Background: an optimization exercise with open tools, aiming at a short achievable clock period and few clock cycles. Do not read the settings as production practice.
Function was checked by simulation only, so behaviour that the tests miss may differ from the original.
Not every run is shown, and edits may drop behaviour that the tests do not exercise.

==> flow/design.v <==
parameter R_type = 7'b0110011;
parameter I_type_alu = 7'b0010011;
parameter I_type_load = 7'b0000011;
parameter I_type_jump = 7'b1100111;
parameter S_type = 7'b0100011;
parameter B_type = 7'b1100011;
parameter J_type = 7'b1101111;
parameter U_type = 7'b0110111;
parameter func3_R_type_add_sub = 3'b000;
parameter func3_R_type_sll = 3'b001;
parameter func3_R_type_slt = 3'b010;
parameter func3_R_type_sltu = 3'b011;
parameter func3_R_type_xor = 3'b100;
parameter func3_R_type_or = 3'b110;
parameter func3_R_type_and = 3'b111;
parameter func3_I_type_lw = 3'b010;
parameter func3_I_type_addi = 3'b000;
parameter func3_I_type_slti = 3'b010;
parameter func3_I_type_sltiu = 3'b011;
parameter func3_I_type_xori = 3'b100;
parameter func3_I_type_ori = 3'b110;
parameter func3_I_type_andi = 3'b111;
parameter func3_I_type_jalr = 3'b000;
parameter func3_S_type_sb = 3'b000;
parameter func3_S_type_sh = 3'b001;
parameter func3_S_type_sw = 3'b010;
parameter func3_B_type_beq = 3'b000;
parameter func3_B_type_bne = 3'b001;
parameter func3_B_type_blt = 3'b100;
parameter func3_B_type_bge = 3'b101;
parameter func3_J_type_jal = 3'b000;
parameter func3_U_type_lui = 3'b011;
parameter func3_U_type_auipc = 3'b100;
parameter func7_R_type_default = 7'b0000000;
parameter func7_R_type_sub = 7'b0100000;
parameter imm_I_type = 3'b000;
parameter imm_S_type = 3'b001;
parameter imm_B_type = 3'b010;
parameter imm_J_type = 3'b011;
parameter imm_U_type = 3'b100;
parameter imm_default = 3'b000;
parameter op_add  = 3'b000;
parameter op_sub  = 3'b001;
parameter op_and  = 3'b010;
parameter op_or   = 3'b011;
parameter op_slt  = 3'b100;
parameter op_sltu = 3'b101;
parameter op_xor  = 3'b110;
parameter op_default = 3'b000;
parameter J_disable = 2'b00;
parameter JumpJalr = 2'b01;
parameter JumpJal = 2'b10;
parameter B_disable = 3'b000;
parameter B_type_beq = 3'b001;
parameter B_type_bne = 3'b100;
parameter B_type_blt = 3'b101;
parameter B_type_bge = 3'b110;
parameter Result_ALU = 2'b00;
parameter Result_mem = 2'b01;
parameter Result_PC = 2'b10;
parameter Result_imm = 2'b11;
parameter ALU_src_reg = 1'b0;
parameter ALU_src_imm = 1'b1;
parameter PC_4 = 2'b00;
parameter PC_reg_imm = 2'b01;
parameter PC_imm = 2'b10;
parameter Forward_none = 2'b00;
parameter Forward_ResultW = 2'b01;
parameter Forward_ALUM = 2'b10;
parameter Forward_ImmM = 2'b11;
module adder(
    input [31:0] A,
    input [31:0] B,
    output [31:0] C
);
    assign  C = A + B;
endmodule
module multiplexer_2to1 (
    input wire S, 
    input wire [31:0]D0, 
    input wire [31:0]D1, 
    output wire [31:0]Y 
);
    assign Y = (S == 1'b0) ? D0 : D1;
endmodule
module multiplexer_4to1 (
    input [1:0] S, 
    input [31:0] D0,
    input [31:0] D1,
    input [31:0] D2,
    input [31:0] D3, 
    output [31:0]Y 
);
    assign Y = (S == 2'b00) ? D0 :
               (S == 2'b01) ? D1 :
               (S == 2'b10) ? D2 :
               (S == 2'b11) ? D3 : 4'b0;
endmodule
module register #(parameter WIDTH = 32) (
    input clk,
    input rst,
    input ld,
    input [WIDTH - 1:0] par_in,
    output reg [WIDTH - 1:0] par_out
);
    always @(posedge clk) begin
        if (rst == 1'b1)
            par_out <= 0;
        else if (ld == 1'b1)
            par_out <= par_in;
    end
endmodule
module PC (
    input clk,
    input rst,
    input [31:0] data_in,
    input enable,
    output reg [31:0] data_out
);
    always @(posedge clk or posedge rst) begin
        if (rst)
            data_out <= 32'b0;
        else if(enable)
            data_out <= data_in;
    end
endmodule
module ALU (
    input signed [31:0] A,
    input signed [31:0] B,
    input [2:0] ALUOp,
    output reg [31:0] ALUResult,
    output Zero,
    output Neg
);
parameter R_type = 7'b0110011;
parameter I_type_alu = 7'b0010011;
parameter I_type_load = 7'b0000011;
parameter I_type_jump = 7'b1100111;
parameter S_type = 7'b0100011;
parameter B_type = 7'b1100011;
parameter J_type = 7'b1101111;
parameter U_type = 7'b0110111;
parameter func3_R_type_add_sub = 3'b000;
parameter func3_R_type_sll = 3'b001;
parameter func3_R_type_slt = 3'b010;
parameter func3_R_type_sltu = 3'b011;
parameter func3_R_type_xor = 3'b100;
parameter func3_R_type_or = 3'b110;
parameter func3_R_type_and = 3'b111;
parameter func3_I_type_lw = 3'b010;
parameter func3_I_type_addi = 3'b000;
parameter func3_I_type_slti = 3'b010;
parameter func3_I_type_sltiu = 3'b011;
parameter func3_I_type_xori = 3'b100;
parameter func3_I_type_ori = 3'b110;
parameter func3_I_type_andi = 3'b111;
parameter func3_I_type_jalr = 3'b000;
parameter func3_S_type_sb = 3'b000;
parameter func3_S_type_sh = 3'b001;
parameter func3_S_type_sw = 3'b010;
parameter func3_B_type_beq = 3'b000;
parameter func3_B_type_bne = 3'b001;
parameter func3_B_type_blt = 3'b100;
parameter func3_B_type_bge = 3'b101;
parameter func3_J_type_jal = 3'b000;
parameter func3_U_type_lui = 3'b011;
parameter func3_U_type_auipc = 3'b100;
parameter func7_R_type_default = 7'b0000000;
parameter func7_R_type_sub = 7'b0100000;
parameter imm_I_type = 3'b000;
parameter imm_S_type = 3'b001;
parameter imm_B_type = 3'b010;
parameter imm_J_type = 3'b011;
parameter imm_U_type = 3'b100;
parameter imm_default = 3'b000;
parameter op_add  = 3'b000;
parameter op_sub  = 3'b001;
parameter op_and  = 3'b010;
parameter op_or   = 3'b011;
parameter op_slt  = 3'b100;
parameter op_sltu = 3'b101;
parameter op_xor  = 3'b110;
parameter op_default = 3'b000;
parameter J_disable = 2'b00;
parameter JumpJalr = 2'b01;
parameter JumpJal = 2'b10;
parameter B_disable = 3'b000;
parameter B_type_beq = 3'b001;
parameter B_type_bne = 3'b100;
parameter B_type_blt = 3'b101;
parameter B_type_bge = 3'b110;
parameter Result_ALU = 2'b00;
parameter Result_mem = 2'b01;
parameter Result_PC = 2'b10;
parameter Result_imm = 2'b11;
parameter ALU_src_reg = 1'b0;
parameter ALU_src_imm = 1'b1;
parameter PC_4 = 2'b00;
parameter PC_reg_imm = 2'b01;
parameter PC_imm = 2'b10;
parameter Forward_none = 2'b00;
parameter Forward_ResultW = 2'b01;
parameter Forward_ALUM = 2'b10;
parameter Forward_ImmM = 2'b11;
    always @(*) begin
        case(ALUOp)
            op_add: ALUResult = A + B;
            op_sub: ALUResult = A - B;
            op_and: ALUResult = A & B;
            op_or: ALUResult = A | B;
            op_slt: ALUResult = A < B;
            op_sltu: ALUResult = $unsigned(A) < $unsigned(B);
            op_xor: ALUResult = A ^ B;
            default: ALUResult = A + B;
        endcase
    end
    assign Zero = (ALUResult == 0);
    assign Neg = (A < B);
endmodule
module imm_extend(
    input [24:0]unextend_data,
    input [2:0]extend_func,
    output reg [31:0]extended_data
);
parameter R_type = 7'b0110011;
parameter I_type_alu = 7'b0010011;
parameter I_type_load = 7'b0000011;
parameter I_type_jump = 7'b1100111;
parameter S_type = 7'b0100011;
parameter B_type = 7'b1100011;
parameter J_type = 7'b1101111;
parameter U_type = 7'b0110111;
parameter func3_R_type_add_sub = 3'b000;
parameter func3_R_type_sll = 3'b001;
parameter func3_R_type_slt = 3'b010;
parameter func3_R_type_sltu = 3'b011;
parameter func3_R_type_xor = 3'b100;
parameter func3_R_type_or = 3'b110;
parameter func3_R_type_and = 3'b111;
parameter func3_I_type_lw = 3'b010;
parameter func3_I_type_addi = 3'b000;
parameter func3_I_type_slti = 3'b010;
parameter func3_I_type_sltiu = 3'b011;
parameter func3_I_type_xori = 3'b100;
parameter func3_I_type_ori = 3'b110;
parameter func3_I_type_andi = 3'b111;
parameter func3_I_type_jalr = 3'b000;
parameter func3_S_type_sb = 3'b000;
parameter func3_S_type_sh = 3'b001;
parameter func3_S_type_sw = 3'b010;
parameter func3_B_type_beq = 3'b000;
parameter func3_B_type_bne = 3'b001;
parameter func3_B_type_blt = 3'b100;
parameter func3_B_type_bge = 3'b101;
parameter func3_J_type_jal = 3'b000;
parameter func3_U_type_lui = 3'b011;
parameter func3_U_type_auipc = 3'b100;
parameter func7_R_type_default = 7'b0000000;
parameter func7_R_type_sub = 7'b0100000;
parameter imm_I_type = 3'b000;
parameter imm_S_type = 3'b001;
parameter imm_B_type = 3'b010;
parameter imm_J_type = 3'b011;
parameter imm_U_type = 3'b100;
parameter imm_default = 3'b000;
parameter op_add  = 3'b000;
parameter op_sub  = 3'b001;
parameter op_and  = 3'b010;
parameter op_or   = 3'b011;
parameter op_slt  = 3'b100;
parameter op_sltu = 3'b101;
parameter op_xor  = 3'b110;
parameter op_default = 3'b000;
parameter J_disable = 2'b00;
parameter JumpJalr = 2'b01;
parameter JumpJal = 2'b10;
parameter B_disable = 3'b000;
parameter B_type_beq = 3'b001;
parameter B_type_bne = 3'b100;
parameter B_type_blt = 3'b101;
parameter B_type_bge = 3'b110;
parameter Result_ALU = 2'b00;
parameter Result_mem = 2'b01;
parameter Result_PC = 2'b10;
parameter Result_imm = 2'b11;
parameter ALU_src_reg = 1'b0;
parameter ALU_src_imm = 1'b1;
parameter PC_4 = 2'b00;
parameter PC_reg_imm = 2'b01;
parameter PC_imm = 2'b10;
parameter Forward_none = 2'b00;
parameter Forward_ResultW = 2'b01;
parameter Forward_ALUM = 2'b10;
parameter Forward_ImmM = 2'b11;
    always @(*)
        begin
            case (extend_func)
                imm_I_type: extended_data = {{20{unextend_data[24]}}, unextend_data[24:13]};
                imm_S_type: extended_data = {{20{unextend_data[24]}}, unextend_data[24:18], unextend_data[4:0]};
                imm_B_type: extended_data = {{20{unextend_data[24]}}, unextend_data[0], unextend_data[23:18], unextend_data[4:1], 1'b0};
                imm_J_type: extended_data = {{12{unextend_data[24]}}, unextend_data[12:5], unextend_data[13], unextend_data[23:14], 1'b0};
                imm_U_type: extended_data = {unextend_data[24:5], {12{1'b0}}};
                default: extended_data = {{20{unextend_data[24]}}, unextend_data[24:13]};
            endcase
    end
endmodule
module branch_logic (
    input Zero,
    input Neg,
    input [1:0] Jump,
    input [2:0] Branch,
    output reg [1:0] PCSrc
);
parameter R_type = 7'b0110011;
parameter I_type_alu = 7'b0010011;
parameter I_type_load = 7'b0000011;
parameter I_type_jump = 7'b1100111;
parameter S_type = 7'b0100011;
parameter B_type = 7'b1100011;
parameter J_type = 7'b1101111;
parameter U_type = 7'b0110111;
parameter func3_R_type_add_sub = 3'b000;
parameter func3_R_type_sll = 3'b001;
parameter func3_R_type_slt = 3'b010;
parameter func3_R_type_sltu = 3'b011;
parameter func3_R_type_xor = 3'b100;
parameter func3_R_type_or = 3'b110;
parameter func3_R_type_and = 3'b111;
parameter func3_I_type_lw = 3'b010;
parameter func3_I_type_addi = 3'b000;
parameter func3_I_type_slti = 3'b010;
parameter func3_I_type_sltiu = 3'b011;
parameter func3_I_type_xori = 3'b100;
parameter func3_I_type_ori = 3'b110;
parameter func3_I_type_andi = 3'b111;
parameter func3_I_type_jalr = 3'b000;
parameter func3_S_type_sb = 3'b000;
parameter func3_S_type_sh = 3'b001;
parameter func3_S_type_sw = 3'b010;
parameter func3_B_type_beq = 3'b000;
parameter func3_B_type_bne = 3'b001;
parameter func3_B_type_blt = 3'b100;
parameter func3_B_type_bge = 3'b101;
parameter func3_J_type_jal = 3'b000;
parameter func3_U_type_lui = 3'b011;
parameter func3_U_type_auipc = 3'b100;
parameter func7_R_type_default = 7'b0000000;
parameter func7_R_type_sub = 7'b0100000;
parameter imm_I_type = 3'b000;
parameter imm_S_type = 3'b001;
parameter imm_B_type = 3'b010;
parameter imm_J_type = 3'b011;
parameter imm_U_type = 3'b100;
parameter imm_default = 3'b000;
parameter op_add  = 3'b000;
parameter op_sub  = 3'b001;
parameter op_and  = 3'b010;
parameter op_or   = 3'b011;
parameter op_slt  = 3'b100;
parameter op_sltu = 3'b101;
parameter op_xor  = 3'b110;
parameter op_default = 3'b000;
parameter J_disable = 2'b00;
parameter JumpJalr = 2'b01;
parameter JumpJal = 2'b10;
parameter B_disable = 3'b000;
parameter B_type_beq = 3'b001;
parameter B_type_bne = 3'b100;
parameter B_type_blt = 3'b101;
parameter B_type_bge = 3'b110;
parameter Result_ALU = 2'b00;
parameter Result_mem = 2'b01;
parameter Result_PC = 2'b10;
parameter Result_imm = 2'b11;
parameter ALU_src_reg = 1'b0;
parameter ALU_src_imm = 1'b1;
parameter PC_4 = 2'b00;
parameter PC_reg_imm = 2'b01;
parameter PC_imm = 2'b10;
parameter Forward_none = 2'b00;
parameter Forward_ResultW = 2'b01;
parameter Forward_ALUM = 2'b10;
parameter Forward_ImmM = 2'b11;
    always @(*) begin
        PCSrc = PC_4;
        case(Jump)
            JumpJal: PCSrc = PC_imm;
            JumpJalr: PCSrc = PC_reg_imm;
        endcase
        case(Branch)
            B_type_beq: PCSrc = Zero ? PC_imm : PC_4;
            B_type_bne: PCSrc = Zero ? PC_4 : PC_imm;
            B_type_blt: PCSrc = Neg ? PC_imm : PC_4;
            B_type_bge: PCSrc = Neg ? PC_4 : PC_imm;
        endcase
    end
endmodule
module file_reg(
    input clk,
    input rst,
    input [4:0] A1, A2, A3,
    input [31:0] WD,
    input We,
    output [31:0] RD1, RD2
);
    reg [31:0] Reg_file [31:0];
    integer i;
    always @(negedge clk or posedge rst) begin
        if (rst) begin
            for (i = 0; i < 32; i = i + 1) begin
                Reg_file[i] <= 32'b0;
            end
        end else if (We) begin
            if (A3 != 5'b00000) begin
                Reg_file[A3] <= WD;
            end
        end
    end
    assign RD1 = Reg_file[A1];
    assign RD2 = Reg_file[A2];
endmodule
module controller(
    input [6:0] op,
    input [2:0] func3,
    input [6:0] func7,
    output reg RegWrite,
    output reg [1:0] ResultSrc,
    output reg MemWrite,
    output reg [1:0] Jump,
    output reg [2:0] Branch,
    output reg [2:0] ALUControl,
    output reg ALUSrc,
    output reg [2:0] ImmSrc
);
parameter R_type = 7'b0110011;
parameter I_type_alu = 7'b0010011;
parameter I_type_load = 7'b0000011;
parameter I_type_jump = 7'b1100111;
parameter S_type = 7'b0100011;
parameter B_type = 7'b1100011;
parameter J_type = 7'b1101111;
parameter U_type = 7'b0110111;
parameter func3_R_type_add_sub = 3'b000;
parameter func3_R_type_sll = 3'b001;
parameter func3_R_type_slt = 3'b010;
parameter func3_R_type_sltu = 3'b011;
parameter func3_R_type_xor = 3'b100;
parameter func3_R_type_or = 3'b110;
parameter func3_R_type_and = 3'b111;
parameter func3_I_type_lw = 3'b010;
parameter func3_I_type_addi = 3'b000;
parameter func3_I_type_slti = 3'b010;
parameter func3_I_type_sltiu = 3'b011;
parameter func3_I_type_xori = 3'b100;
parameter func3_I_type_ori = 3'b110;
parameter func3_I_type_andi = 3'b111;
parameter func3_I_type_jalr = 3'b000;
parameter func3_S_type_sb = 3'b000;
parameter func3_S_type_sh = 3'b001;
parameter func3_S_type_sw = 3'b010;
parameter func3_B_type_beq = 3'b000;
parameter func3_B_type_bne = 3'b001;
parameter func3_B_type_blt = 3'b100;
parameter func3_B_type_bge = 3'b101;
parameter func3_J_type_jal = 3'b000;
parameter func3_U_type_lui = 3'b011;
parameter func3_U_type_auipc = 3'b100;
parameter func7_R_type_default = 7'b0000000;
parameter func7_R_type_sub = 7'b0100000;
parameter imm_I_type = 3'b000;
parameter imm_S_type = 3'b001;
parameter imm_B_type = 3'b010;
parameter imm_J_type = 3'b011;
parameter imm_U_type = 3'b100;
parameter imm_default = 3'b000;
parameter op_add  = 3'b000;
parameter op_sub  = 3'b001;
parameter op_and  = 3'b010;
parameter op_or   = 3'b011;
parameter op_slt  = 3'b100;
parameter op_sltu = 3'b101;
parameter op_xor  = 3'b110;
parameter op_default = 3'b000;
parameter J_disable = 2'b00;
parameter JumpJalr = 2'b01;
parameter JumpJal = 2'b10;
parameter B_disable = 3'b000;
parameter B_type_beq = 3'b001;
parameter B_type_bne = 3'b100;
parameter B_type_blt = 3'b101;
parameter B_type_bge = 3'b110;
parameter Result_ALU = 2'b00;
parameter Result_mem = 2'b01;
parameter Result_PC = 2'b10;
parameter Result_imm = 2'b11;
parameter ALU_src_reg = 1'b0;
parameter ALU_src_imm = 1'b1;
parameter PC_4 = 2'b00;
parameter PC_reg_imm = 2'b01;
parameter PC_imm = 2'b10;
parameter Forward_none = 2'b00;
parameter Forward_ResultW = 2'b01;
parameter Forward_ALUM = 2'b10;
parameter Forward_ImmM = 2'b11;
    always @(*) begin
        {RegWrite, ResultSrc, MemWrite, Jump, Branch, ALUControl, ALUSrc, ImmSrc} = 16'b0;
        case(op)
            R_type: begin
                RegWrite = 1'b1;
                ResultSrc = Result_ALU;
                ALUSrc = ALU_src_reg;
                MemWrite = 1'b0;
                Jump = J_disable;
                Branch = B_disable;
                ImmSrc = imm_default;
                case(func7)
                    func7_R_type_default:
                        case(func3)
                            func3_R_type_add_sub: ALUControl = op_add;
                            func3_R_type_sll: ALUControl = op_default;
                            func3_R_type_slt: ALUControl = op_slt;
                            func3_R_type_sltu: ALUControl = op_sltu;
                            func3_R_type_xor: ALUControl = op_xor;
                            func3_R_type_or: ALUControl = op_or;
                            func3_R_type_and: ALUControl = op_and;
                        endcase
                    func7_R_type_sub:
                        if (func3 == func3_R_type_add_sub)
                            ALUControl = op_sub;
                endcase
            end
            I_type_alu: begin
                RegWrite = 1'b1;
                ResultSrc = Result_ALU;
                ALUSrc = ALU_src_imm;
                ImmSrc = imm_I_type;
                MemWrite = 1'b0;
                Jump = J_disable;
                Branch = B_disable;
                case(func3)
                    func3_I_type_addi: ALUControl = op_add;
                    func3_I_type_slti: ALUControl = op_slt;
                    func3_I_type_sltiu: ALUControl = op_sltu;
                    func3_I_type_xori: ALUControl = op_xor;
                    func3_I_type_ori: ALUControl = op_or;
                    func3_I_type_andi: ALUControl = op_and;
                endcase
            end
            I_type_load: begin
                RegWrite = 1'b1;
                ResultSrc = Result_mem;
                ALUSrc = ALU_src_imm;
                ALUControl = op_add;
                ImmSrc = imm_I_type;
                MemWrite = 1'b0;
                Jump = J_disable;
                Branch = B_disable;
            end
            I_type_jump: begin
                RegWrite = 1'b1;
                ResultSrc = Result_PC;
                ALUSrc = ALU_src_imm;
                ALUControl = op_add;
                Jump = JumpJalr;
                ImmSrc = imm_I_type;
                MemWrite = 1'b0;
                Branch = B_disable;
            end
            S_type: begin
                ALUSrc = ALU_src_imm;
                ALUControl = op_add;
                MemWrite = 1'b1;
                ImmSrc = imm_S_type;
                RegWrite = 1'b0;
                Jump = J_disable;
                Branch = B_disable;
                ResultSrc = Result_ALU;
            end
            B_type: begin
                ALUSrc = ALU_src_reg;
                ALUControl = op_sub;
                ImmSrc = imm_B_type;
                RegWrite = 1'b0;
                Jump = J_disable;
                MemWrite = 1'b0;
                ResultSrc = Result_ALU;
                case(func3)
                    func3_B_type_beq : Branch = B_type_beq;
                    func3_B_type_bne : Branch = B_type_bne;
                    func3_B_type_blt : Branch = B_type_blt;
                    func3_B_type_bge : Branch = B_type_bge;
                endcase
            end
            J_type: begin
                RegWrite = 1'b1;
                ResultSrc = Result_PC;
                Jump = JumpJal;
                ImmSrc = imm_J_type;
                MemWrite = 1'b0;
                Branch = B_disable;
                ALUControl = op_add;
                ALUSrc = ALU_src_imm;
            end
            U_type: begin
                RegWrite = 1'b1;
                ResultSrc = Result_imm;
                ImmSrc = imm_U_type;
                MemWrite = 1'b0;
                Jump = J_disable;
                Branch = B_disable;
                ALUControl = op_add;
                ALUSrc = ALU_src_imm;
            end
        endcase
    end
endmodule
module hazard_unit(
    input [4:0] Rs1D,
    input [4:0] Rs2D,
    input [4:0] RdE,
    input [4:0] Rs1E,
    input [4:0] Rs2E,
    input [1:0] PCSrcE,
    input [4:0] RdM,
    input [4:0] RdW,
    input ResultSrcE0,
    input [1:0] ResultSrcM,
    input RegWriteM,
    input RegWriteW,
    output StallF,
    output StallD,
    output FlushD,
    output FlushE,
    output reg [1:0] ForwardAE,
    output reg [1:0] ForwardBE
);
parameter R_type = 7'b0110011;
parameter I_type_alu = 7'b0010011;
parameter I_type_load = 7'b0000011;
parameter I_type_jump = 7'b1100111;
parameter S_type = 7'b0100011;
parameter B_type = 7'b1100011;
parameter J_type = 7'b1101111;
parameter U_type = 7'b0110111;
parameter func3_R_type_add_sub = 3'b000;
parameter func3_R_type_sll = 3'b001;
parameter func3_R_type_slt = 3'b010;
parameter func3_R_type_sltu = 3'b011;
parameter func3_R_type_xor = 3'b100;
parameter func3_R_type_or = 3'b110;
parameter func3_R_type_and = 3'b111;
parameter func3_I_type_lw = 3'b010;
parameter func3_I_type_addi = 3'b000;
parameter func3_I_type_slti = 3'b010;
parameter func3_I_type_sltiu = 3'b011;
parameter func3_I_type_xori = 3'b100;
parameter func3_I_type_ori = 3'b110;
parameter func3_I_type_andi = 3'b111;
parameter func3_I_type_jalr = 3'b000;
parameter func3_S_type_sb = 3'b000;
parameter func3_S_type_sh = 3'b001;
parameter func3_S_type_sw = 3'b010;
parameter func3_B_type_beq = 3'b000;
parameter func3_B_type_bne = 3'b001;
parameter func3_B_type_blt = 3'b100;
parameter func3_B_type_bge = 3'b101;
parameter func3_J_type_jal = 3'b000;
parameter func3_U_type_lui = 3'b011;
parameter func3_U_type_auipc = 3'b100;
parameter func7_R_type_default = 7'b0000000;
parameter func7_R_type_sub = 7'b0100000;
parameter imm_I_type = 3'b000;
parameter imm_S_type = 3'b001;
parameter imm_B_type = 3'b010;
parameter imm_J_type = 3'b011;
parameter imm_U_type = 3'b100;
parameter imm_default = 3'b000;
parameter op_add  = 3'b000;
parameter op_sub  = 3'b001;
parameter op_and  = 3'b010;
parameter op_or   = 3'b011;
parameter op_slt  = 3'b100;
parameter op_sltu = 3'b101;
parameter op_xor  = 3'b110;
parameter op_default = 3'b000;
parameter J_disable = 2'b00;
parameter JumpJalr = 2'b01;
parameter JumpJal = 2'b10;
parameter B_disable = 3'b000;
parameter B_type_beq = 3'b001;
parameter B_type_bne = 3'b100;
parameter B_type_blt = 3'b101;
parameter B_type_bge = 3'b110;
parameter Result_ALU = 2'b00;
parameter Result_mem = 2'b01;
parameter Result_PC = 2'b10;
parameter Result_imm = 2'b11;
parameter ALU_src_reg = 1'b0;
parameter ALU_src_imm = 1'b1;
parameter PC_4 = 2'b00;
parameter PC_reg_imm = 2'b01;
parameter PC_imm = 2'b10;
parameter Forward_none = 2'b00;
parameter Forward_ResultW = 2'b01;
parameter Forward_ALUM = 2'b10;
parameter Forward_ImmM = 2'b11;
    always @(*) begin
        if (((Rs1E == RdM) && RegWriteM) && (Rs1E != 0))
            ForwardAE = (ResultSrcM == Result_imm) ? Forward_ImmM : Forward_ALUM;
        else if (((Rs1E == RdW) && RegWriteW) && (Rs1E != 0))
            ForwardAE = Forward_ResultW;
        else
            ForwardAE = Forward_none;
    end
    always @(*) begin
        if (((Rs2E == RdM) && RegWriteM) && (Rs2E != 0))
            ForwardBE = (ResultSrcM == Result_imm) ? Forward_ImmM : Forward_ALUM;
        else if (((Rs2E == RdW) && RegWriteW) && (Rs2E != 0))
            ForwardBE = Forward_ResultW;
        else
            ForwardBE = Forward_none;
    end
    wire lwStall;
    assign lwStall = ((Rs1D == RdE) || (Rs2D == RdE)) && ResultSrcE0 && (RdE != 5'b0);
    assign StallF = lwStall;
    assign StallD = lwStall;
    assign FlushD = PCSrcE != 2'b0;
    assign FlushE = PCSrcE != 2'b0 || lwStall;
endmodule
module data_path (
    input clk,
    input rst,
    output [31:0] imem_addr,
    input [31:0] imem_rdata,
    output [31:0] dmem_addr,
    output [31:0] dmem_wdata,
    output dmem_we,
    input [31:0] dmem_rdata,
    output rf_we,
    output [4:0] rf_waddr,
    output [31:0] rf_wdata,
    input RegWriteD,
    input [1:0] ResultSrcD,
    input MemWriteD,
    input [1:0] JumpD,
    input [2:0] BranchD,
    input [2:0] ALUControlD,
    input ALUSrcD,
    input [2:0] ImmSrcD,
    output [6:0] op,
    output [2:0] func3,
    output [6:0] func7,
    input StallF,
    input StallD,
    input FlushD,
    input FlushE,
    input [1:0] ForwardAE,
    input [1:0] ForwardBE,
    output [4:0] H_Rs1D,
    output [4:0] H_Rs2D,
    output [4:0] H_RdE,
    output [4:0] H_Rs1E,
    output [4:0] H_Rs2E,
    output [1:0] H_PCSrcE,
    output [4:0] H_RdM,
    output [4:0] H_RdW,
    output H_ResultSrcE0,
    output [1:0] H_ResultSrcM,
    output H_RegWriteM,
    output H_RegWriteW
);
    wire [31:0] PCFP, PCF, PCD, PCE;
    wire [31:0] PCPlus4F, PCTragetE, PCPlus4D, PCPlus4E, PCPlus4M, PCPlus4W;
    wire [1:0] PCSrcE;
    wire [31:0] InstrF, InstrD;
    wire [31:0] RD1D, RD2D, RD1E, RD2E;
    wire [31:0] ExtImmD, ExtImmE, ExtImmM, ExtImmW;
    wire [4:0] Rs1D, Rs2D, RdD, Rs1E, Rs2E, RdE, RdM, RdW;
    wire [1:0] ResultSrcE, ResultSrcM, ResultSrcW;
    wire RegWriteE, RegWriteM, RegWriteW;
    wire MemWriteE, MemWriteM;
    wire [31:0] ReadDataM, ReadDataW;
    wire [1:0] JumpE;
    wire [2:0] BranchE;
    wire [31:0] SrcAE, SrcBE, RegBE, WriteDataE, WriteDataM;
    wire [31:0] ALUResultE, ALUResultM, ALUResultW;
    wire [2:0] ALUControlE;
    wire ALUSrcE;
    wire Zero, Neg;
    wire [31:0] ResultW;
    assign {H_Rs1D, H_Rs2D, H_RdE, H_Rs1E, H_Rs2E, H_PCSrcE,
            H_RdM, H_RdW, H_ResultSrcE0, H_ResultSrcM, H_RegWriteM, H_RegWriteW} =
           {Rs1D, Rs2D, RdE, Rs1E, Rs2E, PCSrcE, RdM, RdW, 
            ResultSrcE[0], ResultSrcM, RegWriteM, RegWriteW};
    multiplexer_4to1 mux_pc(
        .S(PCSrcE),
        .D0(PCPlus4F),
        .D1(ALUResultE),
        .D2(PCTragetE),
        .D3(32'b0),
        .Y(PCFP)
        );
    PC pc(
        .clk(clk),
        .rst(rst),
        .data_in(PCFP),
        .data_out(PCF),
        .enable(~StallF)
    );
    assign imem_addr = PCF;
    assign InstrF = imem_rdata;
    adder pc_adder(
        .A(PCF),
        .B(32'd4),
        .C(PCPlus4F)
    );
    register #(.WIDTH(96)) reg_F_D(
        .clk(clk),
        .rst(rst | FlushD),
        .ld(~StallD),
        .par_in({InstrF, PCF, PCPlus4F}),
        .par_out({InstrD, PCD, PCPlus4D})
    );
    file_reg Reg_file(
        .clk(clk),
        .rst(rst),
        .A1(InstrD[19:15]),
        .A2(InstrD[24:20]),
        .A3(RdW),
        .WD(ResultW),
        .We(RegWriteW),
        .RD1(RD1D),
        .RD2(RD2D)
    );
    imm_extend imm_ex(
        .unextend_data(InstrD[31:7]),
        .extend_func(ImmSrcD),
        .extended_data(ExtImmD)
    );
    assign Rs1D = InstrD[19:15];
    assign Rs2D = InstrD[24:20];
    assign RdD = InstrD[11:7];
    assign op = InstrD[6:0];
    assign func3 = InstrD[14:12];
    assign func7 = InstrD[31:25];
    register #(.WIDTH(188)) reg_D_E(
        .clk(clk),
        .rst(rst | FlushE),
        .ld(1'b1),
        .par_in({RegWriteD, ResultSrcD, MemWriteD, JumpD, BranchD, ALUControlD, ALUSrcD ,
        RD1D, RD2D, PCD, Rs1D, Rs2D, RdD, ExtImmD, PCPlus4D}),
        .par_out({RegWriteE, ResultSrcE, MemWriteE, JumpE, BranchE, ALUControlE, ALUSrcE ,
        RD1E, RD2E, PCE, Rs1E, Rs2E, RdE, ExtImmE, PCPlus4E})
    );
    multiplexer_4to1 alusrcA(
        .S(ForwardAE),
        .D0(RD1E),
        .D1(ResultW),
        .D2(ALUResultM),
        .D3(ExtImmM),
        .Y(SrcAE)
    );
    multiplexer_4to1 alusrcregB(
        .S(ForwardBE),
        .D0(RD2E),
        .D1(ResultW),
        .D2(ALUResultM),
        .D3(ExtImmM),
        .Y(RegBE)
    );
    multiplexer_2to1  alusrcB(
        .S(ALUSrcE),
        .D0(RegBE),
        .D1(ExtImmE),
        .Y(SrcBE)
    );
    ALU alu(
        .A(SrcAE),
        .B(SrcBE),
        .ALUOp(ALUControlE),
        .ALUResult(ALUResultE),
        .Zero(Zero),
        .Neg(Neg)
    );
    adder addr_imm_pc(
        .A(PCE),
        .B(ExtImmE),
        .C(PCTragetE)
    );
    branch_logic PCSelector(
        .Zero(Zero),
        .Neg(Neg),
        .Jump(JumpE),
        .Branch(BranchE),
        .PCSrc(PCSrcE)
    );
    assign WriteDataE = RegBE;
    register #(.WIDTH(137)) reg_E_M(
        .clk(clk),
        .rst(rst),
        .ld(1'b1),
        .par_in({RegWriteE, ResultSrcE, MemWriteE,
        ALUResultE, WriteDataE, RdE, ExtImmE, PCPlus4E}),
        .par_out({RegWriteM, ResultSrcM, MemWriteM,
        ALUResultM, WriteDataM, RdM, ExtImmM, PCPlus4M})
    );
    assign dmem_addr = ALUResultM;
    assign dmem_wdata = WriteDataM;
    assign dmem_we = MemWriteM;
    assign ReadDataM = dmem_rdata;
    register #(.WIDTH(136)) reg_M_W(
        .clk(clk),
        .rst(rst),
        .ld(1'b1),
        .par_in({RegWriteM, ResultSrcM,
        ALUResultM, ReadDataM, RdM, ExtImmM, PCPlus4M}),
        .par_out({RegWriteW, ResultSrcW,
        ALUResultW, ReadDataW, RdW, ExtImmW, PCPlus4W})
    );
    multiplexer_4to1 mux_W(
        .S(ResultSrcW),
        .D0(ALUResultW),
        .D1(ReadDataW),
        .D2(PCPlus4W),
        .D3(ExtImmW),
        .Y(ResultW)
    );
    assign rf_we = RegWriteW & (RdW != 5'b00000);
    assign rf_waddr = RdW;
    assign rf_wdata = ResultW;
endmodule
module processor(
    input clk,
    input rst,
    output [31:0] imem_addr,
    input [31:0] imem_rdata,
    output [31:0] dmem_addr,
    output [31:0] dmem_wdata,
    output dmem_we,
    input [31:0] dmem_rdata,
    output rf_we,
    output [4:0] rf_waddr,
    output [31:0] rf_wdata
);
    wire [6:0]op;
    wire [2:0]func3;
    wire [6:0]func7;
    wire RegWrite;
    wire [1:0] ResultSrc;
    wire MemWrite;
    wire [1:0] Jump;
    wire [2:0] Branch;
    wire [2:0] ALUControl;
    wire ALUSrc;
    wire [2:0] ImmSrc;
    wire [4:0] Rs1D;
    wire [4:0] Rs2D;
    wire [4:0] RdE;
    wire [4:0] Rs1E;
    wire [4:0] Rs2E;
    wire [1:0] PCSrcE;
    wire [4:0] RdM;
    wire [4:0] RdW;
    wire ResultSrcE0;
    wire [1:0] ResultSrcM;
    wire RegWriteM;
    wire RegWriteW;
    wire StallF;
    wire StallD;
    wire FlushD;
    wire FlushE;
    wire [1:0] ForwardAE;
    wire [1:0] ForwardBE;
    controller ctrl (
        .op(op),
        .func3(func3),
        .func7(func7),
        .RegWrite(RegWrite),
        .ResultSrc(ResultSrc),
        .MemWrite(MemWrite),
        .Jump(Jump),
        .Branch(Branch),
        .ALUControl(ALUControl),
        .ALUSrc(ALUSrc),
        .ImmSrc(ImmSrc)
    );
    hazard_unit hazard (
        .Rs1D(Rs1D),
        .Rs2D(Rs2D),
        .RdE(RdE),
        .Rs1E(Rs1E),
        .Rs2E(Rs2E),
        .PCSrcE(PCSrcE),
        .RdM(RdM),
        .RdW(RdW),
        .ResultSrcE0(ResultSrcE0),
        .ResultSrcM(ResultSrcM),
        .RegWriteM(RegWriteM),
        .RegWriteW(RegWriteW),
        .StallF(StallF),
        .StallD(StallD),
        .FlushD(FlushD),
        .FlushE(FlushE),
        .ForwardAE(ForwardAE),
        .ForwardBE(ForwardBE)
    );
    data_path dp (
        .clk(clk),
        .rst(rst),
        .imem_addr(imem_addr),
        .imem_rdata(imem_rdata),
        .dmem_addr(dmem_addr),
        .dmem_wdata(dmem_wdata),
        .dmem_we(dmem_we),
        .dmem_rdata(dmem_rdata),
        .rf_we(rf_we),
        .rf_waddr(rf_waddr),
        .rf_wdata(rf_wdata),
        .RegWriteD(RegWrite),
        .ResultSrcD(ResultSrc),
        .MemWriteD(MemWrite),
        .JumpD(Jump),
        .BranchD(Branch),
        .ALUControlD(ALUControl),
        .ALUSrcD(ALUSrc),
        .ImmSrcD(ImmSrc),
        .op(op),
        .func3(func3),
        .func7(func7),
        .StallF(StallF),
        .StallD(StallD),
        .FlushD(FlushD),
        .FlushE(FlushE),
        .ForwardAE(ForwardAE),
        .ForwardBE(ForwardBE),
        .H_Rs1D(Rs1D),
        .H_Rs2D(Rs2D),
        .H_RdE(RdE),
        .H_Rs1E(Rs1E),
        .H_Rs2E(Rs2E),
        .H_PCSrcE(PCSrcE),
        .H_RdM(RdM),
        .H_RdW(RdW),
        .H_ResultSrcE0(ResultSrcE0),
        .H_ResultSrcM(ResultSrcM),
        .H_RegWriteM(RegWriteM),
        .H_RegWriteW(RegWriteW)
    );
endmodule
==> flow/run.sh <==
#!/bin/bash
# synth_recipe.tcl (not shown) runs the flow's synth.tcl, then flattens the netlist and writes it again
# the make line also repeats each setting of config.mk as NAME=value (left out here)
make -C /OpenROAD-flow-scripts/flow DESIGN_CONFIG=/design/flow/config.mk WORK_HOME=/design/flow/orfs CLKGATE_MAP_FILE= SYNTH_SCRIPT=/design/flow/synth_recipe.tcl finish
==> flow/config.mk <==
export PLATFORM = sky130hd
export DESIGN_NAME = processor
export DESIGN_NICKNAME = processor
export VERILOG_FILES = /design/flow/design.v
export SDC_FILE = /design/flow/constraint.sdc
export NUM_CORES = 4
export LEC_CHECK = 0
export CAP_MARGIN = 20
export CORE_MARGIN = 2
export CORE_UTILIZATION = 30
export PLACE_DENSITY = 0.5
export SLEW_MARGIN = 20
==> flow/constraint.sdc <==
create_clock -name core_clock -period 11.0 [get_ports {clk}]
set_input_delay 2.2000 -clock core_clock [delete_from_list [all_inputs] [get_ports {clk}]]
set_output_delay 2.2000 -clock core_clock [all_outputs]
set_load 0.01 [all_outputs]
Fig. 1: run 1, the worst timing path
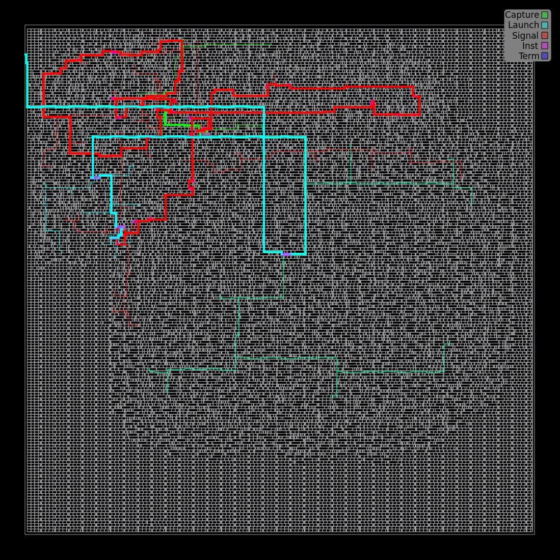
post-route setup TNS: 0 ps
fin crit period: 9410 ps

Fig. 2: run 1, clock distribution
The bar under the picture is 200 um long.
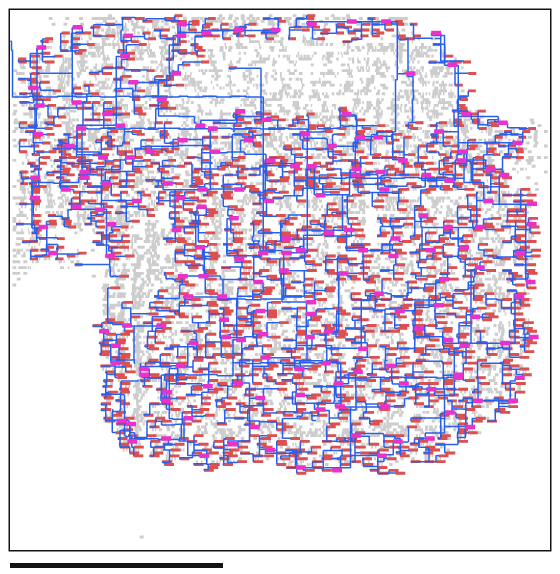
red -> flip-flops  # count 1609
magenta -> clock drivers  # count 179
blue -> clock wires  # length 22.6 mm
routed clock nets = 180
skew final: 130 ps
Clk Latency, worst-skew pair: 870 ps

==> impl_metrics.csv, run 1 <==
group,metric,value,unit
outcome,run_status,"complete, no violations",
setup_path,cpMaxStageDelayCell,"a22oi_1",
setup_path,crit_path_end_kind,"register",
cts,cts_setup_buffers,0,
logic_synthesis,yosys-mux-area-fraction,0.0316,
die,tapCellCount,3348,
cts,cts_hold_buf,0,
finish,nClkBuffers,254,
finish,layoutNonFillerInstCount,11700,
routing,topRoutingLayerUsed,"met5",
placed_design,dpl_cell_area,82500,um^2
routing,routed_wl,400000,um
routing,drt_first_iter_violations,9964,
finish,seq_share,0.423,
run,cap_violations,0,
logic_synthesis,synthCells,8288,
placed_design,dp_slack,1830,ps
timing,finalSetupViolations,0,
routing,num_vias,71600,
logic_synthesis,synth_top_family_by_area,"compound AO/OA/AOI/OAI gates",
hold_path,min_path_cells,0,
setup_path,cp_num_buf_inv,3,
finish,layout_common_cells,"nand2_1, o21ai_0, dfrtn_1",
setup_path,rr_startpoint,"dp.reg_M_W.par_out[67]$_SDFF_PP0_",
logic_synthesis,synthSimpleGateAreaFrac,0.150,
timing,hold_ws,349,ps
timing,timing.fmax,0.106,GHz
setup_path,rr_worst_depth,24,
timing,slew_viol_final,0,
finish,final_common_cell,"nand2_1",
logic_synthesis,netlist_top_cells_count,"nand2_1, o21ai_0, dfrtn_1",
finish,multi_input_area_share,0.406,
placed_design,post-dp-hpwl,249000,um
logic_synthesis,async_flop_share,0.656,
finish,bufAreaShareNonClock,0.0480,
cts,clock_path_buffers,3,
finish,multi_input_cells,5786,
global_route,use_met3,0.105,
finish,layout.nets,8400,
finish,drive_gt1_frac,0.0994,
global_route,grt_pass1_wl,552000,um
setup_path,worstPathMaxFanout,57,
routing,postRouteAntennaNets,0,
die,initial_core_util,0.302,
placed_design,place_congestion,0.945,
setup_path,required,11800,ps
finish,inv_count,147,
finish,final_area,88700,um^2
hold_path,worstHoldPathType,"register to register",
finish,multi_input_area,36000,um^2
finish,finalCoreUtilization,0.352,
cts,tritoncts,"done",
setup_path,worstSetupPathType,"register to register",
logic_synthesis,synth.most_common_cell,"nand2_1",
timing,finalCritPeriodShare,0.856,
logic_synthesis,yosys.area_share.adder,0.0219,
finish,final.fill_count,25600,
setup_path,worstPathArrival,10210,ps
finish,regArea,37500,um^2
finish,largest_cell_class,"flip-flops and latches",
setup_path,crit_cells,24,
routing,route.detailed.drc,0,
routing,met1_length,166000,um
global_route,antenna_found_initial,36,
global_route,grt_max_degree,127,
setup_path,max_stage_delay,930,ps
timing,hold_viol,0,
finish,design.seq.count,1609,
setup_path,r2r_slack,1590,ps
logic_synthesis,synth_enable_flop_cells,0,
routing,vias_per_cell,6.11,
timing,slew_headroom,0.106,
timing,fin_ws,1590,ps
global_route,grt_pass1_vias,68100,
finish,area_growth,16.8,%
logic_synthesis,synth-compound-area-share,0.247,
die,dieArea,257000,um^2
logic_synthesis,syn-cell-area,75900,um^2
cts,root_buffer,"clkbuf_16",
global_route,gr-max-usage-layer,"met1",
setup_path,r2r_end,"dp.reg_D_E.par_out[26]$_SDFF_PP0_",
setup_path,endpoint,"dp.reg_D_E.par_out[26]$_SDFF_PP0_",
setup_path,startpoint_type,"register",
logic_synthesis,synth.area.top_cells,"dfrtn_1, dfxtp_1, o21ai_0, nand2_1, a221oi_1",
routing,wl_met2,158000,um
logic_synthesis,synth_nets,8485,
finish,largest_reg_flops,1024,
Testbench counts for the RTL of run 1, summed over its fixed seeds: cycles 57,646.
Fig. 3: run 1, nets reached from selected ports
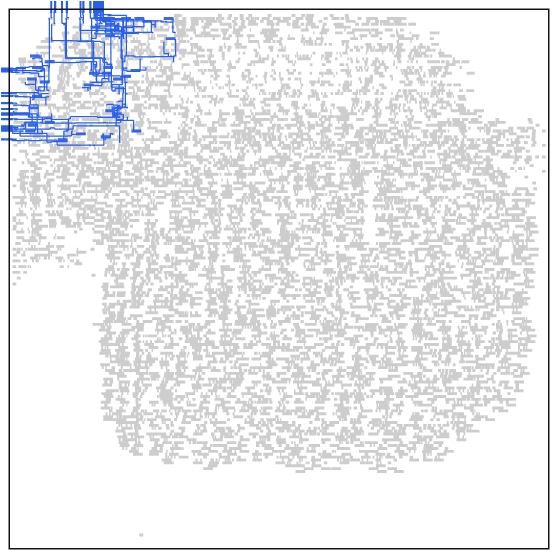
blue -> `imem_addr`  # bits 32, direction output, end cells 32, buffers 32, wire 3320 um
port bufs: 200
Top-Level Pins: 201

Fig. 4: run 1, PDN straps and rails
The bar under the picture is 200 um long. Pins as bars on the die edge. Tap cells in grey.
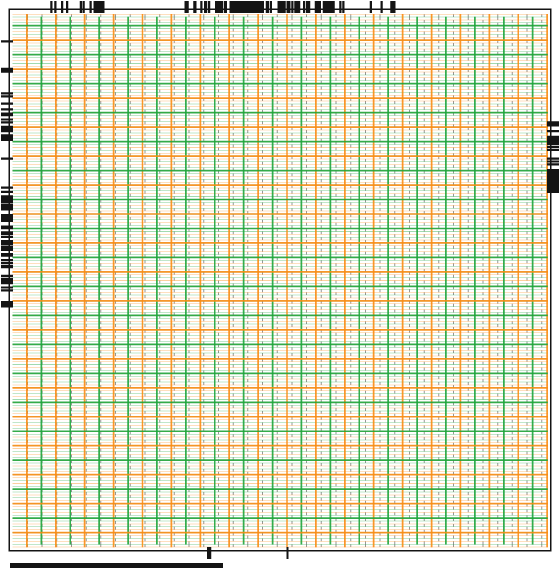
green -> VDD
orange -> VSS
met4 straps = 37
tap cells = 3348
met1 rails = 185
signal pins = 201
Die Width: 507 um
Chip Height: 507 um
Std-Cell Core Area: 252000 um^2

## Run 2: files that changed since run 1, shown whole
==> flow/design.v <==
module processor(
    input clk,
    input rst,
    output [31:0] imem_addr,
    input [31:0] imem_rdata,
    output [31:0] dmem_addr,
    output [31:0] dmem_wdata,
    output dmem_we,
    input [31:0] dmem_rdata,
    output rf_we,
    output [4:0] rf_waddr,
    output [31:0] rf_wdata
);
    reg [31:0] pcF;
    reg [15:0] btb_v;
    reg [25:0] btb_tag [0:15];
    reg [29:0] btb_tgt [0:15];
    reg [1:0]  btb_ctr [0:15];
    reg        upd_v;
    reg [3:0]  upd_idx;
    reg [25:0] upd_tag;
    reg [29:0] upd_tgt;
    reg [1:0]  upd_ctr;
    reg        validD;
    reg [31:0] instrD;
    reg [31:0] pcD;
    reg        predD, hitD;
    reg [1:0]  ctrD;
    reg [31:0] opA, opB, sdE;
    reg        fA_M, fA_W, fB_M, fB_W, fS_M, fS_W, fS_L;
    reg        weE, ldE, stE, brE, jalE, jalrE, redirE;
    reg        brLtE, brInvE, brUpdE;
    reg        o_add, o_sub, o_and, o_or, o_xor, o_slt, o_sltu, o_passB, o_link;
    reg [4:0]  rdE;
    reg [31:0] pc4E, altE;
    reg [29:0] tgtE;
    reg [29:0] pcE;
    reg        predE, hitE;
    reg [1:0]  ctrE;
    reg [31:0] ResM, sdM;
    reg        weM, ldM, stM;
    reg [4:0]  rdM;
    reg [31:0] ResW;
    reg        weW;
    reg [4:0]  rdW;
    reg [31:0] rf [0:31];
    reg [31:0] rf_ok;
    wire [31:0] A = fA_M ? ResM : (fA_W ? ResW : opA);
    wire [31:0] B = fB_M ? ResM : (fB_W ? ResW : opB);
    wire [31:0] S = fS_M ? ResM : (fS_W ? ResW : sdE);
    wire [31:0] sum  = A + B;
    wire [31:0] diff = A - B;
    wire eq   = (A == B);
    wire lt31 = A[30:0] < B[30:0];
    wire ltS  = (A[31] ^ B[31]) ? A[31] : lt31;
    wire ltU  = (A[31] ^ B[31]) ? B[31] : lt31;
    wire [31:0] aluE =
          ({32{o_add}}   & sum)
        | ({32{o_sub}}   & diff)
        | ({32{o_and}}   & (A & B))
        | ({32{o_or}}    & (A | B))
        | ({32{o_xor}}   & (A ^ B))
        | ({32{o_slt}}   & {31'b0, ltS})
        | ({32{o_sltu}}  & {31'b0, ltU})
        | ({32{o_passB}} & B)
        | ({32{o_link}}  & pc4E);
    wire condE = brLtE ? ltS : eq;
    wire redirect = redirE | (brE & (condE ^ brInvE));
    wire [31:0] redirPC = jalrE ? {sum[31:1], 1'b0} : altE;
    wire [3:0]  bi     = pcF[5:2];
    wire        btbHit = btb_v[bi] & (btb_tag[bi] == pcF[31:6]);
    wire [1:0]  btbCtr = btb_ctr[bi];
    wire        predF  = btbHit & btbCtr[1];
    wire [31:0] pc4F   = pcF + 32'd4;
    wire [31:0] predPC = predF ? {btb_tgt[bi], 2'b00} : pc4F;
    assign imem_addr = pcF;
    wire [6:0] opc = instrD[6:0];
    wire [2:0] f3  = instrD[14:12];
    wire [4:0] rs1 = instrD[19:15];
    wire [4:0] rs2 = instrD[24:20];
    wire [4:0] rd  = instrD[11:7];
    wire isR    = opc[6:2] == 5'b01100;
    wire isI    = opc[6:2] == 5'b00100;
    wire isLd   = opc[6:2] == 5'b00000;
    wire isSt   = opc[6:2] == 5'b01000;
    wire isBr   = opc[6:2] == 5'b11000;
    wire isJal  = opc[6:2] == 5'b11011;
    wire isJalr = opc[6:2] == 5'b11001;
    wire isLui  = opc[6:2] == 5'b01101;
    wire regW  = isR | isI | isLd | isJal | isJalr | isLui;
    wire weD   = regW & (rd != 5'd0);
    wire use1  = isR | isI | isLd | isSt | isBr | isJalr;
    wire use2  = isR | isBr;           
    wire use2s = isSt;                 
    wire [31:0] immI = {{20{instrD[31]}}, instrD[31:20]};
    wire [31:0] immS = {{20{instrD[31]}}, instrD[31:25], instrD[11:7]};
    wire [31:0] immB = {{20{instrD[31]}}, instrD[7], instrD[30:25], instrD[11:8], 1'b0};
    wire [31:0] immJ = {{12{instrD[31]}}, instrD[19:12], instrD[20], instrD[30:21], 1'b0};
    wire [31:0] immU = {instrD[31:12], 12'b0};
    wire [31:0] immD = isSt ? immS : (isLui ? immU : immI);
    wire [31:0] tgtD = pcD + (isJal ? immJ : immB);
    wire [31:0] pc4D = pcD + 32'd4;
    wire [31:0] r1 = (weW && rdW == rs1) ? ResW : (rf_ok[rs1] ? rf[rs1] : 32'd0);
    wire [31:0] r2 = (weW && rdW == rs2) ? ResW : (rf_ok[rs2] ? rf[rs2] : 32'd0);
    wire m1E = weE && rdE == rs1;
    wire m2E = weE && rdE == rs2;
    wire m1M = weM && rdM == rs1;
    wire m2M = weM && rdM == rs2;
    wire loadUse = validD & ldE & ((use1 & m1E) | (use2 & m2E));
    wire goE = validD & ~redirect & ~loadUse;
    wire aluRI = isR | isI;
    wire subR  = isR & instrD[30];
    wire d_add  = (aluRI & f3 == 3'b000 & ~subR) | isLd | isSt;
    wire d_sub  = aluRI & f3 == 3'b000 & subR;
    wire d_slt  = aluRI & f3 == 3'b010;
    wire d_sltu = aluRI & f3 == 3'b011;
    wire d_xor  = aluRI & f3 == 3'b100;
    wire d_or   = aluRI & f3 == 3'b110;
    wire d_and  = aluRI & f3 == 3'b111;
    wire jalNoPred = isJal & ~predD;
    wire predNonBr = predD & ~isJal & ~isBr;
    always @(posedge clk or posedge rst) begin
        if (rst) begin
            pcF    <= 32'd0;
            btb_v  <= 16'd0;
            upd_v  <= 1'b0;
            validD <= 1'b0;
            weE <= 1'b0; ldE <= 1'b0; stE <= 1'b0; brE <= 1'b0;
            jalE <= 1'b0; jalrE <= 1'b0; redirE <= 1'b0; brUpdE <= 1'b0;
            weM <= 1'b0; ldM <= 1'b0; stM <= 1'b0;
            weW <= 1'b0;
            rf_ok <= 32'd0;
        end else begin
            if (redirect)
                pcF <= redirPC;
            else if (!loadUse)
                pcF <= predPC;
            if (upd_v)
                btb_v[upd_idx] <= 1'b1;
            upd_v <= brUpdE & (hitE | condE ^ brInvE ^ predE) | (jalE & ~hitE);
            if (redirect)
                validD <= 1'b0;
            else if (!loadUse)
                validD <= 1'b1;
            weE    <= goE & weD;
            ldE    <= goE & isLd;
            stE    <= goE & isSt;
            brE    <= goE & isBr;
            jalE   <= goE & isJal;
            jalrE  <= goE & isJalr;
            redirE <= goE & (isJalr | jalNoPred | predNonBr);
            brUpdE <= goE & (isBr | isJal);
            weM <= weE;
            ldM <= ldE;
            stM <= stE;
            weW <= weM;
            if (weW)
                rf_ok[rdW] <= 1'b1;
        end
    end
    always @(posedge clk) begin
        if (upd_v) begin
            btb_tag[upd_idx] <= upd_tag;
            btb_tgt[upd_idx] <= upd_tgt;
            btb_ctr[upd_idx] <= upd_ctr;
        end
        upd_idx <= pcE[3:0];
        upd_tag <= pcE[29:4];
        upd_tgt <= tgtE;
        if (jalE)
            upd_ctr <= hitE ? ((ctrE == 2'b11) ? 2'b11 : ctrE + 2'b01) : 2'b11;
        else if (condE ^ brInvE ^ predE)
            upd_ctr <= hitE ? ((ctrE == 2'b11) ? 2'b11 : ctrE + 2'b01) : 2'b11;
        else
            upd_ctr <= (ctrE == 2'b00) ? 2'b00 : ctrE - 2'b01;
        if (!loadUse) begin
            instrD <= imem_rdata;
            pcD    <= pcF;
            predD  <= predF;
            hitD   <= btbHit;
            ctrD   <= btbCtr;
        end
        opA  <= r1;
        opB  <= use2 ? r2 : immD;
        sdE  <= r2;
        fA_M <= use1 & m1E;
        fA_W <= use1 & ~m1E & m1M;
        fB_M <= use2 & m2E;
        fB_W <= use2 & ~m2E & m2M;
        fS_L <= m2E & ldE;
        fS_M <= m2E & ~ldE;
        fS_W <= ~m2E & m2M;
        o_add   <= d_add;
        o_sub   <= d_sub;
        o_and   <= d_and;
        o_or    <= d_or;
        o_xor   <= d_xor;
        o_slt   <= d_slt;
        o_sltu  <= d_sltu;
        o_passB <= isLui;
        o_link  <= isJal | isJalr;
        brLtE  <= f3[2];
        brInvE <= f3[0] ^ predD;
        rdE    <= rd;
        pc4E   <= pc4D;
        altE   <= ((isBr | isJal) & ~predD) ? tgtD : pc4D;
        tgtE   <= tgtD[31:2];
        pcE    <= pcD[31:2];
        predE  <= predD;
        hitE   <= hitD;
        ctrE   <= ctrD;
        ResM <= aluE;
        sdM  <= fS_L ? dmem_rdata : S;
        rdM  <= rdE;
        ResW <= ldM ? dmem_rdata : ResM;
        rdW  <= rdM;
        if (weW)
            rf[rdW] <= ResW;
    end
    assign dmem_addr  = ResM;
    assign dmem_wdata = sdM;
    assign dmem_we    = stM;
    assign rf_we      = weW;
    assign rf_waddr   = rdW;
    assign rf_wdata   = ResW;
endmodule
==> flow/config.mk <==
export PLATFORM = sky130hd
export DESIGN_NAME = processor
export DESIGN_NICKNAME = processor
export VERILOG_FILES = /design/flow/design.v
export SDC_FILE = /design/flow/constraint.sdc
export NUM_CORES = 4
export LEC_CHECK = 0
export ABC_CLOCK_PERIOD_IN_PS = 3000
export CAP_MARGIN = 20
export CORE_MARGIN = 2
export CORE_UTILIZATION = 40
export PLACE_DENSITY = 0.6
export SETUP_SLACK_MARGIN = 5
export SLEW_MARGIN = 20
Fig. 5: run 2, the metal 4 layer
The bar under the picture is 200 um long. Supply wires on this layer in grey.
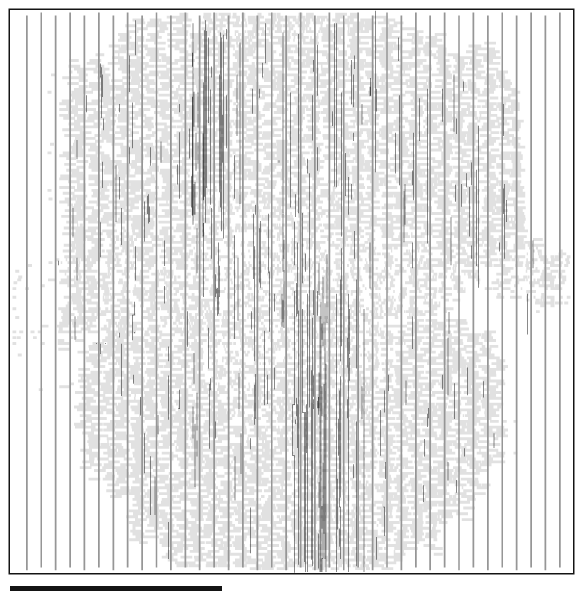
share of all routed wire = 4.2%
wire length on this layer = 14100 um
nets with wire on the layer = 172
main direction = vertical
longest straight run = 262 um
via count: 64200
routed wire length: 338000 um

Fig. 6: run 2, clock distribution
The bar under the picture is 200 um long.
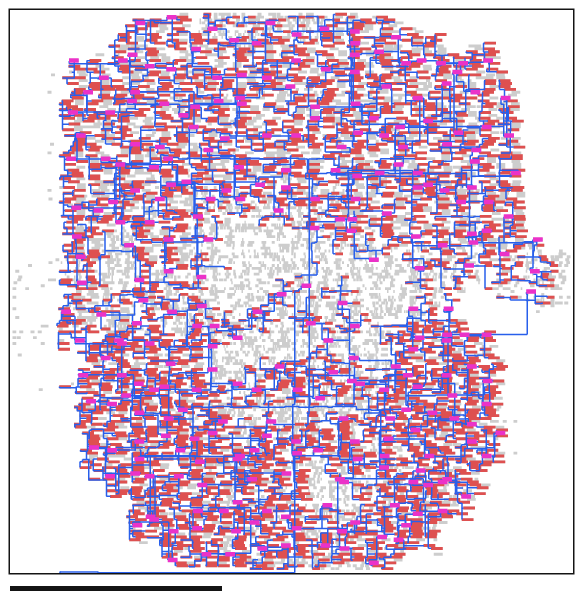
red -> flip-flops  # count 2536
magenta -> clock drivers  # count 278
blue -> clock wires  # length 31.1 mm
routed clock nets = 279
skew final: 58.6 ps

Fig. 7: run 2, PDN straps and rails
The bar under the picture is 200 um long. Pins as bars on the die edge. Tap cells in grey.
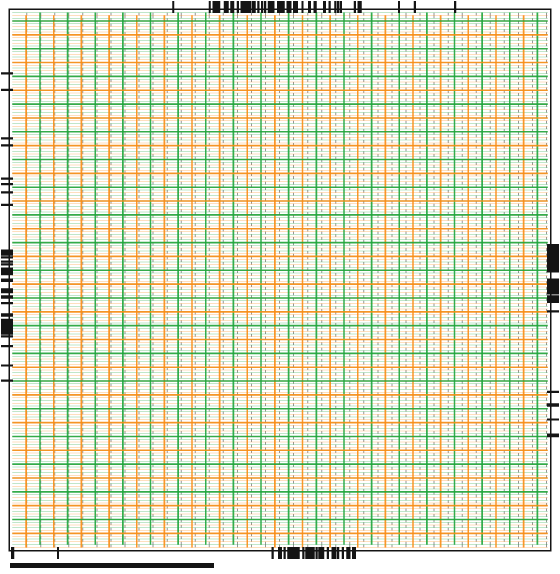
green -> VDD
orange -> VSS
signal pins = 201
met1 rails = 194
met4 straps = 38
tap cells = 3705
Die Width: 530 um
Chip Height: 530 um

==> impl_metrics.csv, run 2 <==
group,metric,value,unit
placed_design,port_buffers,198,
placed_design,dp_slack,4210,ps
routing,postRouteAntennaNets,0,
setup_path,endpoint,"pcF[24]$_DFFE_PP0P_",
routing,topRoutingLayerUsed,"met5",
cts,clock_path_buffers,4,
global_route,grt_pass1_vias,64400,
cts,tritoncts,"done",
timing,tns,0,ps
timing,fin_crit,5700,ps
finish,multi_input_cells,3408,
cts,cts_setup_buffers,0,
global_route,gr-max-usage-layer,"met2",
logic_synthesis,synthSimpleGateAreaFrac,0.0419,
finish,multi_input_area_share,0.297,
logic_synthesis,synth_enable_flop_cells,2018,
finish,final.fill_count,23400,
setup_path,worstSetupPathType,"register to register",
cts,clock_latency,870,ps
routing,met1_length,142000,um
finish,area_growth,14.2,%
setup_path,r2r_slack,5300,ps
timing,hold_ws,318,ps
routing,vias_per_cell,6.01,
die,initial_core_util,0.401,
logic_synthesis,async_flop_share,0.0371,
die,coreArea,276000,um^2
finish,largest_reg_flops,1024,
die,dieArea,281000,um^2
run,cap_violations,0,
logic_synthesis,syn-cell-area,111000,um^2
finish,seq_share,0.565,
finish,inv_count,137,
setup_path,cp_num_buf_inv,2,
setup_path,startpoint_type,"register",
placed_design,dpl_cell_area,118000,um^2
finish,nClkBuffers,374,
global_route,antenna_found_initial,18,
outcome,run_status,"complete, no violations",
finish,layoutNonFillerInstCount,10700,
timing,finalCritPeriodShare,0.518,
setup_path,worstPathArrival,6400,ps
setup_path,r2r_end,"pcF[24]$_DFFE_PP0P_",
timing,slew_viol_final,0,
hold_path,min_path_cells,0,
logic_synthesis,synth.most_common_cell,"edfxtp_1",
setup_path,required,11700,ps
cts,root_buffer,"clkbuf_16",
global_route,use_met3,0.0411,
logic_synthesis,yosys.area_share.adder,0.0163,
setup_path,cpMaxStageDelayCell,"a31oi_1",
setup_path,rr_startpoint,"fB_W$_DFF_P_",
routing,route.detailed.drc,0,
finish,final_area,126000,um^2
finish,layout_common_cells,"edfxtp_1, mux4_2, nand2_1",
logic_synthesis,synth_nets,6708,
finish,bufAreaShareNonClock,0.0276,
global_route,grt_max_degree,117,
finish,finalCoreUtilization,0.458,
routing,drt_first_iter_violations,7644,
timing,hold_viol,0,
hold_path,worstHoldPathType,"register to register",
global_route,grt_pass1_wl,477000,um
finish,largest_cell_class,"flip-flops and latches",
Testbench counts for the RTL of run 2, summed over its fixed seeds: cycles 44,892.
## Run 3: files that changed since run 2, shown whole
removed: flow/run.sh
==> flow/design.v <==
module processor(
    input clk,
    input rst,
    output [31:0] imem_addr,
    input [31:0] imem_rdata,
    output [31:0] dmem_addr,
    output [31:0] dmem_wdata,
    output dmem_we,
    input [31:0] dmem_rdata,
    output rf_we,
    output [4:0] rf_waddr,
    output [31:0] rf_wdata
);
    reg [31:0] pcF;
    reg [15:0] btb_v;
    reg [25:0] btb_tag [0:15];
    reg [29:0] btb_tgt [0:15];
    reg [1:0]  btb_ctr [0:15];
    reg [15:0] btb_short;    
    reg        upd_v;
    reg [3:0]  upd_idx;
    reg [25:0] upd_tag;
    reg [29:0] upd_tgt;
    reg [1:0]  upd_ctr;
    reg        upd_short;
    reg        validD;
    reg [31:0] instrD;
    reg [31:0] oh1D, oh2D;
    reg [31:0] pcD;
    reg        predD, hitD;
    reg [1:0]  ctrD;
    reg [31:0] opA, opB, addrE, sdE;
    reg        fA, fB;
    reg        weE, ldE, stE, brE, jalE, jalrE, redirE;
    reg        brLtE, brInvE, brUpdE, shortE, noRedir;
    reg        o_add, o_sub, o_and, o_or, o_xor, o_slt, o_sltu, o_passB, o_link;
    reg [4:0]  rdE;
    reg [31:0] pc4E, altE;
    reg [29:0] tgtE;
    reg [29:0] pcE;
    reg        predE, hitE;
    reg [1:0]  ctrE;
    reg [31:0] ResW;
    reg        weW;
    reg [4:0]  rdW;
    reg [31:0] rf [0:31];
    reg [31:0] rf_ok;
    wire [31:0] A = fA ? ResW : opA;
    wire [31:0] B = fB ? ResW : opB;
    wire [31:0] sum  = A + B;
    wire [31:0] diff = A - B;
    wire eq   = (A == B);
    wire lt31 = A[30:0] < B[30:0];
    wire ltS  = (A[31] ^ B[31]) ? A[31] : lt31;
    wire ltU  = (A[31] ^ B[31]) ? B[31] : lt31;
    wire [31:0] aluE =
          ({32{o_add}}   & sum)
        | ({32{o_sub}}   & diff)
        | ({32{o_and}}   & (A & B))
        | ({32{o_or}}    & (A | B))
        | ({32{o_xor}}   & (A ^ B))
        | ({32{o_slt}}   & {31'b0, ltS})
        | ({32{o_sltu}}  & {31'b0, ltU})
        | ({32{o_passB}} & B)
        | ({32{o_link}}  & pc4E);
    wire [31:0] resE = ldE ? dmem_rdata : aluE;
    wire condE = brLtE ? ltS : eq;
    wire mispE    = brE & (condE ^ brInvE);
    wire redirect = redirE | mispE;
    wire redirPCsel = redirE | (mispE & ~(noRedir & ~predD));
    wire [31:0] redirPC = jalrE ? {sum[31:1], 1'b0} : altE;
    wire [3:0]  bi     = pcF[5:2];
    wire        btbHit = btb_v[bi] & (btb_tag[bi] == pcF[31:6]);
    wire [1:0]  btbCtr = btb_ctr[bi];
    wire        predF  = btbHit & btbCtr[1] & (~btb_short[bi] | btbCtr[0]);
    wire [31:0] pc4F   = pcF + 32'd4;
    wire [31:0] predPC = predF ? {btb_tgt[bi], 2'b00} : pc4F;
    assign imem_addr = pcF;
    wire [6:0] opc = instrD[6:0];
    wire [2:0] f3  = instrD[14:12];
    wire [4:0] rs1 = instrD[19:15];
    wire [4:0] rs2 = instrD[24:20];
    wire [4:0] rd  = instrD[11:7];
    wire isR    = opc[6:2] == 5'b01100;
    wire isI    = opc[6:2] == 5'b00100;
    wire isLd   = opc[6:2] == 5'b00000;
    wire isSt   = opc[6:2] == 5'b01000;
    wire isBr   = opc[6:2] == 5'b11000;
    wire isJal  = opc[6:2] == 5'b11011;
    wire isJalr = opc[6:2] == 5'b11001;
    wire isLui  = opc[6:2] == 5'b01101;
    wire regW  = isR | isI | isLd | isJal | isJalr | isLui;
    wire weD   = regW & (rd != 5'd0);
    wire use1  = isR | isI | isBr | isJalr;    
    wire use2  = isR | isBr;                   
    wire mem   = isLd | isSt;
    wire [31:0] immI = {{20{instrD[31]}}, instrD[31:20]};
    wire [31:0] immS = {{20{instrD[31]}}, instrD[31:25], instrD[11:7]};
    wire [31:0] immB = {{20{instrD[31]}}, instrD[7], instrD[30:25], instrD[11:8], 1'b0};
    wire [31:0] immJ = {{12{instrD[31]}}, instrD[19:12], instrD[20], instrD[30:21], 1'b0};
    wire [31:0] immU = {instrD[31:12], 12'b0};
    wire [31:0] immD = isLui ? immU : immI;
    wire [31:0] tgtD = pcD + (isJal ? immJ : immB);
    wire [31:0] pc4D = pcD + 32'd4;
    wire [31:0] sel1 = oh1D & rf_ok;
    wire [31:0] sel2 = oh2D & rf_ok;
    reg  [31:0] rf1, rf2;
    integer k;
    always @(*) begin
        rf1 = 32'd0;
        rf2 = 32'd0;
        for (k = 1; k < 32; k = k + 1) begin
            rf1 = rf1 | ({32{sel1[k]}} & rf[k]);
            rf2 = rf2 | ({32{sel2[k]}} & rf[k]);
        end
    end
    wire [31:0] r1 = (weW && rdW == rs1) ? ResW : rf1;
    wire [31:0] r2 = (weW && rdW == rs2) ? ResW : rf2;
    wire [31:0] addrD = r1 + (isSt ? immS : immI);
    wire m1E = weE && rdE == rs1;
    wire m2E = weE && rdE == rs2;
    wire off0 = isSt ? (immS == 32'd0) : (immI == 32'd0);
    wire agi = validD & mem & m1E & ~off0;
    wire goE = validD & ~redirect & ~agi;
    wire aluRI = isR | isI;
    wire subR  = isR & instrD[30];
    wire d_add  = aluRI & f3 == 3'b000 & ~subR;
    wire d_sub  = aluRI & f3 == 3'b000 & subR;
    wire d_slt  = aluRI & f3 == 3'b010;
    wire d_sltu = aluRI & f3 == 3'b011;
    wire d_xor  = aluRI & f3 == 3'b100;
    wire d_or   = aluRI & f3 == 3'b110;
    wire d_and  = aluRI & f3 == 3'b111;
    wire jalNoPred = isJal & ~predD;
    wire predNonBr = predD & ~isJal & ~isBr;
    always @(posedge clk or posedge rst) begin
        if (rst) begin
            pcF    <= 32'd0;
            btb_v  <= 16'd0;
            upd_v  <= 1'b0;
            validD <= 1'b0;
            weE <= 1'b0; ldE <= 1'b0; stE <= 1'b0; brE <= 1'b0;
            jalE <= 1'b0; jalrE <= 1'b0; redirE <= 1'b0; brUpdE <= 1'b0;
            weW <= 1'b0;
            rf_ok <= 32'd0;
        end else begin
            if (redirPCsel)
                pcF <= redirPC;
            else if (!agi)
                pcF <= predPC;
            if (upd_v)
                btb_v[upd_idx] <= 1'b1;
            upd_v <= brUpdE & (hitE | condE ^ brInvE ^ predE) | (jalE & ~hitE);
            if (redirPCsel)
                validD <= 1'b0;
            else if (!agi)
                validD <= 1'b1;
            weE    <= goE & weD;
            ldE    <= goE & isLd;
            stE    <= goE & isSt;
            brE    <= goE & isBr;
            jalE   <= goE & isJal;
            jalrE  <= goE & isJalr;
            redirE <= goE & (isJalr | jalNoPred | predNonBr);
            brUpdE <= goE & (isBr | isJal);
            weW <= weE;
            if (weW)
                rf_ok[rdW] <= 1'b1;
        end
    end
    always @(posedge clk) begin
        if (upd_v) begin
            btb_tag[upd_idx] <= upd_tag;
            btb_tgt[upd_idx] <= upd_tgt;
            btb_ctr[upd_idx] <= upd_ctr;
            btb_short[upd_idx] <= upd_short;
        end
        upd_idx <= pcE[3:0];
        upd_tag <= pcE[29:4];
        upd_tgt <= tgtE;
        upd_short <= shortE;
        if (jalE)
            upd_ctr <= hitE ? ((ctrE == 2'b11) ? 2'b11 : ctrE + 2'b01) : 2'b11;
        else if (condE ^ brInvE ^ predE)
            upd_ctr <= hitE ? ((ctrE == 2'b11) ? 2'b11 : ctrE + 2'b01) : 2'b11;
        else
            upd_ctr <= (ctrE == 2'b00) ? 2'b00 : ctrE - 2'b01;
        if (!agi) begin
            instrD <= imem_rdata;
            oh1D   <= 32'd1 << imem_rdata[19:15];
            oh2D   <= 32'd1 << imem_rdata[24:20];
            pcD    <= pcF;
            predD  <= predF;
            hitD   <= btbHit;
            ctrD   <= btbCtr;
        end
        opA   <= r1;
        opB   <= use2 ? r2 : immD;
        addrE <= m1E ? resE : addrD;
        sdE   <= m2E ? resE : r2;
        fA    <= use1 & m1E;
        fB    <= use2 & m2E;
        o_add   <= d_add;
        o_sub   <= d_sub;
        o_and   <= d_and;
        o_or    <= d_or;
        o_xor   <= d_xor;
        o_slt   <= d_slt;
        o_sltu  <= d_sltu;
        o_passB <= isLui;
        o_link  <= isJal | isJalr;
        brLtE  <= f3[2];
        shortE  <= isBr & (immB == 32'd8);
        noRedir <= isBr & (immB == 32'd8) & ~predD;
        brInvE <= f3[0] ^ predD;
        rdE    <= rd;
        pc4E   <= pc4D;
        altE   <= ((isBr | isJal) & ~predD) ? tgtD : pc4D;
        tgtE   <= tgtD[31:2];
        pcE    <= pcD[31:2];
        predE  <= predD;
        hitE   <= hitD;
        ctrE   <= ctrD;
        ResW <= resE;
        rdW  <= rdE;
        if (weW)
            rf[rdW] <= ResW;
    end
    assign dmem_addr  = addrE;
    assign dmem_wdata = sdE;
    assign dmem_we    = stE;
    assign rf_we      = weW;
    assign rf_waddr   = rdW;
    assign rf_wdata   = ResW;
endmodule
==> flow/flow/run.sh <==
#!/bin/bash
# The standard layout, with the timing repair steps aiming for setup slack
# of MARGIN ns at the design's clock period (the SDC is unchanged).
set -euo pipefail
MARGIN=7
bash standard.sh SETUP_SLACK_MARGIN=$MARGIN finish > standard_make.log 2>&1
==> flow/standard.sh <==
#!/bin/bash
# synth_recipe.tcl (not shown) runs the flow's synth.tcl, then flattens the netlist and writes it again
# the make line also repeats each setting of config.mk as NAME=value (left out here)
make -C /OpenROAD-flow-scripts/flow DESIGN_CONFIG=/design/flow/config.mk WORK_HOME=/design/flow/orfs CLKGATE_MAP_FILE= SYNTH_SCRIPT=/design/flow/synth_recipe.tcl "${@:-finish}"
==> flow/config.mk <==
export PLATFORM = sky130hd
export DESIGN_NAME = processor
export DESIGN_NICKNAME = processor
export VERILOG_FILES = /design/flow/design.v
export SDC_FILE = /design/flow/constraint.sdc
export NUM_CORES = 4
export LEC_CHECK = 0
export ABC_CLOCK_PERIOD_IN_PS = 3000
export CAP_MARGIN = 20
export CORE_MARGIN = 2
export CORE_UTILIZATION = 40
export PLACE_DENSITY = 0.6
export SLEW_MARGIN = 20
Fig. 8: run 3, the metal 4 layer
The bar under the picture is 200 um long. Supply wires on this layer in grey.
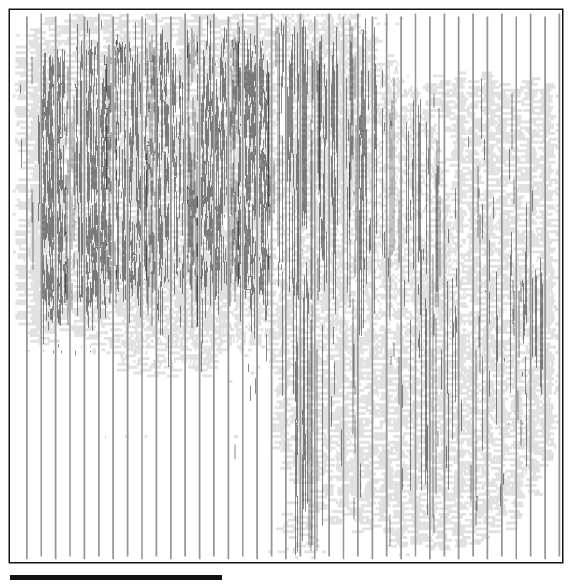
longest straight run = 249 um
wire length on this layer = 44.8 mm
share of all routed wire = 9.6%
main direction = vertical
routed wire length: 466000 um
via count: 79700

Fig. 9: run 3, the worst timing path
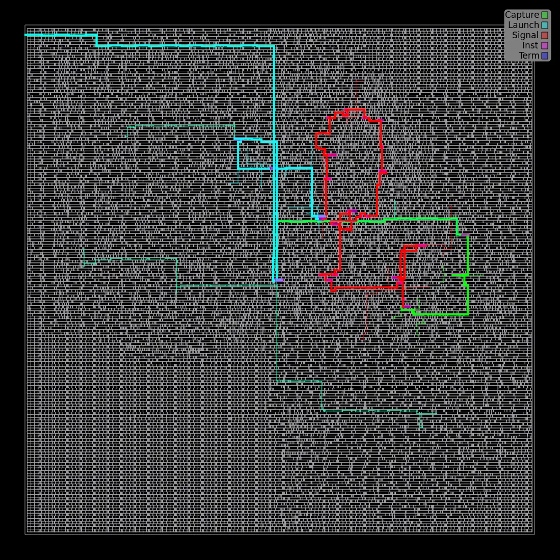
worst setup margin: 6210 ps
fin crit period: 4790 ps
post-route insts no fill: 11700

Fig. 10: run 3, cell outlines without signal wires
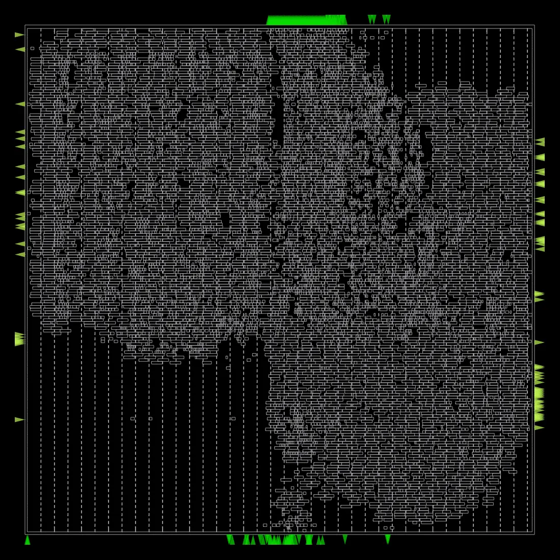
post-layout util: 0.499
seq_cells: 2529
sequential share of cell area: 0.544
Tapcells: 3533
fillers: 22000

==> impl_metrics.csv, run 3 <==
group,metric,value,unit
routing,route.detailed.drc,0,
die,coreArea,265000,um^2
global_route,grt_max_degree,109,
cts,tritoncts,"done",
global_route,gr-max-usage-layer,"met2",
cts,clock_latency,960,ps
finish,layout_common_cells,"edfxtp_1, buf_4, a22oi_1",
setup_path,r2r_end,"pcF[15]$_DFFE_PP0P_",
outcome,run_status,"complete, no violations",
finish,final_area,132000,um^2
finish,nClkBuffers,373,
finish,inv_count,196,
die,die_h,520,um
finish,area_growth,24.0,%
logic_synthesis,synth_enable_flop_cells,2064,
finish,top_regs,"rf (992), btb_tgt (480), btb_tag (416)",
setup_path,cpMaxStageDelayCell,"a221o_1",
die,initial_core_util,0.402,
timing,slew_viol_final,0,
hold_path,worstHoldPathType,"register to register",
setup_path,cp_num_buf_inv,7,
logic_synthesis,synth_ff_type,"edfxtp_1",
setup_path,r2r_slack,6210,ps
global_route,grt.overflow.total,0,
logic_synthesis,synthCells,7203,
setup_path,worstPathMaxFanout,8,
hold_path,min_path_cells,0,
routing,met1_length,155000,um
timing,hold_viol,0,
logic_synthesis,synth.area.top_cells,"edfxtp_1, dfxtp_1, mux4_2, a22oi_1, a221oi_1",
finish,largest_cell_class,"flip-flops and latches",
logic_synthesis,yosys.area_share.adder,0.0207,
finish,largest_reg_flops,992,
logic_synthesis,syn-cell-area,107000,um^2
placed_design,port_buffers,198,
setup_path,worstPathArrival,5590,ps
setup_path,startpoint_type,"register",
logic_synthesis,async_flop_share,0.0356,
global_route,grt_pass1_vias,75600,
setup_path,endpoint,"pcF[15]$_DFFE_PP0P_",
logic_synthesis,synth_nets,7442,
finish,bufAreaShareNonClock,0.0747,
cts,root_buffer,"clkbuf_16",
setup_path,worstSetupPathType,"register to register",
global_route,use_met3,0.137,
setup_path,max_stage_delay,390,ps
logic_synthesis,synth.most_common_cell,"edfxtp_1",
finish,multi_input_area_share,0.273,
timing,finalSetupViolations,0,
global_route,grt_pass1_wl,619000,um
placed_design,dp_slack,4720,ps
global_route,use_met1,0.391,
timing,tns,0,ps
cts,cts_setup_buffers,341,
die,die_width,520,um
routing,drt_first_pass_iters,12,
finish,multi_input_cells,3993,
timing,grt_setup_unrepaired,"true",
setup_path,rr_startpoint,"fB$_DFF_P_",
finish,layout.nets,8130,
cts,clock_path_buffers,4,
routing,postRouteAntennaNets,0,
routing,vias_per_cell,6.84,
timing,fin_skew,90.3,ps
run,cap_violations,0,
die,std_cell_rows,189,
routing,topRoutingLayerUsed,"met5",
setup_path,required,11800,ps
global_route,antenna_found_initial,45,
placed_design,post-dp-hpwl,255000,um
logic_synthesis,synth.avg_cell_area,14.8,um^2
timing,finalCritPeriodShare,0.436,
routing,drt_first_iter_violations,15200,
logic_synthesis,synthSimpleGateAreaFrac,0.0568,
die,dieArea,271000,um^2
timing,hold_ws,303,ps
placed_design,dpl_cell_area,114000,um^2
Testbench counts for the RTL of run 3, summed over its fixed seeds: cycles 41,240.
## Run 4: files that changed since run 3, shown whole
==> flow/design.v <==
module processor(
    input clk,
    input rst,
    output [31:0] imem_addr,
    input [31:0] imem_rdata,
    output [31:0] dmem_addr,
    output [31:0] dmem_wdata,
    output dmem_we,
    input [31:0] dmem_rdata,
    output rf_we,
    output [4:0] rf_waddr,
    output [31:0] rf_wdata
);
    integer k;
    reg [31:0] pcF;
    reg [15:0] biF;             
    reg [15:0] btb_v;
    reg [25:0] btb_tag [0:15];
    reg [29:0] btb_tgt [0:15];
    reg [1:0]  btb_ctr [0:15];
    reg [15:0] btb_short;       
    reg        upd_v;
    reg [3:0]  upd_idx;
    reg [25:0] upd_tag;
    reg [29:0] upd_tgt;
    reg [1:0]  upd_ctr;
    reg        upd_short;
    reg        validD;
    reg [31:0] instrD;
    reg [31:0] oh1D, oh2D;
    reg [31:0] pcD;
    reg        predD, hitD;
    reg [1:0]  ctrD;
    reg [31:0] opA, opB, addrE, sdE;
    reg        fA, fB;
    reg        weE, stE, brE, jalE, jalrE, redirE;
    reg        brLtE, brInvE, brUpdE, shortE, noRedir;
    reg        o_add, o_sub, o_and, o_or, o_xor, o_slt, o_sltu, o_passB, o_link, o_ld;
    reg [4:0]  rdE;
    reg [31:0] pc4E, altE;
    reg [29:0] tgtE;
    reg [29:0] pcE;
    reg        predE, hitE;
    reg [1:0]  ctrE;
    reg [31:0] ResW;
    reg        weW;
    reg [4:0]  rdW;
    reg [31:0] rf [1:31];
    wire [31:0] A = fA ? ResW : opA;
    wire [31:0] B = fB ? ResW : opB;
    wire [31:0] sum  = A + B;
    wire [31:0] diff = A - B;
    wire eq   = (A == B);
    wire lt31 = A[30:0] < B[30:0];
    wire ltS  = (A[31] ^ B[31]) ? A[31] : lt31;
    wire ltU  = (A[31] ^ B[31]) ? B[31] : lt31;
    wire [31:0] resE =
          ({32{o_add}}   & sum)
        | ({32{o_sub}}   & diff)
        | ({32{o_and}}   & (A & B))
        | ({32{o_or}}    & (A | B))
        | ({32{o_xor}}   & (A ^ B))
        | ({32{o_slt}}   & {31'b0, ltS})
        | ({32{o_sltu}}  & {31'b0, ltU})
        | ({32{o_passB}} & B)
        | ({32{o_link}}  & pc4E)
        | ({32{o_ld}}    & dmem_rdata);
    wire condE = brLtE ? ltS : eq;
    wire mispE = brE & (condE ^ brInvE);
    wire mispRedir = mispE & ~(noRedir & ~predD);
    reg         hitF;
    reg [1:0]   ctrF;
    reg         shortF;
    reg [29:0]  tgtF;
    always @(*) begin
        hitF = 1'b0;
        ctrF = 2'b00;
        shortF = 1'b0;
        tgtF = 30'd0;
        for (k = 0; k < 16; k = k + 1) begin
            hitF   = hitF   | (biF[k] & btb_v[k] & (btb_tag[k] == pcF[31:6]));
            ctrF   = ctrF   | ({2{biF[k]}} & btb_ctr[k]);
            shortF = shortF | (biF[k] & btb_short[k]);
            tgtF   = tgtF   | ({30{biF[k]}} & btb_tgt[k]);
        end
    end
    wire        predF  = hitF & ctrF[1] & (~shortF | ctrF[0]);
    wire [31:0] pc4F   = pcF + 32'd4;
    wire [31:0] predPC = predF ? {tgtF, 2'b00} : pc4F;
    assign imem_addr = pcF;
    wire [6:0] opc = instrD[6:0];
    wire [2:0] f3  = instrD[14:12];
    wire [4:0] rs1 = instrD[19:15];
    wire [4:0] rs2 = instrD[24:20];
    wire [4:0] rd  = instrD[11:7];
    wire isR    = opc[6:2] == 5'b01100;
    wire isI    = opc[6:2] == 5'b00100;
    wire isLd   = opc[6:2] == 5'b00000;
    wire isSt   = opc[6:2] == 5'b01000;
    wire isBr   = opc[6:2] == 5'b11000;
    wire isJal  = opc[6:2] == 5'b11011;
    wire isJalr = opc[6:2] == 5'b11001;
    wire isLui  = opc[6:2] == 5'b01101;
    wire regW  = isR | isI | isLd | isJal | isJalr | isLui;
    wire weD   = regW & (rd != 5'd0);
    wire use1  = isR | isI | isBr;             
    wire use2  = isR | isBr;                   
    wire mem   = isLd | isSt | isJalr;         
    wire [31:0] immI = {{20{instrD[31]}}, instrD[31:20]};
    wire [31:0] immS = {{20{instrD[31]}}, instrD[31:25], instrD[11:7]};
    wire [31:0] immB = {{20{instrD[31]}}, instrD[7], instrD[30:25], instrD[11:8], 1'b0};
    wire [31:0] immJ = {{12{instrD[31]}}, instrD[19:12], instrD[20], instrD[30:21], 1'b0};
    wire [31:0] immU = {instrD[31:12], 12'b0};
    wire [31:0] immD = isLui ? immU : immI;
    wire [31:0] immA = isSt ? immS : immI;     
    wire [31:0] tgtD = pcD + (isJal ? immJ : immB);
    wire [31:0] pc4D = pcD + 32'd4;
    reg  [31:0] rf1, rf2;
    always @(*) begin
        rf1 = 32'd0;
        rf2 = 32'd0;
        for (k = 1; k < 32; k = k + 1) begin
            rf1 = rf1 | ({32{oh1D[k]}} & rf[k]);
            rf2 = rf2 | ({32{oh2D[k]}} & rf[k]);
        end
    end
    wire byp1 = weW && rdW == rs1;
    wire byp2 = weW && rdW == rs2;
    wire [31:0] r1 = byp1 ? ResW : rf1;
    wire [31:0] r2 = byp2 ? ResW : rf2;
    wire m1E = weE && rdE == rs1;
    wire m2E = weE && rdE == rs2;
    wire off0 = immA == 32'd0;
    wire agi  = validD & mem & m1E & ~off0;
    wire [31:0] addrRF  = rf1 + immA;
    wire [31:0] addrW   = ResW + immA;
    wire [31:0] addrE_d = ({32{m1E}}          & resE)
                        | ({32{~m1E & byp1}}  & addrW)
                        | ({32{~m1E & ~byp1}} & addrRF);
    wire aluRI = isR | isI;
    wire subR  = isR & instrD[30];
    wire d_add  = aluRI & f3 == 3'b000 & ~subR;
    wire d_sub  = aluRI & f3 == 3'b000 & subR;
    wire d_slt  = aluRI & f3 == 3'b010;
    wire d_sltu = aluRI & f3 == 3'b011;
    wire d_xor  = aluRI & f3 == 3'b100;
    wire d_or   = aluRI & f3 == 3'b110;
    wire d_and  = aluRI & f3 == 3'b111;
    wire jalNoPred = isJal & ~predD;
    wire predNonBr = predD & ~isJal & ~isBr;
    wire goE = validD & ~agi & ~redirE & ~mispE;
    wire [31:0] redirS = jalrE ? {addrE[31:1], 1'b0} : altE;
    wire [31:0] earlyPC = redirE ? redirS : (agi ? pcF : predPC);
    wire [31:0] nextPC  = mispRedir ? altE : earlyPC;
    always @(posedge clk or posedge rst) begin
        if (rst) begin
            pcF    <= 32'd0;
            biF    <= 16'd1;
            btb_v  <= 16'd0;
            upd_v  <= 1'b0;
            validD <= 1'b0;
            weE <= 1'b0; stE <= 1'b0; brE <= 1'b0;
            jalE <= 1'b0; jalrE <= 1'b0; redirE <= 1'b0; brUpdE <= 1'b0;
            weW <= 1'b0;
            for (k = 1; k < 32; k = k + 1)
                rf[k] <= 32'd0;
        end else begin
            pcF <= nextPC;
            biF <= mispRedir ? (16'd1 << altE[5:2]) : (16'd1 << earlyPC[5:2]);
            if (upd_v)
                btb_v[upd_idx] <= 1'b1;
            upd_v <= brUpdE & (hitE | condE ^ brInvE ^ predE) | (jalE & ~hitE);
            if (redirE | mispRedir)
                validD <= 1'b0;
            else if (!agi)
                validD <= 1'b1;
            weE    <= goE & weD;
            stE    <= goE & isSt;
            brE    <= goE & isBr;
            jalE   <= goE & isJal;
            jalrE  <= goE & isJalr;
            redirE <= goE & (isJalr | jalNoPred | predNonBr);
            brUpdE <= goE & (isBr | isJal);
            weW <= weE;
            if (weW)
                rf[rdW] <= ResW;
        end
    end
    always @(posedge clk) begin
        if (upd_v) begin
            btb_tag[upd_idx] <= upd_tag;
            btb_tgt[upd_idx] <= upd_tgt;
            btb_ctr[upd_idx] <= upd_ctr;
            btb_short[upd_idx] <= upd_short;
        end
        upd_idx <= pcE[3:0];
        upd_tag <= pcE[29:4];
        upd_tgt <= tgtE;
        upd_short <= shortE;
        if (jalE)
            upd_ctr <= hitE ? ((ctrE == 2'b11) ? 2'b11 : ctrE + 2'b01) : 2'b11;
        else if (condE ^ brInvE ^ predE)
            upd_ctr <= hitE ? ((ctrE == 2'b11) ? 2'b11 : ctrE + 2'b01) : 2'b11;
        else
            upd_ctr <= (ctrE == 2'b00) ? 2'b00 : ctrE - 2'b01;
        if (!agi) begin
            instrD <= imem_rdata;
            oh1D   <= 32'd1 << imem_rdata[19:15];
            oh2D   <= 32'd1 << imem_rdata[24:20];
            pcD    <= pcF;
            predD  <= predF;
            hitD   <= hitF;
            ctrD   <= ctrF;
        end
        opA   <= r1;
        opB   <= use2 ? r2 : immD;
        addrE <= addrE_d;
        sdE   <= m2E ? resE : r2;
        fA    <= use1 & m1E;
        fB    <= use2 & m2E;
        o_add   <= d_add;
        o_sub   <= d_sub;
        o_and   <= d_and;
        o_or    <= d_or;
        o_xor   <= d_xor;
        o_slt   <= d_slt;
        o_sltu  <= d_sltu;
        o_passB <= isLui;
        o_link  <= isJal | isJalr;
        o_ld    <= isLd;
        brLtE  <= f3[2];
        brInvE <= f3[0] ^ predD;
        shortE  <= isBr & (immB == 32'd8);
        noRedir <= isBr & (immB == 32'd8) & ~predD;
        rdE    <= rd;
        pc4E   <= pc4D;
        altE   <= ((isBr | isJal) & ~predD) ? tgtD : pc4D;
        tgtE   <= tgtD[31:2];
        pcE    <= pcD[31:2];
        predE  <= predD;
        hitE   <= hitD;
        ctrE   <= ctrD;
        ResW <= resE;
        rdW  <= rdE;
    end
    assign dmem_addr  = addrE;
    assign dmem_wdata = sdE;
    assign dmem_we    = stE;
    assign rf_we      = weW;
    assign rf_waddr   = rdW;
    assign rf_wdata   = ResW;
endmodule
==> flow/flow/run.sh <==
#!/bin/bash
# The standard layout (standard.sh), made with two different settings:
#  - ADDER_MAP_FILE is empty, so synthesis leaves the adders to abc instead of
#    mapping them to full- and half-adder cells first (the registers, their
#    names and cell types are the same as in the standard synthesis);
#  - timing repair aims for MARGIN ns of setup slack at the design's clock
#    period (the SDC is the design's, unchanged).
# make's output goes to standard_make.log; ORFS's per-step logs are under orfs/logs.
set -euo pipefail
MARGIN=7.5
bash standard.sh ADDER_MAP_FILE= SETUP_SLACK_MARGIN=$MARGIN finish > standard_make.log 2>&1
==> flow/config.mk <==
export PLATFORM = sky130hd
export DESIGN_NAME = processor
export DESIGN_NICKNAME = processor
export VERILOG_FILES = /design/flow/design.v
export SDC_FILE = /design/flow/constraint.sdc
export NUM_CORES = 4
export LEC_CHECK = 0
export ABC_CLOCK_PERIOD_IN_PS = 500
export CAP_MARGIN = 20
export CORE_MARGIN = 2
export CORE_UTILIZATION = 40
export PLACE_DENSITY = 0.6
export SLEW_MARGIN = 20
Fig. 11: run 4, nets reached from selected ports
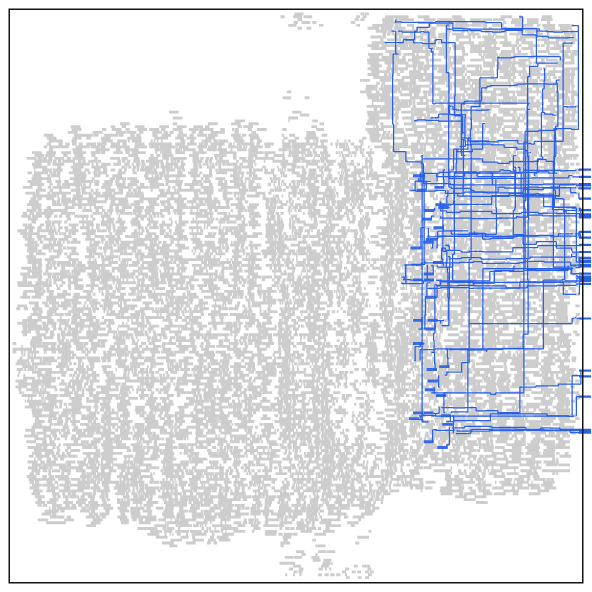
blue -> `imem_addr`  # bits 32, direction output, end cells 32, buffers 57, wire 10700 um
port bufs: 198

Fig. 12: run 4, clock distribution
The bar under the picture is 200 um long.
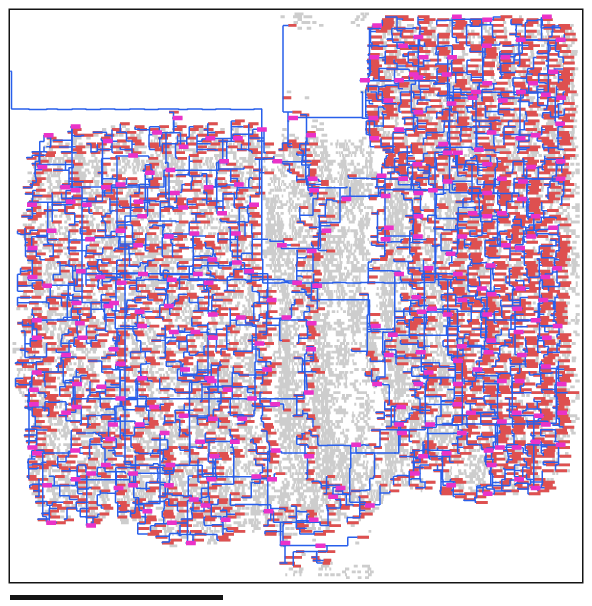
red -> flip-flops  # count 2514
magenta -> clock drivers  # count 278
blue -> clock wires  # length 31.4 mm
flops lie = all over the die
routed clock nets = 279
Clk Latency, worst-skew pair: 950 ps
skew final: 49.9 ps

Fig. 13: run 4, cell outlines without signal wires
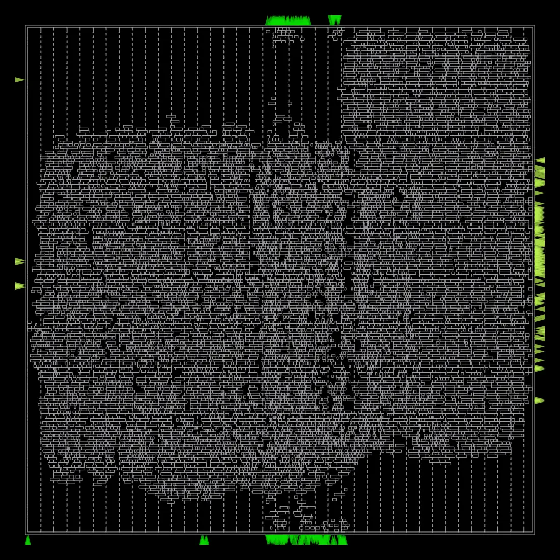
sequential share of cell area: 0.470
seq_cells: 2514
post-route insts no fill: 14300
post-layout util: 0.500

==> impl_metrics.csv, run 4 <==
group,metric,value,unit
logic_synthesis,synthSimpleGateAreaFrac,0.0895,
routing,topRoutingLayerUsed,"met5",
die,tapCellCount,3762,
die,std_cell_rows,196,
routing,postRouteAntennaNets,0,
logic_synthesis,synth.avg_cell_area,11.8,um^2
logic_synthesis,synth.most_common_cell,"edfxtp_1",
global_route,grt_pass1_wl,726000,um
timing,grt_setup_unrepaired,"true",
global_route,grt_max_degree,165,
global_route,grt_pass1_vias,91600,
routing,drt_first_iter_violations,18100,
setup_path,startpoint_type,"register",
global_route,use_met3,0.144,
setup_path,cpMaxStageDelayCell,"or4_4",
logic_synthesis,yosys.area_share.adder,0.00492,
logic_synthesis,synth_ff_type,"edfxtp_1",
placed_design,dp_slack,4850,ps
placed_design,post-dp-hpwl,281000,um
routing,num_vias,97200,
timing,hold_viol,0,
die,coreArea,284000,um^2
global_route,gr-max-usage-layer,"met2",
hold_path,worstHoldPathType,"register to register",
cts,root_buffer,"clkbuf_16",
die,die_width,538,um
setup_path,r2r_end,"biF[11]$_DFF_PP0_",
finish,multi_input_cells,6254,
setup_path,max_stage_delay,560,ps
finish,top_regs,"rf (992), btb_tgt (480), btb_tag (416)",
finish,inv_count,103,
global_route,grt.overflow.total,0,
hold_path,min_path_cells,0,
outcome,run_status,"complete, no violations",
die,die_h,538,um
global_route,antenna_found_initial,52,
finish,final.fill_count,24500,
finish,area_growth,24.7,%
setup_path,worstPathMaxFanout,18,
cts,cts_setup_buffers,474,
setup_path,endpoint,"biF[11]$_DFF_PP0_",
setup_path,r2r_slack,6670,ps
die,initial_core_util,0.401,
timing,fin_crit,4330,ps
routing,drt_first_pass_iters,12,
setup_path,rr_startpoint,"fB$_DFF_P_",
logic_synthesis,syn-cell-area,114000,um^2
finish,layout_common_cells,"edfxtp_1, dfrtp_1, mux2_2",
logic_synthesis,synth_nets,9741,
placed_design,dpl_cell_area,120000,um^2
die,dieArea,290000,um^2
timing,hold_ws,322,ps
run,cap_violations,0,
logic_synthesis,synth.area.top_cells,"edfxtp_1, dfrtp_1, mux2_2, dfxtp_1, a22oi_1",
setup_path,required,11770,ps
logic_synthesis,yosys-mux-area-fraction,0.0830,
finish,bufAreaShareNonClock,0.0963,
setup_path,worstPathArrival,5100,ps
timing,finalCritPeriodShare,0.394,
finish,final_area,142000,um^2
cts,clock_path_buffers,4,
finish,multi_input_area_share,0.333,
routing,vias_per_cell,6.79,
finish,largest_reg_flops,992,
routing,route.detailed.drc,0,
finish,nClkBuffers,366,
timing,fin_ws,6670,ps
Testbench counts for the RTL of run 4, summed over its fixed seeds: cycles 41,240.
## Run 5: files that changed since run 4, shown whole
==> flow/design.v <==
module processor(
    input clk,
    input rst,
    output [31:0] imem_addr,
    input [31:0] imem_rdata,
    output [31:0] dmem_addr,
    output [31:0] dmem_wdata,
    output dmem_we,
    input [31:0] dmem_rdata,
    output rf_we,
    output [4:0] rf_waddr,
    output [31:0] rf_wdata
);
    integer k;
    reg [31:0] pcF;
    reg [15:0] biF;             
    reg [15:0] btb_v;
    reg [5:0]  btb_tag [0:15];    
    reg [29:0] btb_tgt [0:15];
    reg [1:0]  btb_ctr [0:15];
    reg [15:0] btb_short;       
    reg        upd_v;
    reg [3:0]  upd_idx;
    reg [5:0]  upd_tag;
    reg [29:0] upd_tgt;
    reg [1:0]  upd_ctr;
    reg        upd_short;
    reg        validD;
    reg [31:0] instrD;
    reg [31:0] v1lD, v1hD, v2lD, v2hD;
    wire [31:0] v1D = v1lD | v1hD;
    wire [31:0] v2D = v2lD | v2hD;
    reg        bypF1, bypF2;    
    reg [31:0] prevW;           
    reg [31:0] pcD;
    reg        predD, hitD;
    reg [29:0] tgtPD;           
    reg [31:0] immAD;           
    reg [31:0] immBJD;          
    reg        off0D;           
    reg [1:0]  ctrD;
    reg [31:0] opA, opB, addrE, sdE;
    reg        weE, brE, jalE, jalrE, redirE;
    reg        stE;             
    reg        brLtE, brInvE, brUpdE, shortE, noRedir, badE, invE, upd_inv;
    reg        o_add, o_sub, o_and, o_or, o_xor, o_slt, o_sltu, o_passB, o_link, o_ld;
    reg [4:0]  rdE;
    reg [31:0] pc4E, altE, sAltE;
    reg [29:0] tgtE;
    reg [29:0] pcE;
    reg        predE, hitE;
    reg [1:0]  ctrE;
    reg [31:0] ResW;
    reg        weW;             
    reg [31:1] wrW;             
    reg [4:0]  rdW;
    reg [31:0] rf [1:31];
    wire [31:0] A = opA;
    wire [31:0] B = opB;
    wire [31:0] sum  = A + B;
    wire [31:0] diff = A - B;
    wire eq   = (A == B);
    wire lt31 = A[30:0] < B[30:0];
    wire ltS  = (A[31] ^ B[31]) ? A[31] : lt31;
    wire ltU  = (A[31] ^ B[31]) ? B[31] : lt31;
    wire [31:0] resE =
          ({32{o_add}}   & sum)
        | ({32{o_sub}}   & diff)
        | ({32{o_and}}   & (A & B))
        | ({32{o_or}}    & (A | B))
        | ({32{o_xor}}   & (A ^ B))
        | ({32{o_slt}}   & {31'b0, ltS})
        | ({32{o_sltu}}  & {31'b0, ltU})
        | ({32{o_passB}} & B)
        | ({32{o_link}}  & pc4E)
        | ({32{o_ld}}    & dmem_rdata);
    wire condE = brLtE ? ltS : eq;
    wire mispE = brE & (condE ^ brInvE);
    wire mispRedir = mispE & ~(noRedir & ~predD);
    reg         hitF;
    reg [1:0]   ctrF;
    reg         shortF;
    reg [29:0]  tgtF;
    always @(*) begin
        hitF = 1'b0;
        ctrF = 2'b00;
        shortF = 1'b0;
        tgtF = 30'd0;
        for (k = 0; k < 16; k = k + 1) begin
            hitF   = hitF   | (biF[k] & btb_v[k] & (btb_tag[k] == pcF[11:6]));
            ctrF   = ctrF   | ({2{biF[k]}} & btb_ctr[k]);
            shortF = shortF | (biF[k] & btb_short[k]);
            tgtF   = tgtF   | ({30{biF[k]}} & btb_tgt[k]);
        end
    end
    wire        predF  = hitF & ctrF[1] & (~shortF | ctrF[0]);
    wire [31:0] pc4F   = pcF + 32'd4;
    wire [31:0] predPC = predF ? {tgtF, 2'b00} : pc4F;
    assign imem_addr = pcF;
    wire [4:0]  rs1F = imem_rdata[19:15];
    wire [4:0]  rs2F = imem_rdata[24:20];
    wire [7:0]  hi1F = 8'd1 << rs1F[4:2];
    wire [3:0]  lo1F = 4'd1 << rs1F[1:0];
    wire [7:0]  hi2F = 8'd1 << rs2F[4:2];
    wire [3:0]  lo2F = 4'd1 << rs2F[1:0];
    wire        stF    = imem_rdata[6:2] == 5'b01000;
    wire        jalF   = imem_rdata[6:2] == 5'b11011;
    wire [31:0] immIF  = {{20{imem_rdata[31]}}, imem_rdata[31:20]};
    wire [31:0] immSF  = {{20{imem_rdata[31]}}, imem_rdata[31:25], imem_rdata[11:7]};
    wire [31:0] immBF  = {{20{imem_rdata[31]}}, imem_rdata[7], imem_rdata[30:25], imem_rdata[11:8], 1'b0};
    wire [31:0] immJF  = {{12{imem_rdata[31]}}, imem_rdata[19:12], imem_rdata[20], imem_rdata[30:21], 1'b0};
    wire [31:0] immAF  = stF ? immSF : immIF;
    wire [31:0] immBJF = jalF ? immJF : immBF;
    reg  [31:0] rf1lF, rf1hF, rf2lF, rf2hF;
    always @(*) begin
        rf1lF = 32'd0;
        rf2lF = 32'd0;
        rf1hF = 32'd0;
        rf2hF = 32'd0;
        for (k = 1; k < 16; k = k + 1) begin
            rf1lF = rf1lF | ({32{hi1F[k / 4] & lo1F[k % 4]}} & rf[k]);
            rf2lF = rf2lF | ({32{hi2F[k / 4] & lo2F[k % 4]}} & rf[k]);
        end
        for (k = 16; k < 32; k = k + 1) begin
            rf1hF = rf1hF | ({32{hi1F[k / 4] & lo1F[k % 4]}} & rf[k]);
            rf2hF = rf2hF | ({32{hi2F[k / 4] & lo2F[k % 4]}} & rf[k]);
        end
    end
    wire [6:0] opc = instrD[6:0];
    wire [2:0] f3  = instrD[14:12];
    wire [4:0] rs1 = instrD[19:15];
    wire [4:0] rs2 = instrD[24:20];
    wire [4:0] rd  = instrD[11:7];
    wire isR    = opc[6:2] == 5'b01100;
    wire isI    = opc[6:2] == 5'b00100;
    wire isLd   = opc[6:2] == 5'b00000;
    wire isSt   = opc[6:2] == 5'b01000;
    wire isBr   = opc[6:2] == 5'b11000;
    wire isJal  = opc[6:2] == 5'b11011;
    wire isJalr = opc[6:2] == 5'b11001;
    wire isLui  = opc[6:2] == 5'b01101;
    wire regW  = isR | isI | isLd | isJal | isJalr | isLui;
    wire weD   = regW & (rd != 5'd0);
    wire use1  = isR | isI | isBr;             
    wire use2  = isR | isBr;                   
    wire mem   = isLd | isSt | isJalr;         
    wire [31:0] immI = {{20{instrD[31]}}, instrD[31:20]};
    wire [31:0] immS = {{20{instrD[31]}}, instrD[31:25], instrD[11:7]};
    wire [31:0] immB = {{20{instrD[31]}}, instrD[7], instrD[30:25], instrD[11:8], 1'b0};
    wire [31:0] immJ = {{12{instrD[31]}}, instrD[19:12], instrD[20], instrD[30:21], 1'b0};
    wire [31:0] immU = {instrD[31:12], 12'b0};
    wire [31:0] immD = isLui ? immU : immI;
    wire [31:0] immA = immAD;                  
    wire [31:0] tgtD = pcD + immBJD;
    wire [31:0] pc4D = pcD + 32'd4;
    wire byp1 = weW && rdW == rs1;
    wire byp2 = weW && rdW == rs2;
    wire [31:0] r1 = byp1 ? ResW : (bypF1 ? prevW : v1D);
    wire [31:0] r2 = byp2 ? ResW : (bypF2 ? prevW : v2D);
    wire m1E = weE && rdE == rs1;
    wire m2E = weE && rdE == rs2;
    wire off0 = off0D;
    wire agi  = validD & mem & m1E & ~off0;
    wire [31:0] addrRF  = v1D + immA;
    wire [31:0] addrW   = ResW + immA;
    wire [31:0] addrP   = prevW + immA;
    wire [31:0] addrE_d = ({32{m1E}}                   & resE)
                        | ({32{~m1E & byp1}}           & addrW)
                        | ({32{~m1E & ~byp1 & bypF1}}  & addrP)
                        | ({32{~m1E & ~byp1 & ~bypF1}} & addrRF);
    wire aluRI = isR | isI;
    wire subR  = isR & instrD[30];
    wire d_add  = aluRI & f3 == 3'b000 & ~subR;
    wire d_sub  = aluRI & f3 == 3'b000 & subR;
    wire d_slt  = aluRI & f3 == 3'b010;
    wire d_sltu = aluRI & f3 == 3'b011;
    wire d_xor  = aluRI & f3 == 3'b100;
    wire d_or   = aluRI & f3 == 3'b110;
    wire d_and  = aluRI & f3 == 3'b111;
    wire okTgt   = (isBr | isJal) & (tgtD[31:2] == tgtPD);
    wire badPred = predD & ~okTgt;
    wire jalNoPred = isJal & ~predD;
    wire goX = goE & ~badPred;       
    wire goE = validD & ~agi & ~redirE & ~mispE;
    wire [31:0] redirS = jalrE ? {addrE[31:1], 1'b0} : (badE ? {pcE, 2'b00} : sAltE);
    wire [31:0] earlyPC = redirE ? redirS : (agi ? pcD : predPC);
    wire [31:0] nextPC  = mispRedir ? altE : earlyPC;
    wire [15:0] earlyBI = redirE ? (16'd1 << redirS[5:2])
                        : agi ? (16'd1 << pcD[5:2])
                        : predF ? (16'd1 << tgtF[3:0]) : {biF[14:0], biF[15]};
    always @(posedge clk or posedge rst) begin
        if (rst) begin
            btb_v  <= 16'd0;
            upd_v  <= 1'b0;
            upd_inv <= 1'b0;
            invE   <= 1'b0;
            validD <= 1'b0;
            weE <= 1'b0; brE <= 1'b0;
            jalE <= 1'b0; jalrE <= 1'b0; redirE <= 1'b0; brUpdE <= 1'b0;
            for (k = 1; k < 32; k = k + 1)
                rf[k] <= 32'd0;
        end else begin
            if (upd_v)
                btb_v[upd_idx] <= 1'b1;
            if (upd_inv)
                btb_v[upd_idx] <= 1'b0;
            upd_inv <= invE;
            upd_v <= brUpdE & (hitE | condE ^ brInvE ^ predE) | (jalE & ~hitE);
            validD <= ~(redirE | mispRedir | agi);
            weE    <= goX & weD;
            brE    <= goX & isBr;
            jalE   <= goX & isJal;
            jalrE  <= goX & isJalr;
            redirE <= goE & (isJalr | jalNoPred | badPred);
            brUpdE <= goX & (isBr | isJal);
            invE   <= goE & badPred;
            for (k = 1; k < 32; k = k + 1)
                if (wrW[k])
                    rf[k] <= ResW;
        end
    end
    always @(posedge clk) begin
        if (rst) begin
            pcF <= 32'd0;
            biF <= 16'd1;
        end else begin
            pcF <= nextPC;
            biF <= mispRedir ? (16'd1 << altE[5:2]) : earlyBI;
        end
    end
    always @(posedge clk) begin
        if (upd_v) begin
            btb_tag[upd_idx] <= upd_tag;
            btb_tgt[upd_idx] <= upd_tgt;
            btb_ctr[upd_idx] <= upd_ctr;
            btb_short[upd_idx] <= upd_short;
        end
        upd_idx <= pcE[3:0];
        upd_tag <= pcE[9:4];
        upd_tgt <= tgtE;
        upd_short <= shortE;
        if (jalE)
            upd_ctr <= hitE ? ((ctrE == 2'b11) ? 2'b11 : ctrE + 2'b01) : 2'b11;
        else if (condE ^ brInvE ^ predE)
            upd_ctr <= hitE ? ((ctrE == 2'b11) ? 2'b11 : ctrE + 2'b01) : 2'b11;
        else
            upd_ctr <= (ctrE == 2'b00) ? 2'b00 : ctrE - 2'b01;
        v1lD   <= rf1lF;
        v1hD   <= rf1hF;
        v2lD   <= rf2lF;
        v2hD   <= rf2hF;
        bypF1  <= weW && rdW == rs1F;
        bypF2  <= weW && rdW == rs2F;
        prevW  <= ResW;
        instrD <= imem_rdata;
        pcD    <= pcF;
        predD  <= predF;
        hitD   <= hitF;
        tgtPD  <= tgtF;
        immAD  <= immAF;
        immBJD <= immBJF;
        off0D  <= immAF == 32'd0;
        ctrD   <= ctrF;
        opA   <= m1E ? resE : r1;
        opB   <= use2 ? (m2E ? resE : r2) : immD;
        addrE <= addrE_d;
        sdE   <= m2E ? resE : r2;
        o_add   <= d_add;
        o_sub   <= d_sub;
        o_and   <= d_and;
        o_or    <= d_or;
        o_xor   <= d_xor;
        o_slt   <= d_slt;
        o_sltu  <= d_sltu;
        o_passB <= isLui;
        o_link  <= isJal | isJalr;
        o_ld    <= isLd;
        brLtE  <= f3[2];
        brInvE <= f3[0] ^ predD;
        badE   <= badPred;
        shortE  <= isBr & (immB == 32'd8);
        noRedir <= isBr & (immB == 32'd8) & ~predD;
        rdE    <= rd;
        pc4E   <= pc4D;
        altE   <= predD ? pc4D : tgtD;
        sAltE  <= tgtD;
        tgtE   <= tgtD[31:2];
        pcE    <= pcD[31:2];
        predE  <= predD;
        hitE   <= hitD;
        ctrE   <= ctrD;
        stE  <= goX & isSt;
        weW  <= weE;
        for (k = 1; k < 32; k = k + 1)
            wrW[k] <= weE & (rdE == k);
        ResW <= resE;
        rdW  <= rdE;
    end
    assign dmem_addr  = addrE;
    assign dmem_wdata = sdE;
    assign dmem_we    = stE;
    assign rf_we      = weW;
    assign rf_waddr   = rdW;
    assign rf_wdata   = ResW;
endmodule
==> flow/flow/run.sh <==
#!/bin/bash
# The standard layout (standard.sh), made with these settings changed:
#  - synthesis maps with a shorter abc script (one SOP balancing, one choice
#    computation, then delay-oriented mapping with pin permutation) instead of ORFS's
#    abc_speed.script, whose repeated area-recovery rounds turn the adders
#    and comparators into ripple chains. The script is swapped in a copy of
#    ORFS's scripts folder made here; everything else in it is unchanged;
#  - ADDER_MAP_FILE is empty, so synthesis leaves the adders to abc instead of
#    mapping them to full- and half-adder cells first.
#  Neither changes the registers: the same flip-flops, names and cell types
#  as the standard synthesis (abc only maps the combinational logic).
#  - timing repair aims for MARGIN ns of setup slack at the design's clock
#    period (the SDC is the design's, unchanged).
# make's output goes to standard_make.log; ORFS's per-step logs are under orfs/logs.
set -euo pipefail
MARGIN=7.5
rm -rf scripts
cp -r "$FLOW_HOME/scripts" scripts
printf '&get -n\n&st\n&if -g -K 6\n&st\n&dch -f\n&nf -p\n&put\nbuffer -c\ntopo\nstime -c\nupsize -c\ndnsize -c\n' > scripts/abc_speed.script
bash standard.sh SCRIPTS_DIR="$PWD/scripts" ADDER_MAP_FILE= SETUP_SLACK_MARGIN=$MARGIN finish > standard_make.log 2>&1
==> flow/config.mk <==
export PLATFORM = sky130hd
export DESIGN_NAME = processor
export DESIGN_NICKNAME = processor
export VERILOG_FILES = /design/flow/design.v
export SDC_FILE = /design/flow/constraint.sdc
export NUM_CORES = 4
export LEC_CHECK = 0
export CAP_MARGIN = 20
export CORE_MARGIN = 2
export CORE_UTILIZATION = 50
export PLACE_DENSITY = 0.65
export SLEW_MARGIN = 20
Fig. 14: run 5, clock distribution
The bar under the picture is 100 um long.
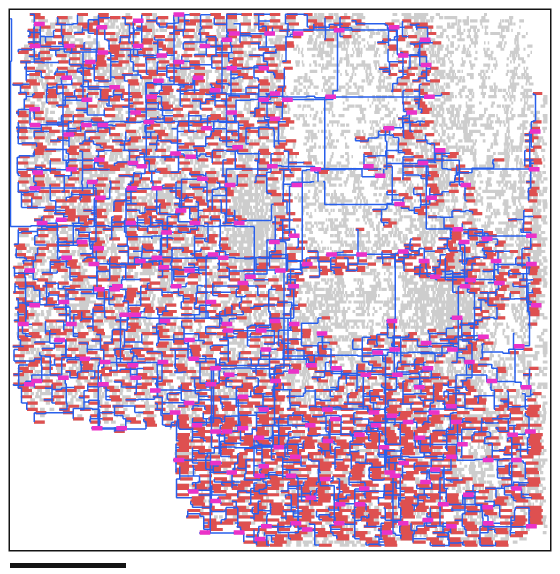
magenta -> clock drivers  # count 236
red -> flip-flops  # count 2356
blue -> clock wires  # length 27.4 mm
routed clock nets = 237
flops lie = all over the die
skew final: 95.6 ps

Fig. 15: run 5, the worst timing path
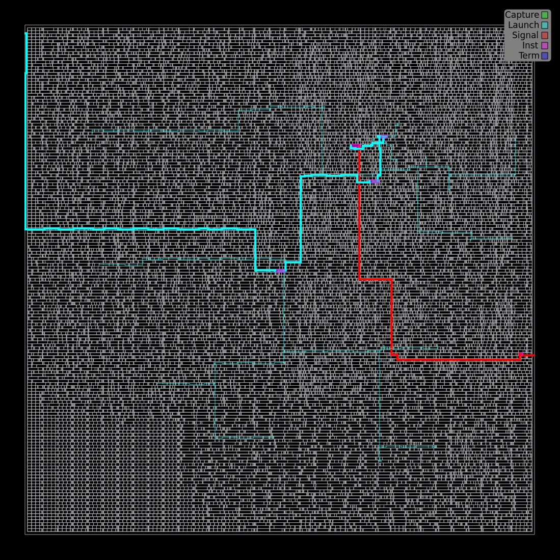
post-layout util: 0.600
worst setup margin: 7250 ps

Fig. 16: run 5, cell outlines without signal wires
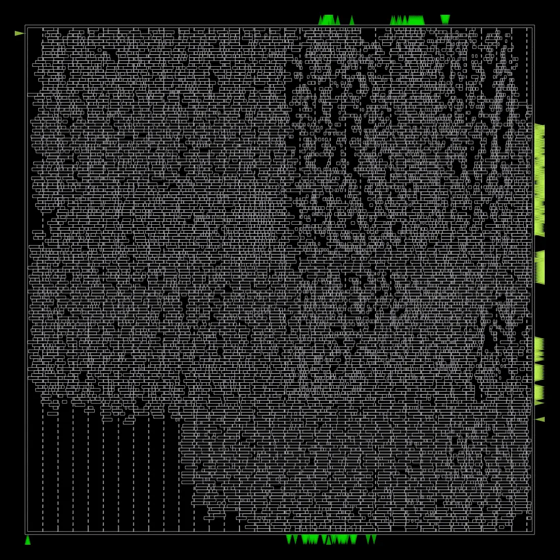
post-route insts no fill: 12500
# rows: 169
fillers: 16700
Std-Cell Core Area: 212000 um^2

==> impl_metrics.csv, run 5 <==
group,metric,value,unit
logic_synthesis,yosysSeqAreaShare,0.551,
setup_path,r2r_end,"redirE$_DFF_PP0_",
routing,topRoutingLayerUsed,"met5",
setup_path,endpoint,"dmem_addr[13]",
logic_synthesis,yosys-mux-area-fraction,0.113,
global_route,use_met3,0.144,
logic_synthesis,synthSimpleGateAreaFrac,0.0957,
setup_path,cpMaxStageDelayCell,"dfxtp_4",
logic_synthesis,synth.area.top_cells,"dfrtp_1, edfxtp_1, dfxtp_1, mux2_2, a22oi_1",
timing,grt_setup_unrepaired,"true",
finish,multi_input_area_share,0.371,
die,die_width,465,um
finish,nClkBuffers,340,
finish,largest_reg_flops,992,
cts,clock_path_buffers,3,
setup_path,max_stage_delay,470,ps
timing,tns,0,ps
logic_synthesis,synth_enable_flop_cells,624,
routing,postRouteAntennaNets,0,
finish,multi_input_cells,6058,
global_route,grt_use_met2,0.573,
finish,final_common_cell,"mux2_2",
setup_path,startpoint_type,"register",
run,cap_violations,0,
finish,final_area,127000,um^2
routing,num_vias,88800,
global_route,grt_pass1_wl,627000,um
finish,design.seq.count,2356,
routing,drt_first_iter_violations,14800,
global_route,grt.overflow.total,0,
routing,drt_first_pass_iters,11,
placed_design,dp_slack,5360,ps
logic_synthesis,synth_nets,9333,
placed_design,port_buffers,198,
global_route,antenna_found_initial,55,
die,dieArea,216000,um^2
routing,route.detailed.drc,0,
finish,inv_count,62,
global_route,grt_max_degree,177,
logic_synthesis,synth_ff_type,"dfrtp_1",
die,io-pin-count,201,
setup_path,worstPathMaxFanout,2,
finish,seq_share,0.465,
finish,layout.nets,9548,
timing,worst_pin_slew,1130,ps
logic_synthesis,synth.most_common_cell,"mux2_2",
placed_design,dpl_cell_area,111000,um^2
routing,vias_per_cell,7.08,
outcome,run_status,"complete, no violations",
setup_path,r2r_slack,7380,ps
finish,top_regs,"rf (992), btb_tgt (480), btb_tag (96)",
hold_path,min_path_cells,0,
placed_design,post-dp-hpwl,266000,um
logic_synthesis,yosys.area_share.adder,0.000188,
finish,final-clk-cell-share,0.0649,
cts,root_buffer,"clkbuf_16",
routing,met3_length,61200,um
global_route,use_met1,0.516,
global_route,gr-max-usage-layer,"met2",
finish,layout_common_cells,"mux2_2, dfrtp_1, a22oi_1",
finish,drive_gt1_frac,0.290,
timing,hold_ws,325,ps
finish,area_growth,19.6,%
die,tapCellCount,2821,
setup_path,required,8800,ps
setup_path,worstPathArrival,1550,ps
cts,cts.reportedPaths.clkPinSlew,70,ps
cts,cts_setup_buffers,187,
finish,bufAreaShareNonClock,0.0680,
cts,clock_latency,950,ps
timing,hold_viol,0,
hold_path,worstHoldPathType,"register to register",
die,die_h,465,um
timing,fin_crit,3750,ps
logic_synthesis,syn-cell-area,106000,um^2
global_route,grt_pass1_vias,84300,
die,initial_core_util,0.502,
logic_synthesis,synth.avg_cell_area,11.5,um^2
timing,finalCritPeriodShare,0.341,
setup_path,rr_startpoint,"pcD[2]$_DFF_P_",
setup_path,crit_cells,1,
Testbench counts for the RTL of run 5, summed over its fixed seeds: cycles 41,240.
==> inputs of run 6 (changes only) <==
--- a/flow/config.mk
+++ b/flow/config.mk
@@ -10,2 +10,4 @@
 export CORE_UTILIZATION = 50
+export CTS_CLUSTER_DIAMETER = 50
+export CTS_CLUSTER_SIZE = 24
 export PLACE_DENSITY = 0.65
Fig. 17: run 6, clock distribution
The bar under the picture is 100 um long.
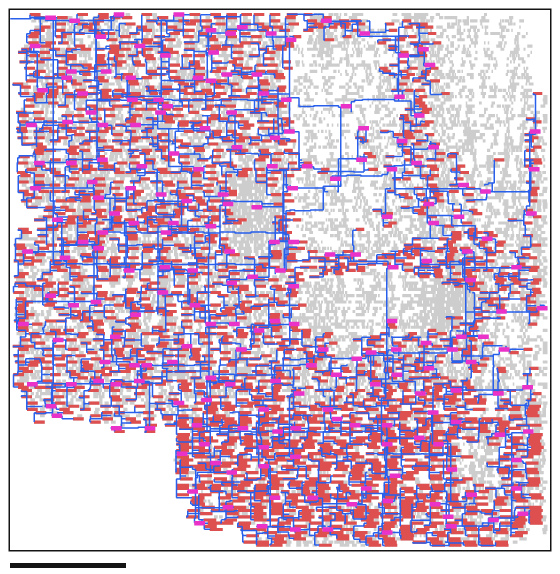
blue -> clock wires  # length 26.6 mm
red -> flip-flops  # count 2356
magenta -> clock drivers  # count 213
routed clock nets = 214
flops lie = all over the die
skew final: 138 ps
Clk Latency, worst-skew pair: 970 ps

Fig. 18: run 6, nets reached from selected ports
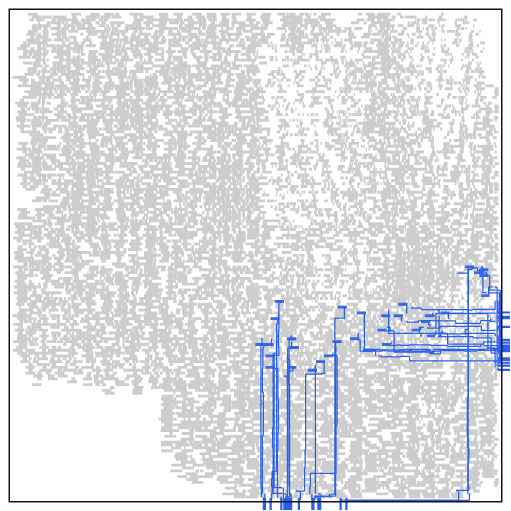
blue -> `imem_addr`  # bits 32, direction output, end cells 32, buffers 38, wire 4840 um

Fig. 19: run 6, the worst timing path
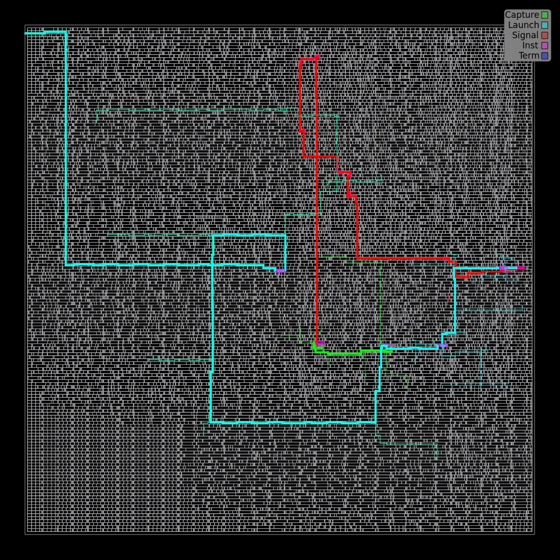
post-route insts no fill: 12500
fin crit period: 3770 ps
worst setup margin: 7230 ps
post-layout util: 0.599

==> impl_metrics.csv, run 6 <==
group,metric,value,unit
die,dieArea,216000,um^2
outcome,run_status,"complete, no violations",
logic_synthesis,synth.avg_cell_area,11.5,um^2
finish,multi_input_cells,6058,
routing,met3_length,61400,um
finish,final-clk-cell-share,0.0617,
setup_path,worstPathArrival,4470,ps
finish,final_common_cell,"mux2_2",
logic_synthesis,synth.most_common_cell,"mux2_2",
setup_path,cpMaxStageDelayCell,"o211ai_1",
global_route,grt_pass1_wl,626000,um
routing,topRoutingLayerUsed,"met5",
die,initial_core_util,0.502,
finish,drive_gt1_frac,0.294,
cts,post_cts_resized,1339,
finish,antenna-diode-count,37,
finish,largest_reg_flops,992,
logic_synthesis,yosys-mux-area-fraction,0.113,
finish,layout.nets,9528,
finish,area_growth,19.4,%
routing,drt_first_pass_iters,13,
die,coreArea,212000,um^2
placed_design,dp_slack,5360,ps
logic_synthesis,netlist_top_cells_count,"mux2_2, dfrtp_1, a22oi_1",
finish,bufAreaShareNonClock,0.0687,
placed_design,port_buffers,198,
finish,largest_cell_class,"flip-flops and latches",
global_route,gr-max-usage-layer,"met2",
routing,route.detailed.drc,0,
global_route,grt.overflow.total,0,
cts,tritoncts,"done",
cts,root_buffer,"clkbuf_16",
global_route,grt_pass1_vias,84200,
placed_design,post-dp-hpwl,266000,um
setup_path,crit_cells,11,
timing,tns,0,ps
timing,slew_headroom,0.246,
finish,nClkBuffers,241,
global_route,grt_max_degree,162,
global_route,antenna_found_initial,59,
finish,multi_input_area_share,0.373,
timing,worst_pin_slew,1130,ps
logic_synthesis,syn-cell-area,106000,um^2
finish,multi_input_area,47300,um^2
setup_path,rr_worst_depth,11,
logic_synthesis,synth_nets,9333,
finish,top_regs,"rf (992), btb_tgt (480), btb_tag (96)",
cts,cts.reportedPaths.clkPinSlew,90,ps
finish,final_area,127000,um^2
setup_path,max_stage_delay,890,ps
timing,finalSetupViolations,0,
global_route,use_met1,0.515,
global_route,track_usage,0.404,
finish,final.fill_count,16800,
finish,design.seq.count,2356,
setup_path,r2r_end,"addrE[30]$_DFF_P_",
cts,cts_setup_buffers,186,
hold_path,worstHoldPathType,"register to register",
finish,layout_common_cells,"mux2_2, dfrtp_1, a22oi_1",
logic_synthesis,synth.ff_latch_count,2356,
placed_design,dpl_cell_area,111000,um^2
logic_synthesis,yosys.area_share.adder,0.000188,
hold_path,min_path_cells,0,
setup_path,cpLargestDelayFamily,"compound AO/OA/AOI/OAI gates",
timing,grt_setup_unrepaired,"true",
setup_path,startpoint_type,"register",
setup_path,rr_startpoint,"immAD[5]$_DFF_P_",
run,cap_violations,0,
setup_path,r2r_slack,7230,ps
global_route,grt_use_met2,0.576,
logic_synthesis,synth_ff_type,"dfrtp_1",
setup_path,worstPathMaxFanout,4,
logic_synthesis,yosysSeqAreaShare,0.551,
die,std_cell_rows,169,
cts,clock_path_buffers,3,
timing,hold_viol,0,
global_route,use_met3,0.141,
logic_synthesis,synthSimpleGateAreaFrac,0.0957,
setup_path,endpoint,"addrE[30]$_DFF_P_",
logic_synthesis,synth_enable_flop_cells,624,
logic_synthesis,synthCells,9267,
finish,seq_share,0.466,
die,die_h,465,um
die,die_width,465,um
timing,hold_ws,322,ps
logic_synthesis,synth.area.top_cells,"dfrtp_1, edfxtp_1, dfxtp_1, mux2_2, a22oi_1",
routing,postRouteAntennaNets,0,
routing,num_vias,89000,
logic_synthesis,synth_cell_types,102,
die,tapCellCount,2821,
timing,finalCritPeriodShare,0.343,
die,io-pin-count,201,
routing,drt_first_iter_violations,15500,
setup_path,required,11700,ps
finish,inv_count,62,
routing,vias_per_cell,7.12,

==> separate check: timing with driven ports <==
Ports are ideal in the flow. The routed layouts listed here were re-timed in OpenROAD. Step 1 sets driving cells, clkbuf_16 on the clock port and buf_2 on the other inputs (assumed; they add their load-dependent delay and slew). Step 2 moves the port delays by t, midway between the first and last clock arrival at a register: inputs arrive t later, outputs are due t later. That takes back most of the time a late clock gives input paths. a / b / c = no drivers / after step 1 / after step 2; a / b = the first two.
run | shift t [ns] | setup WS [ns] | slew at the worst register clock pin (ns) | worst data-port slew with drivers (ns)
run 2 | 0.939 | 5.301 / 5.301 / 5.301 | 0.07 / 0.07 | 0.11
run 3 | 1.035 | 6.207 / 6.207 / 6.207 | 0.07 / 0.07 | 0.12
run 4 | 1.014 | 6.669 / 6.669 / 6.602 | 0.07 / 0.07 | 0.15
run 5 | 0.993 | 7.252 / 7.161 / 6.424 | 0.07 / 0.07 | 0.22
run 6 | 1.006 | 7.232 / 7.136 / 6.292 | 0.09 / 0.09 | 0.22
After both steps setup and hold are still met in every run listed. For run 6, which loses most, drivers alone change the setup slack by -0.096 ns; drivers and shift together by -0.940 ns.
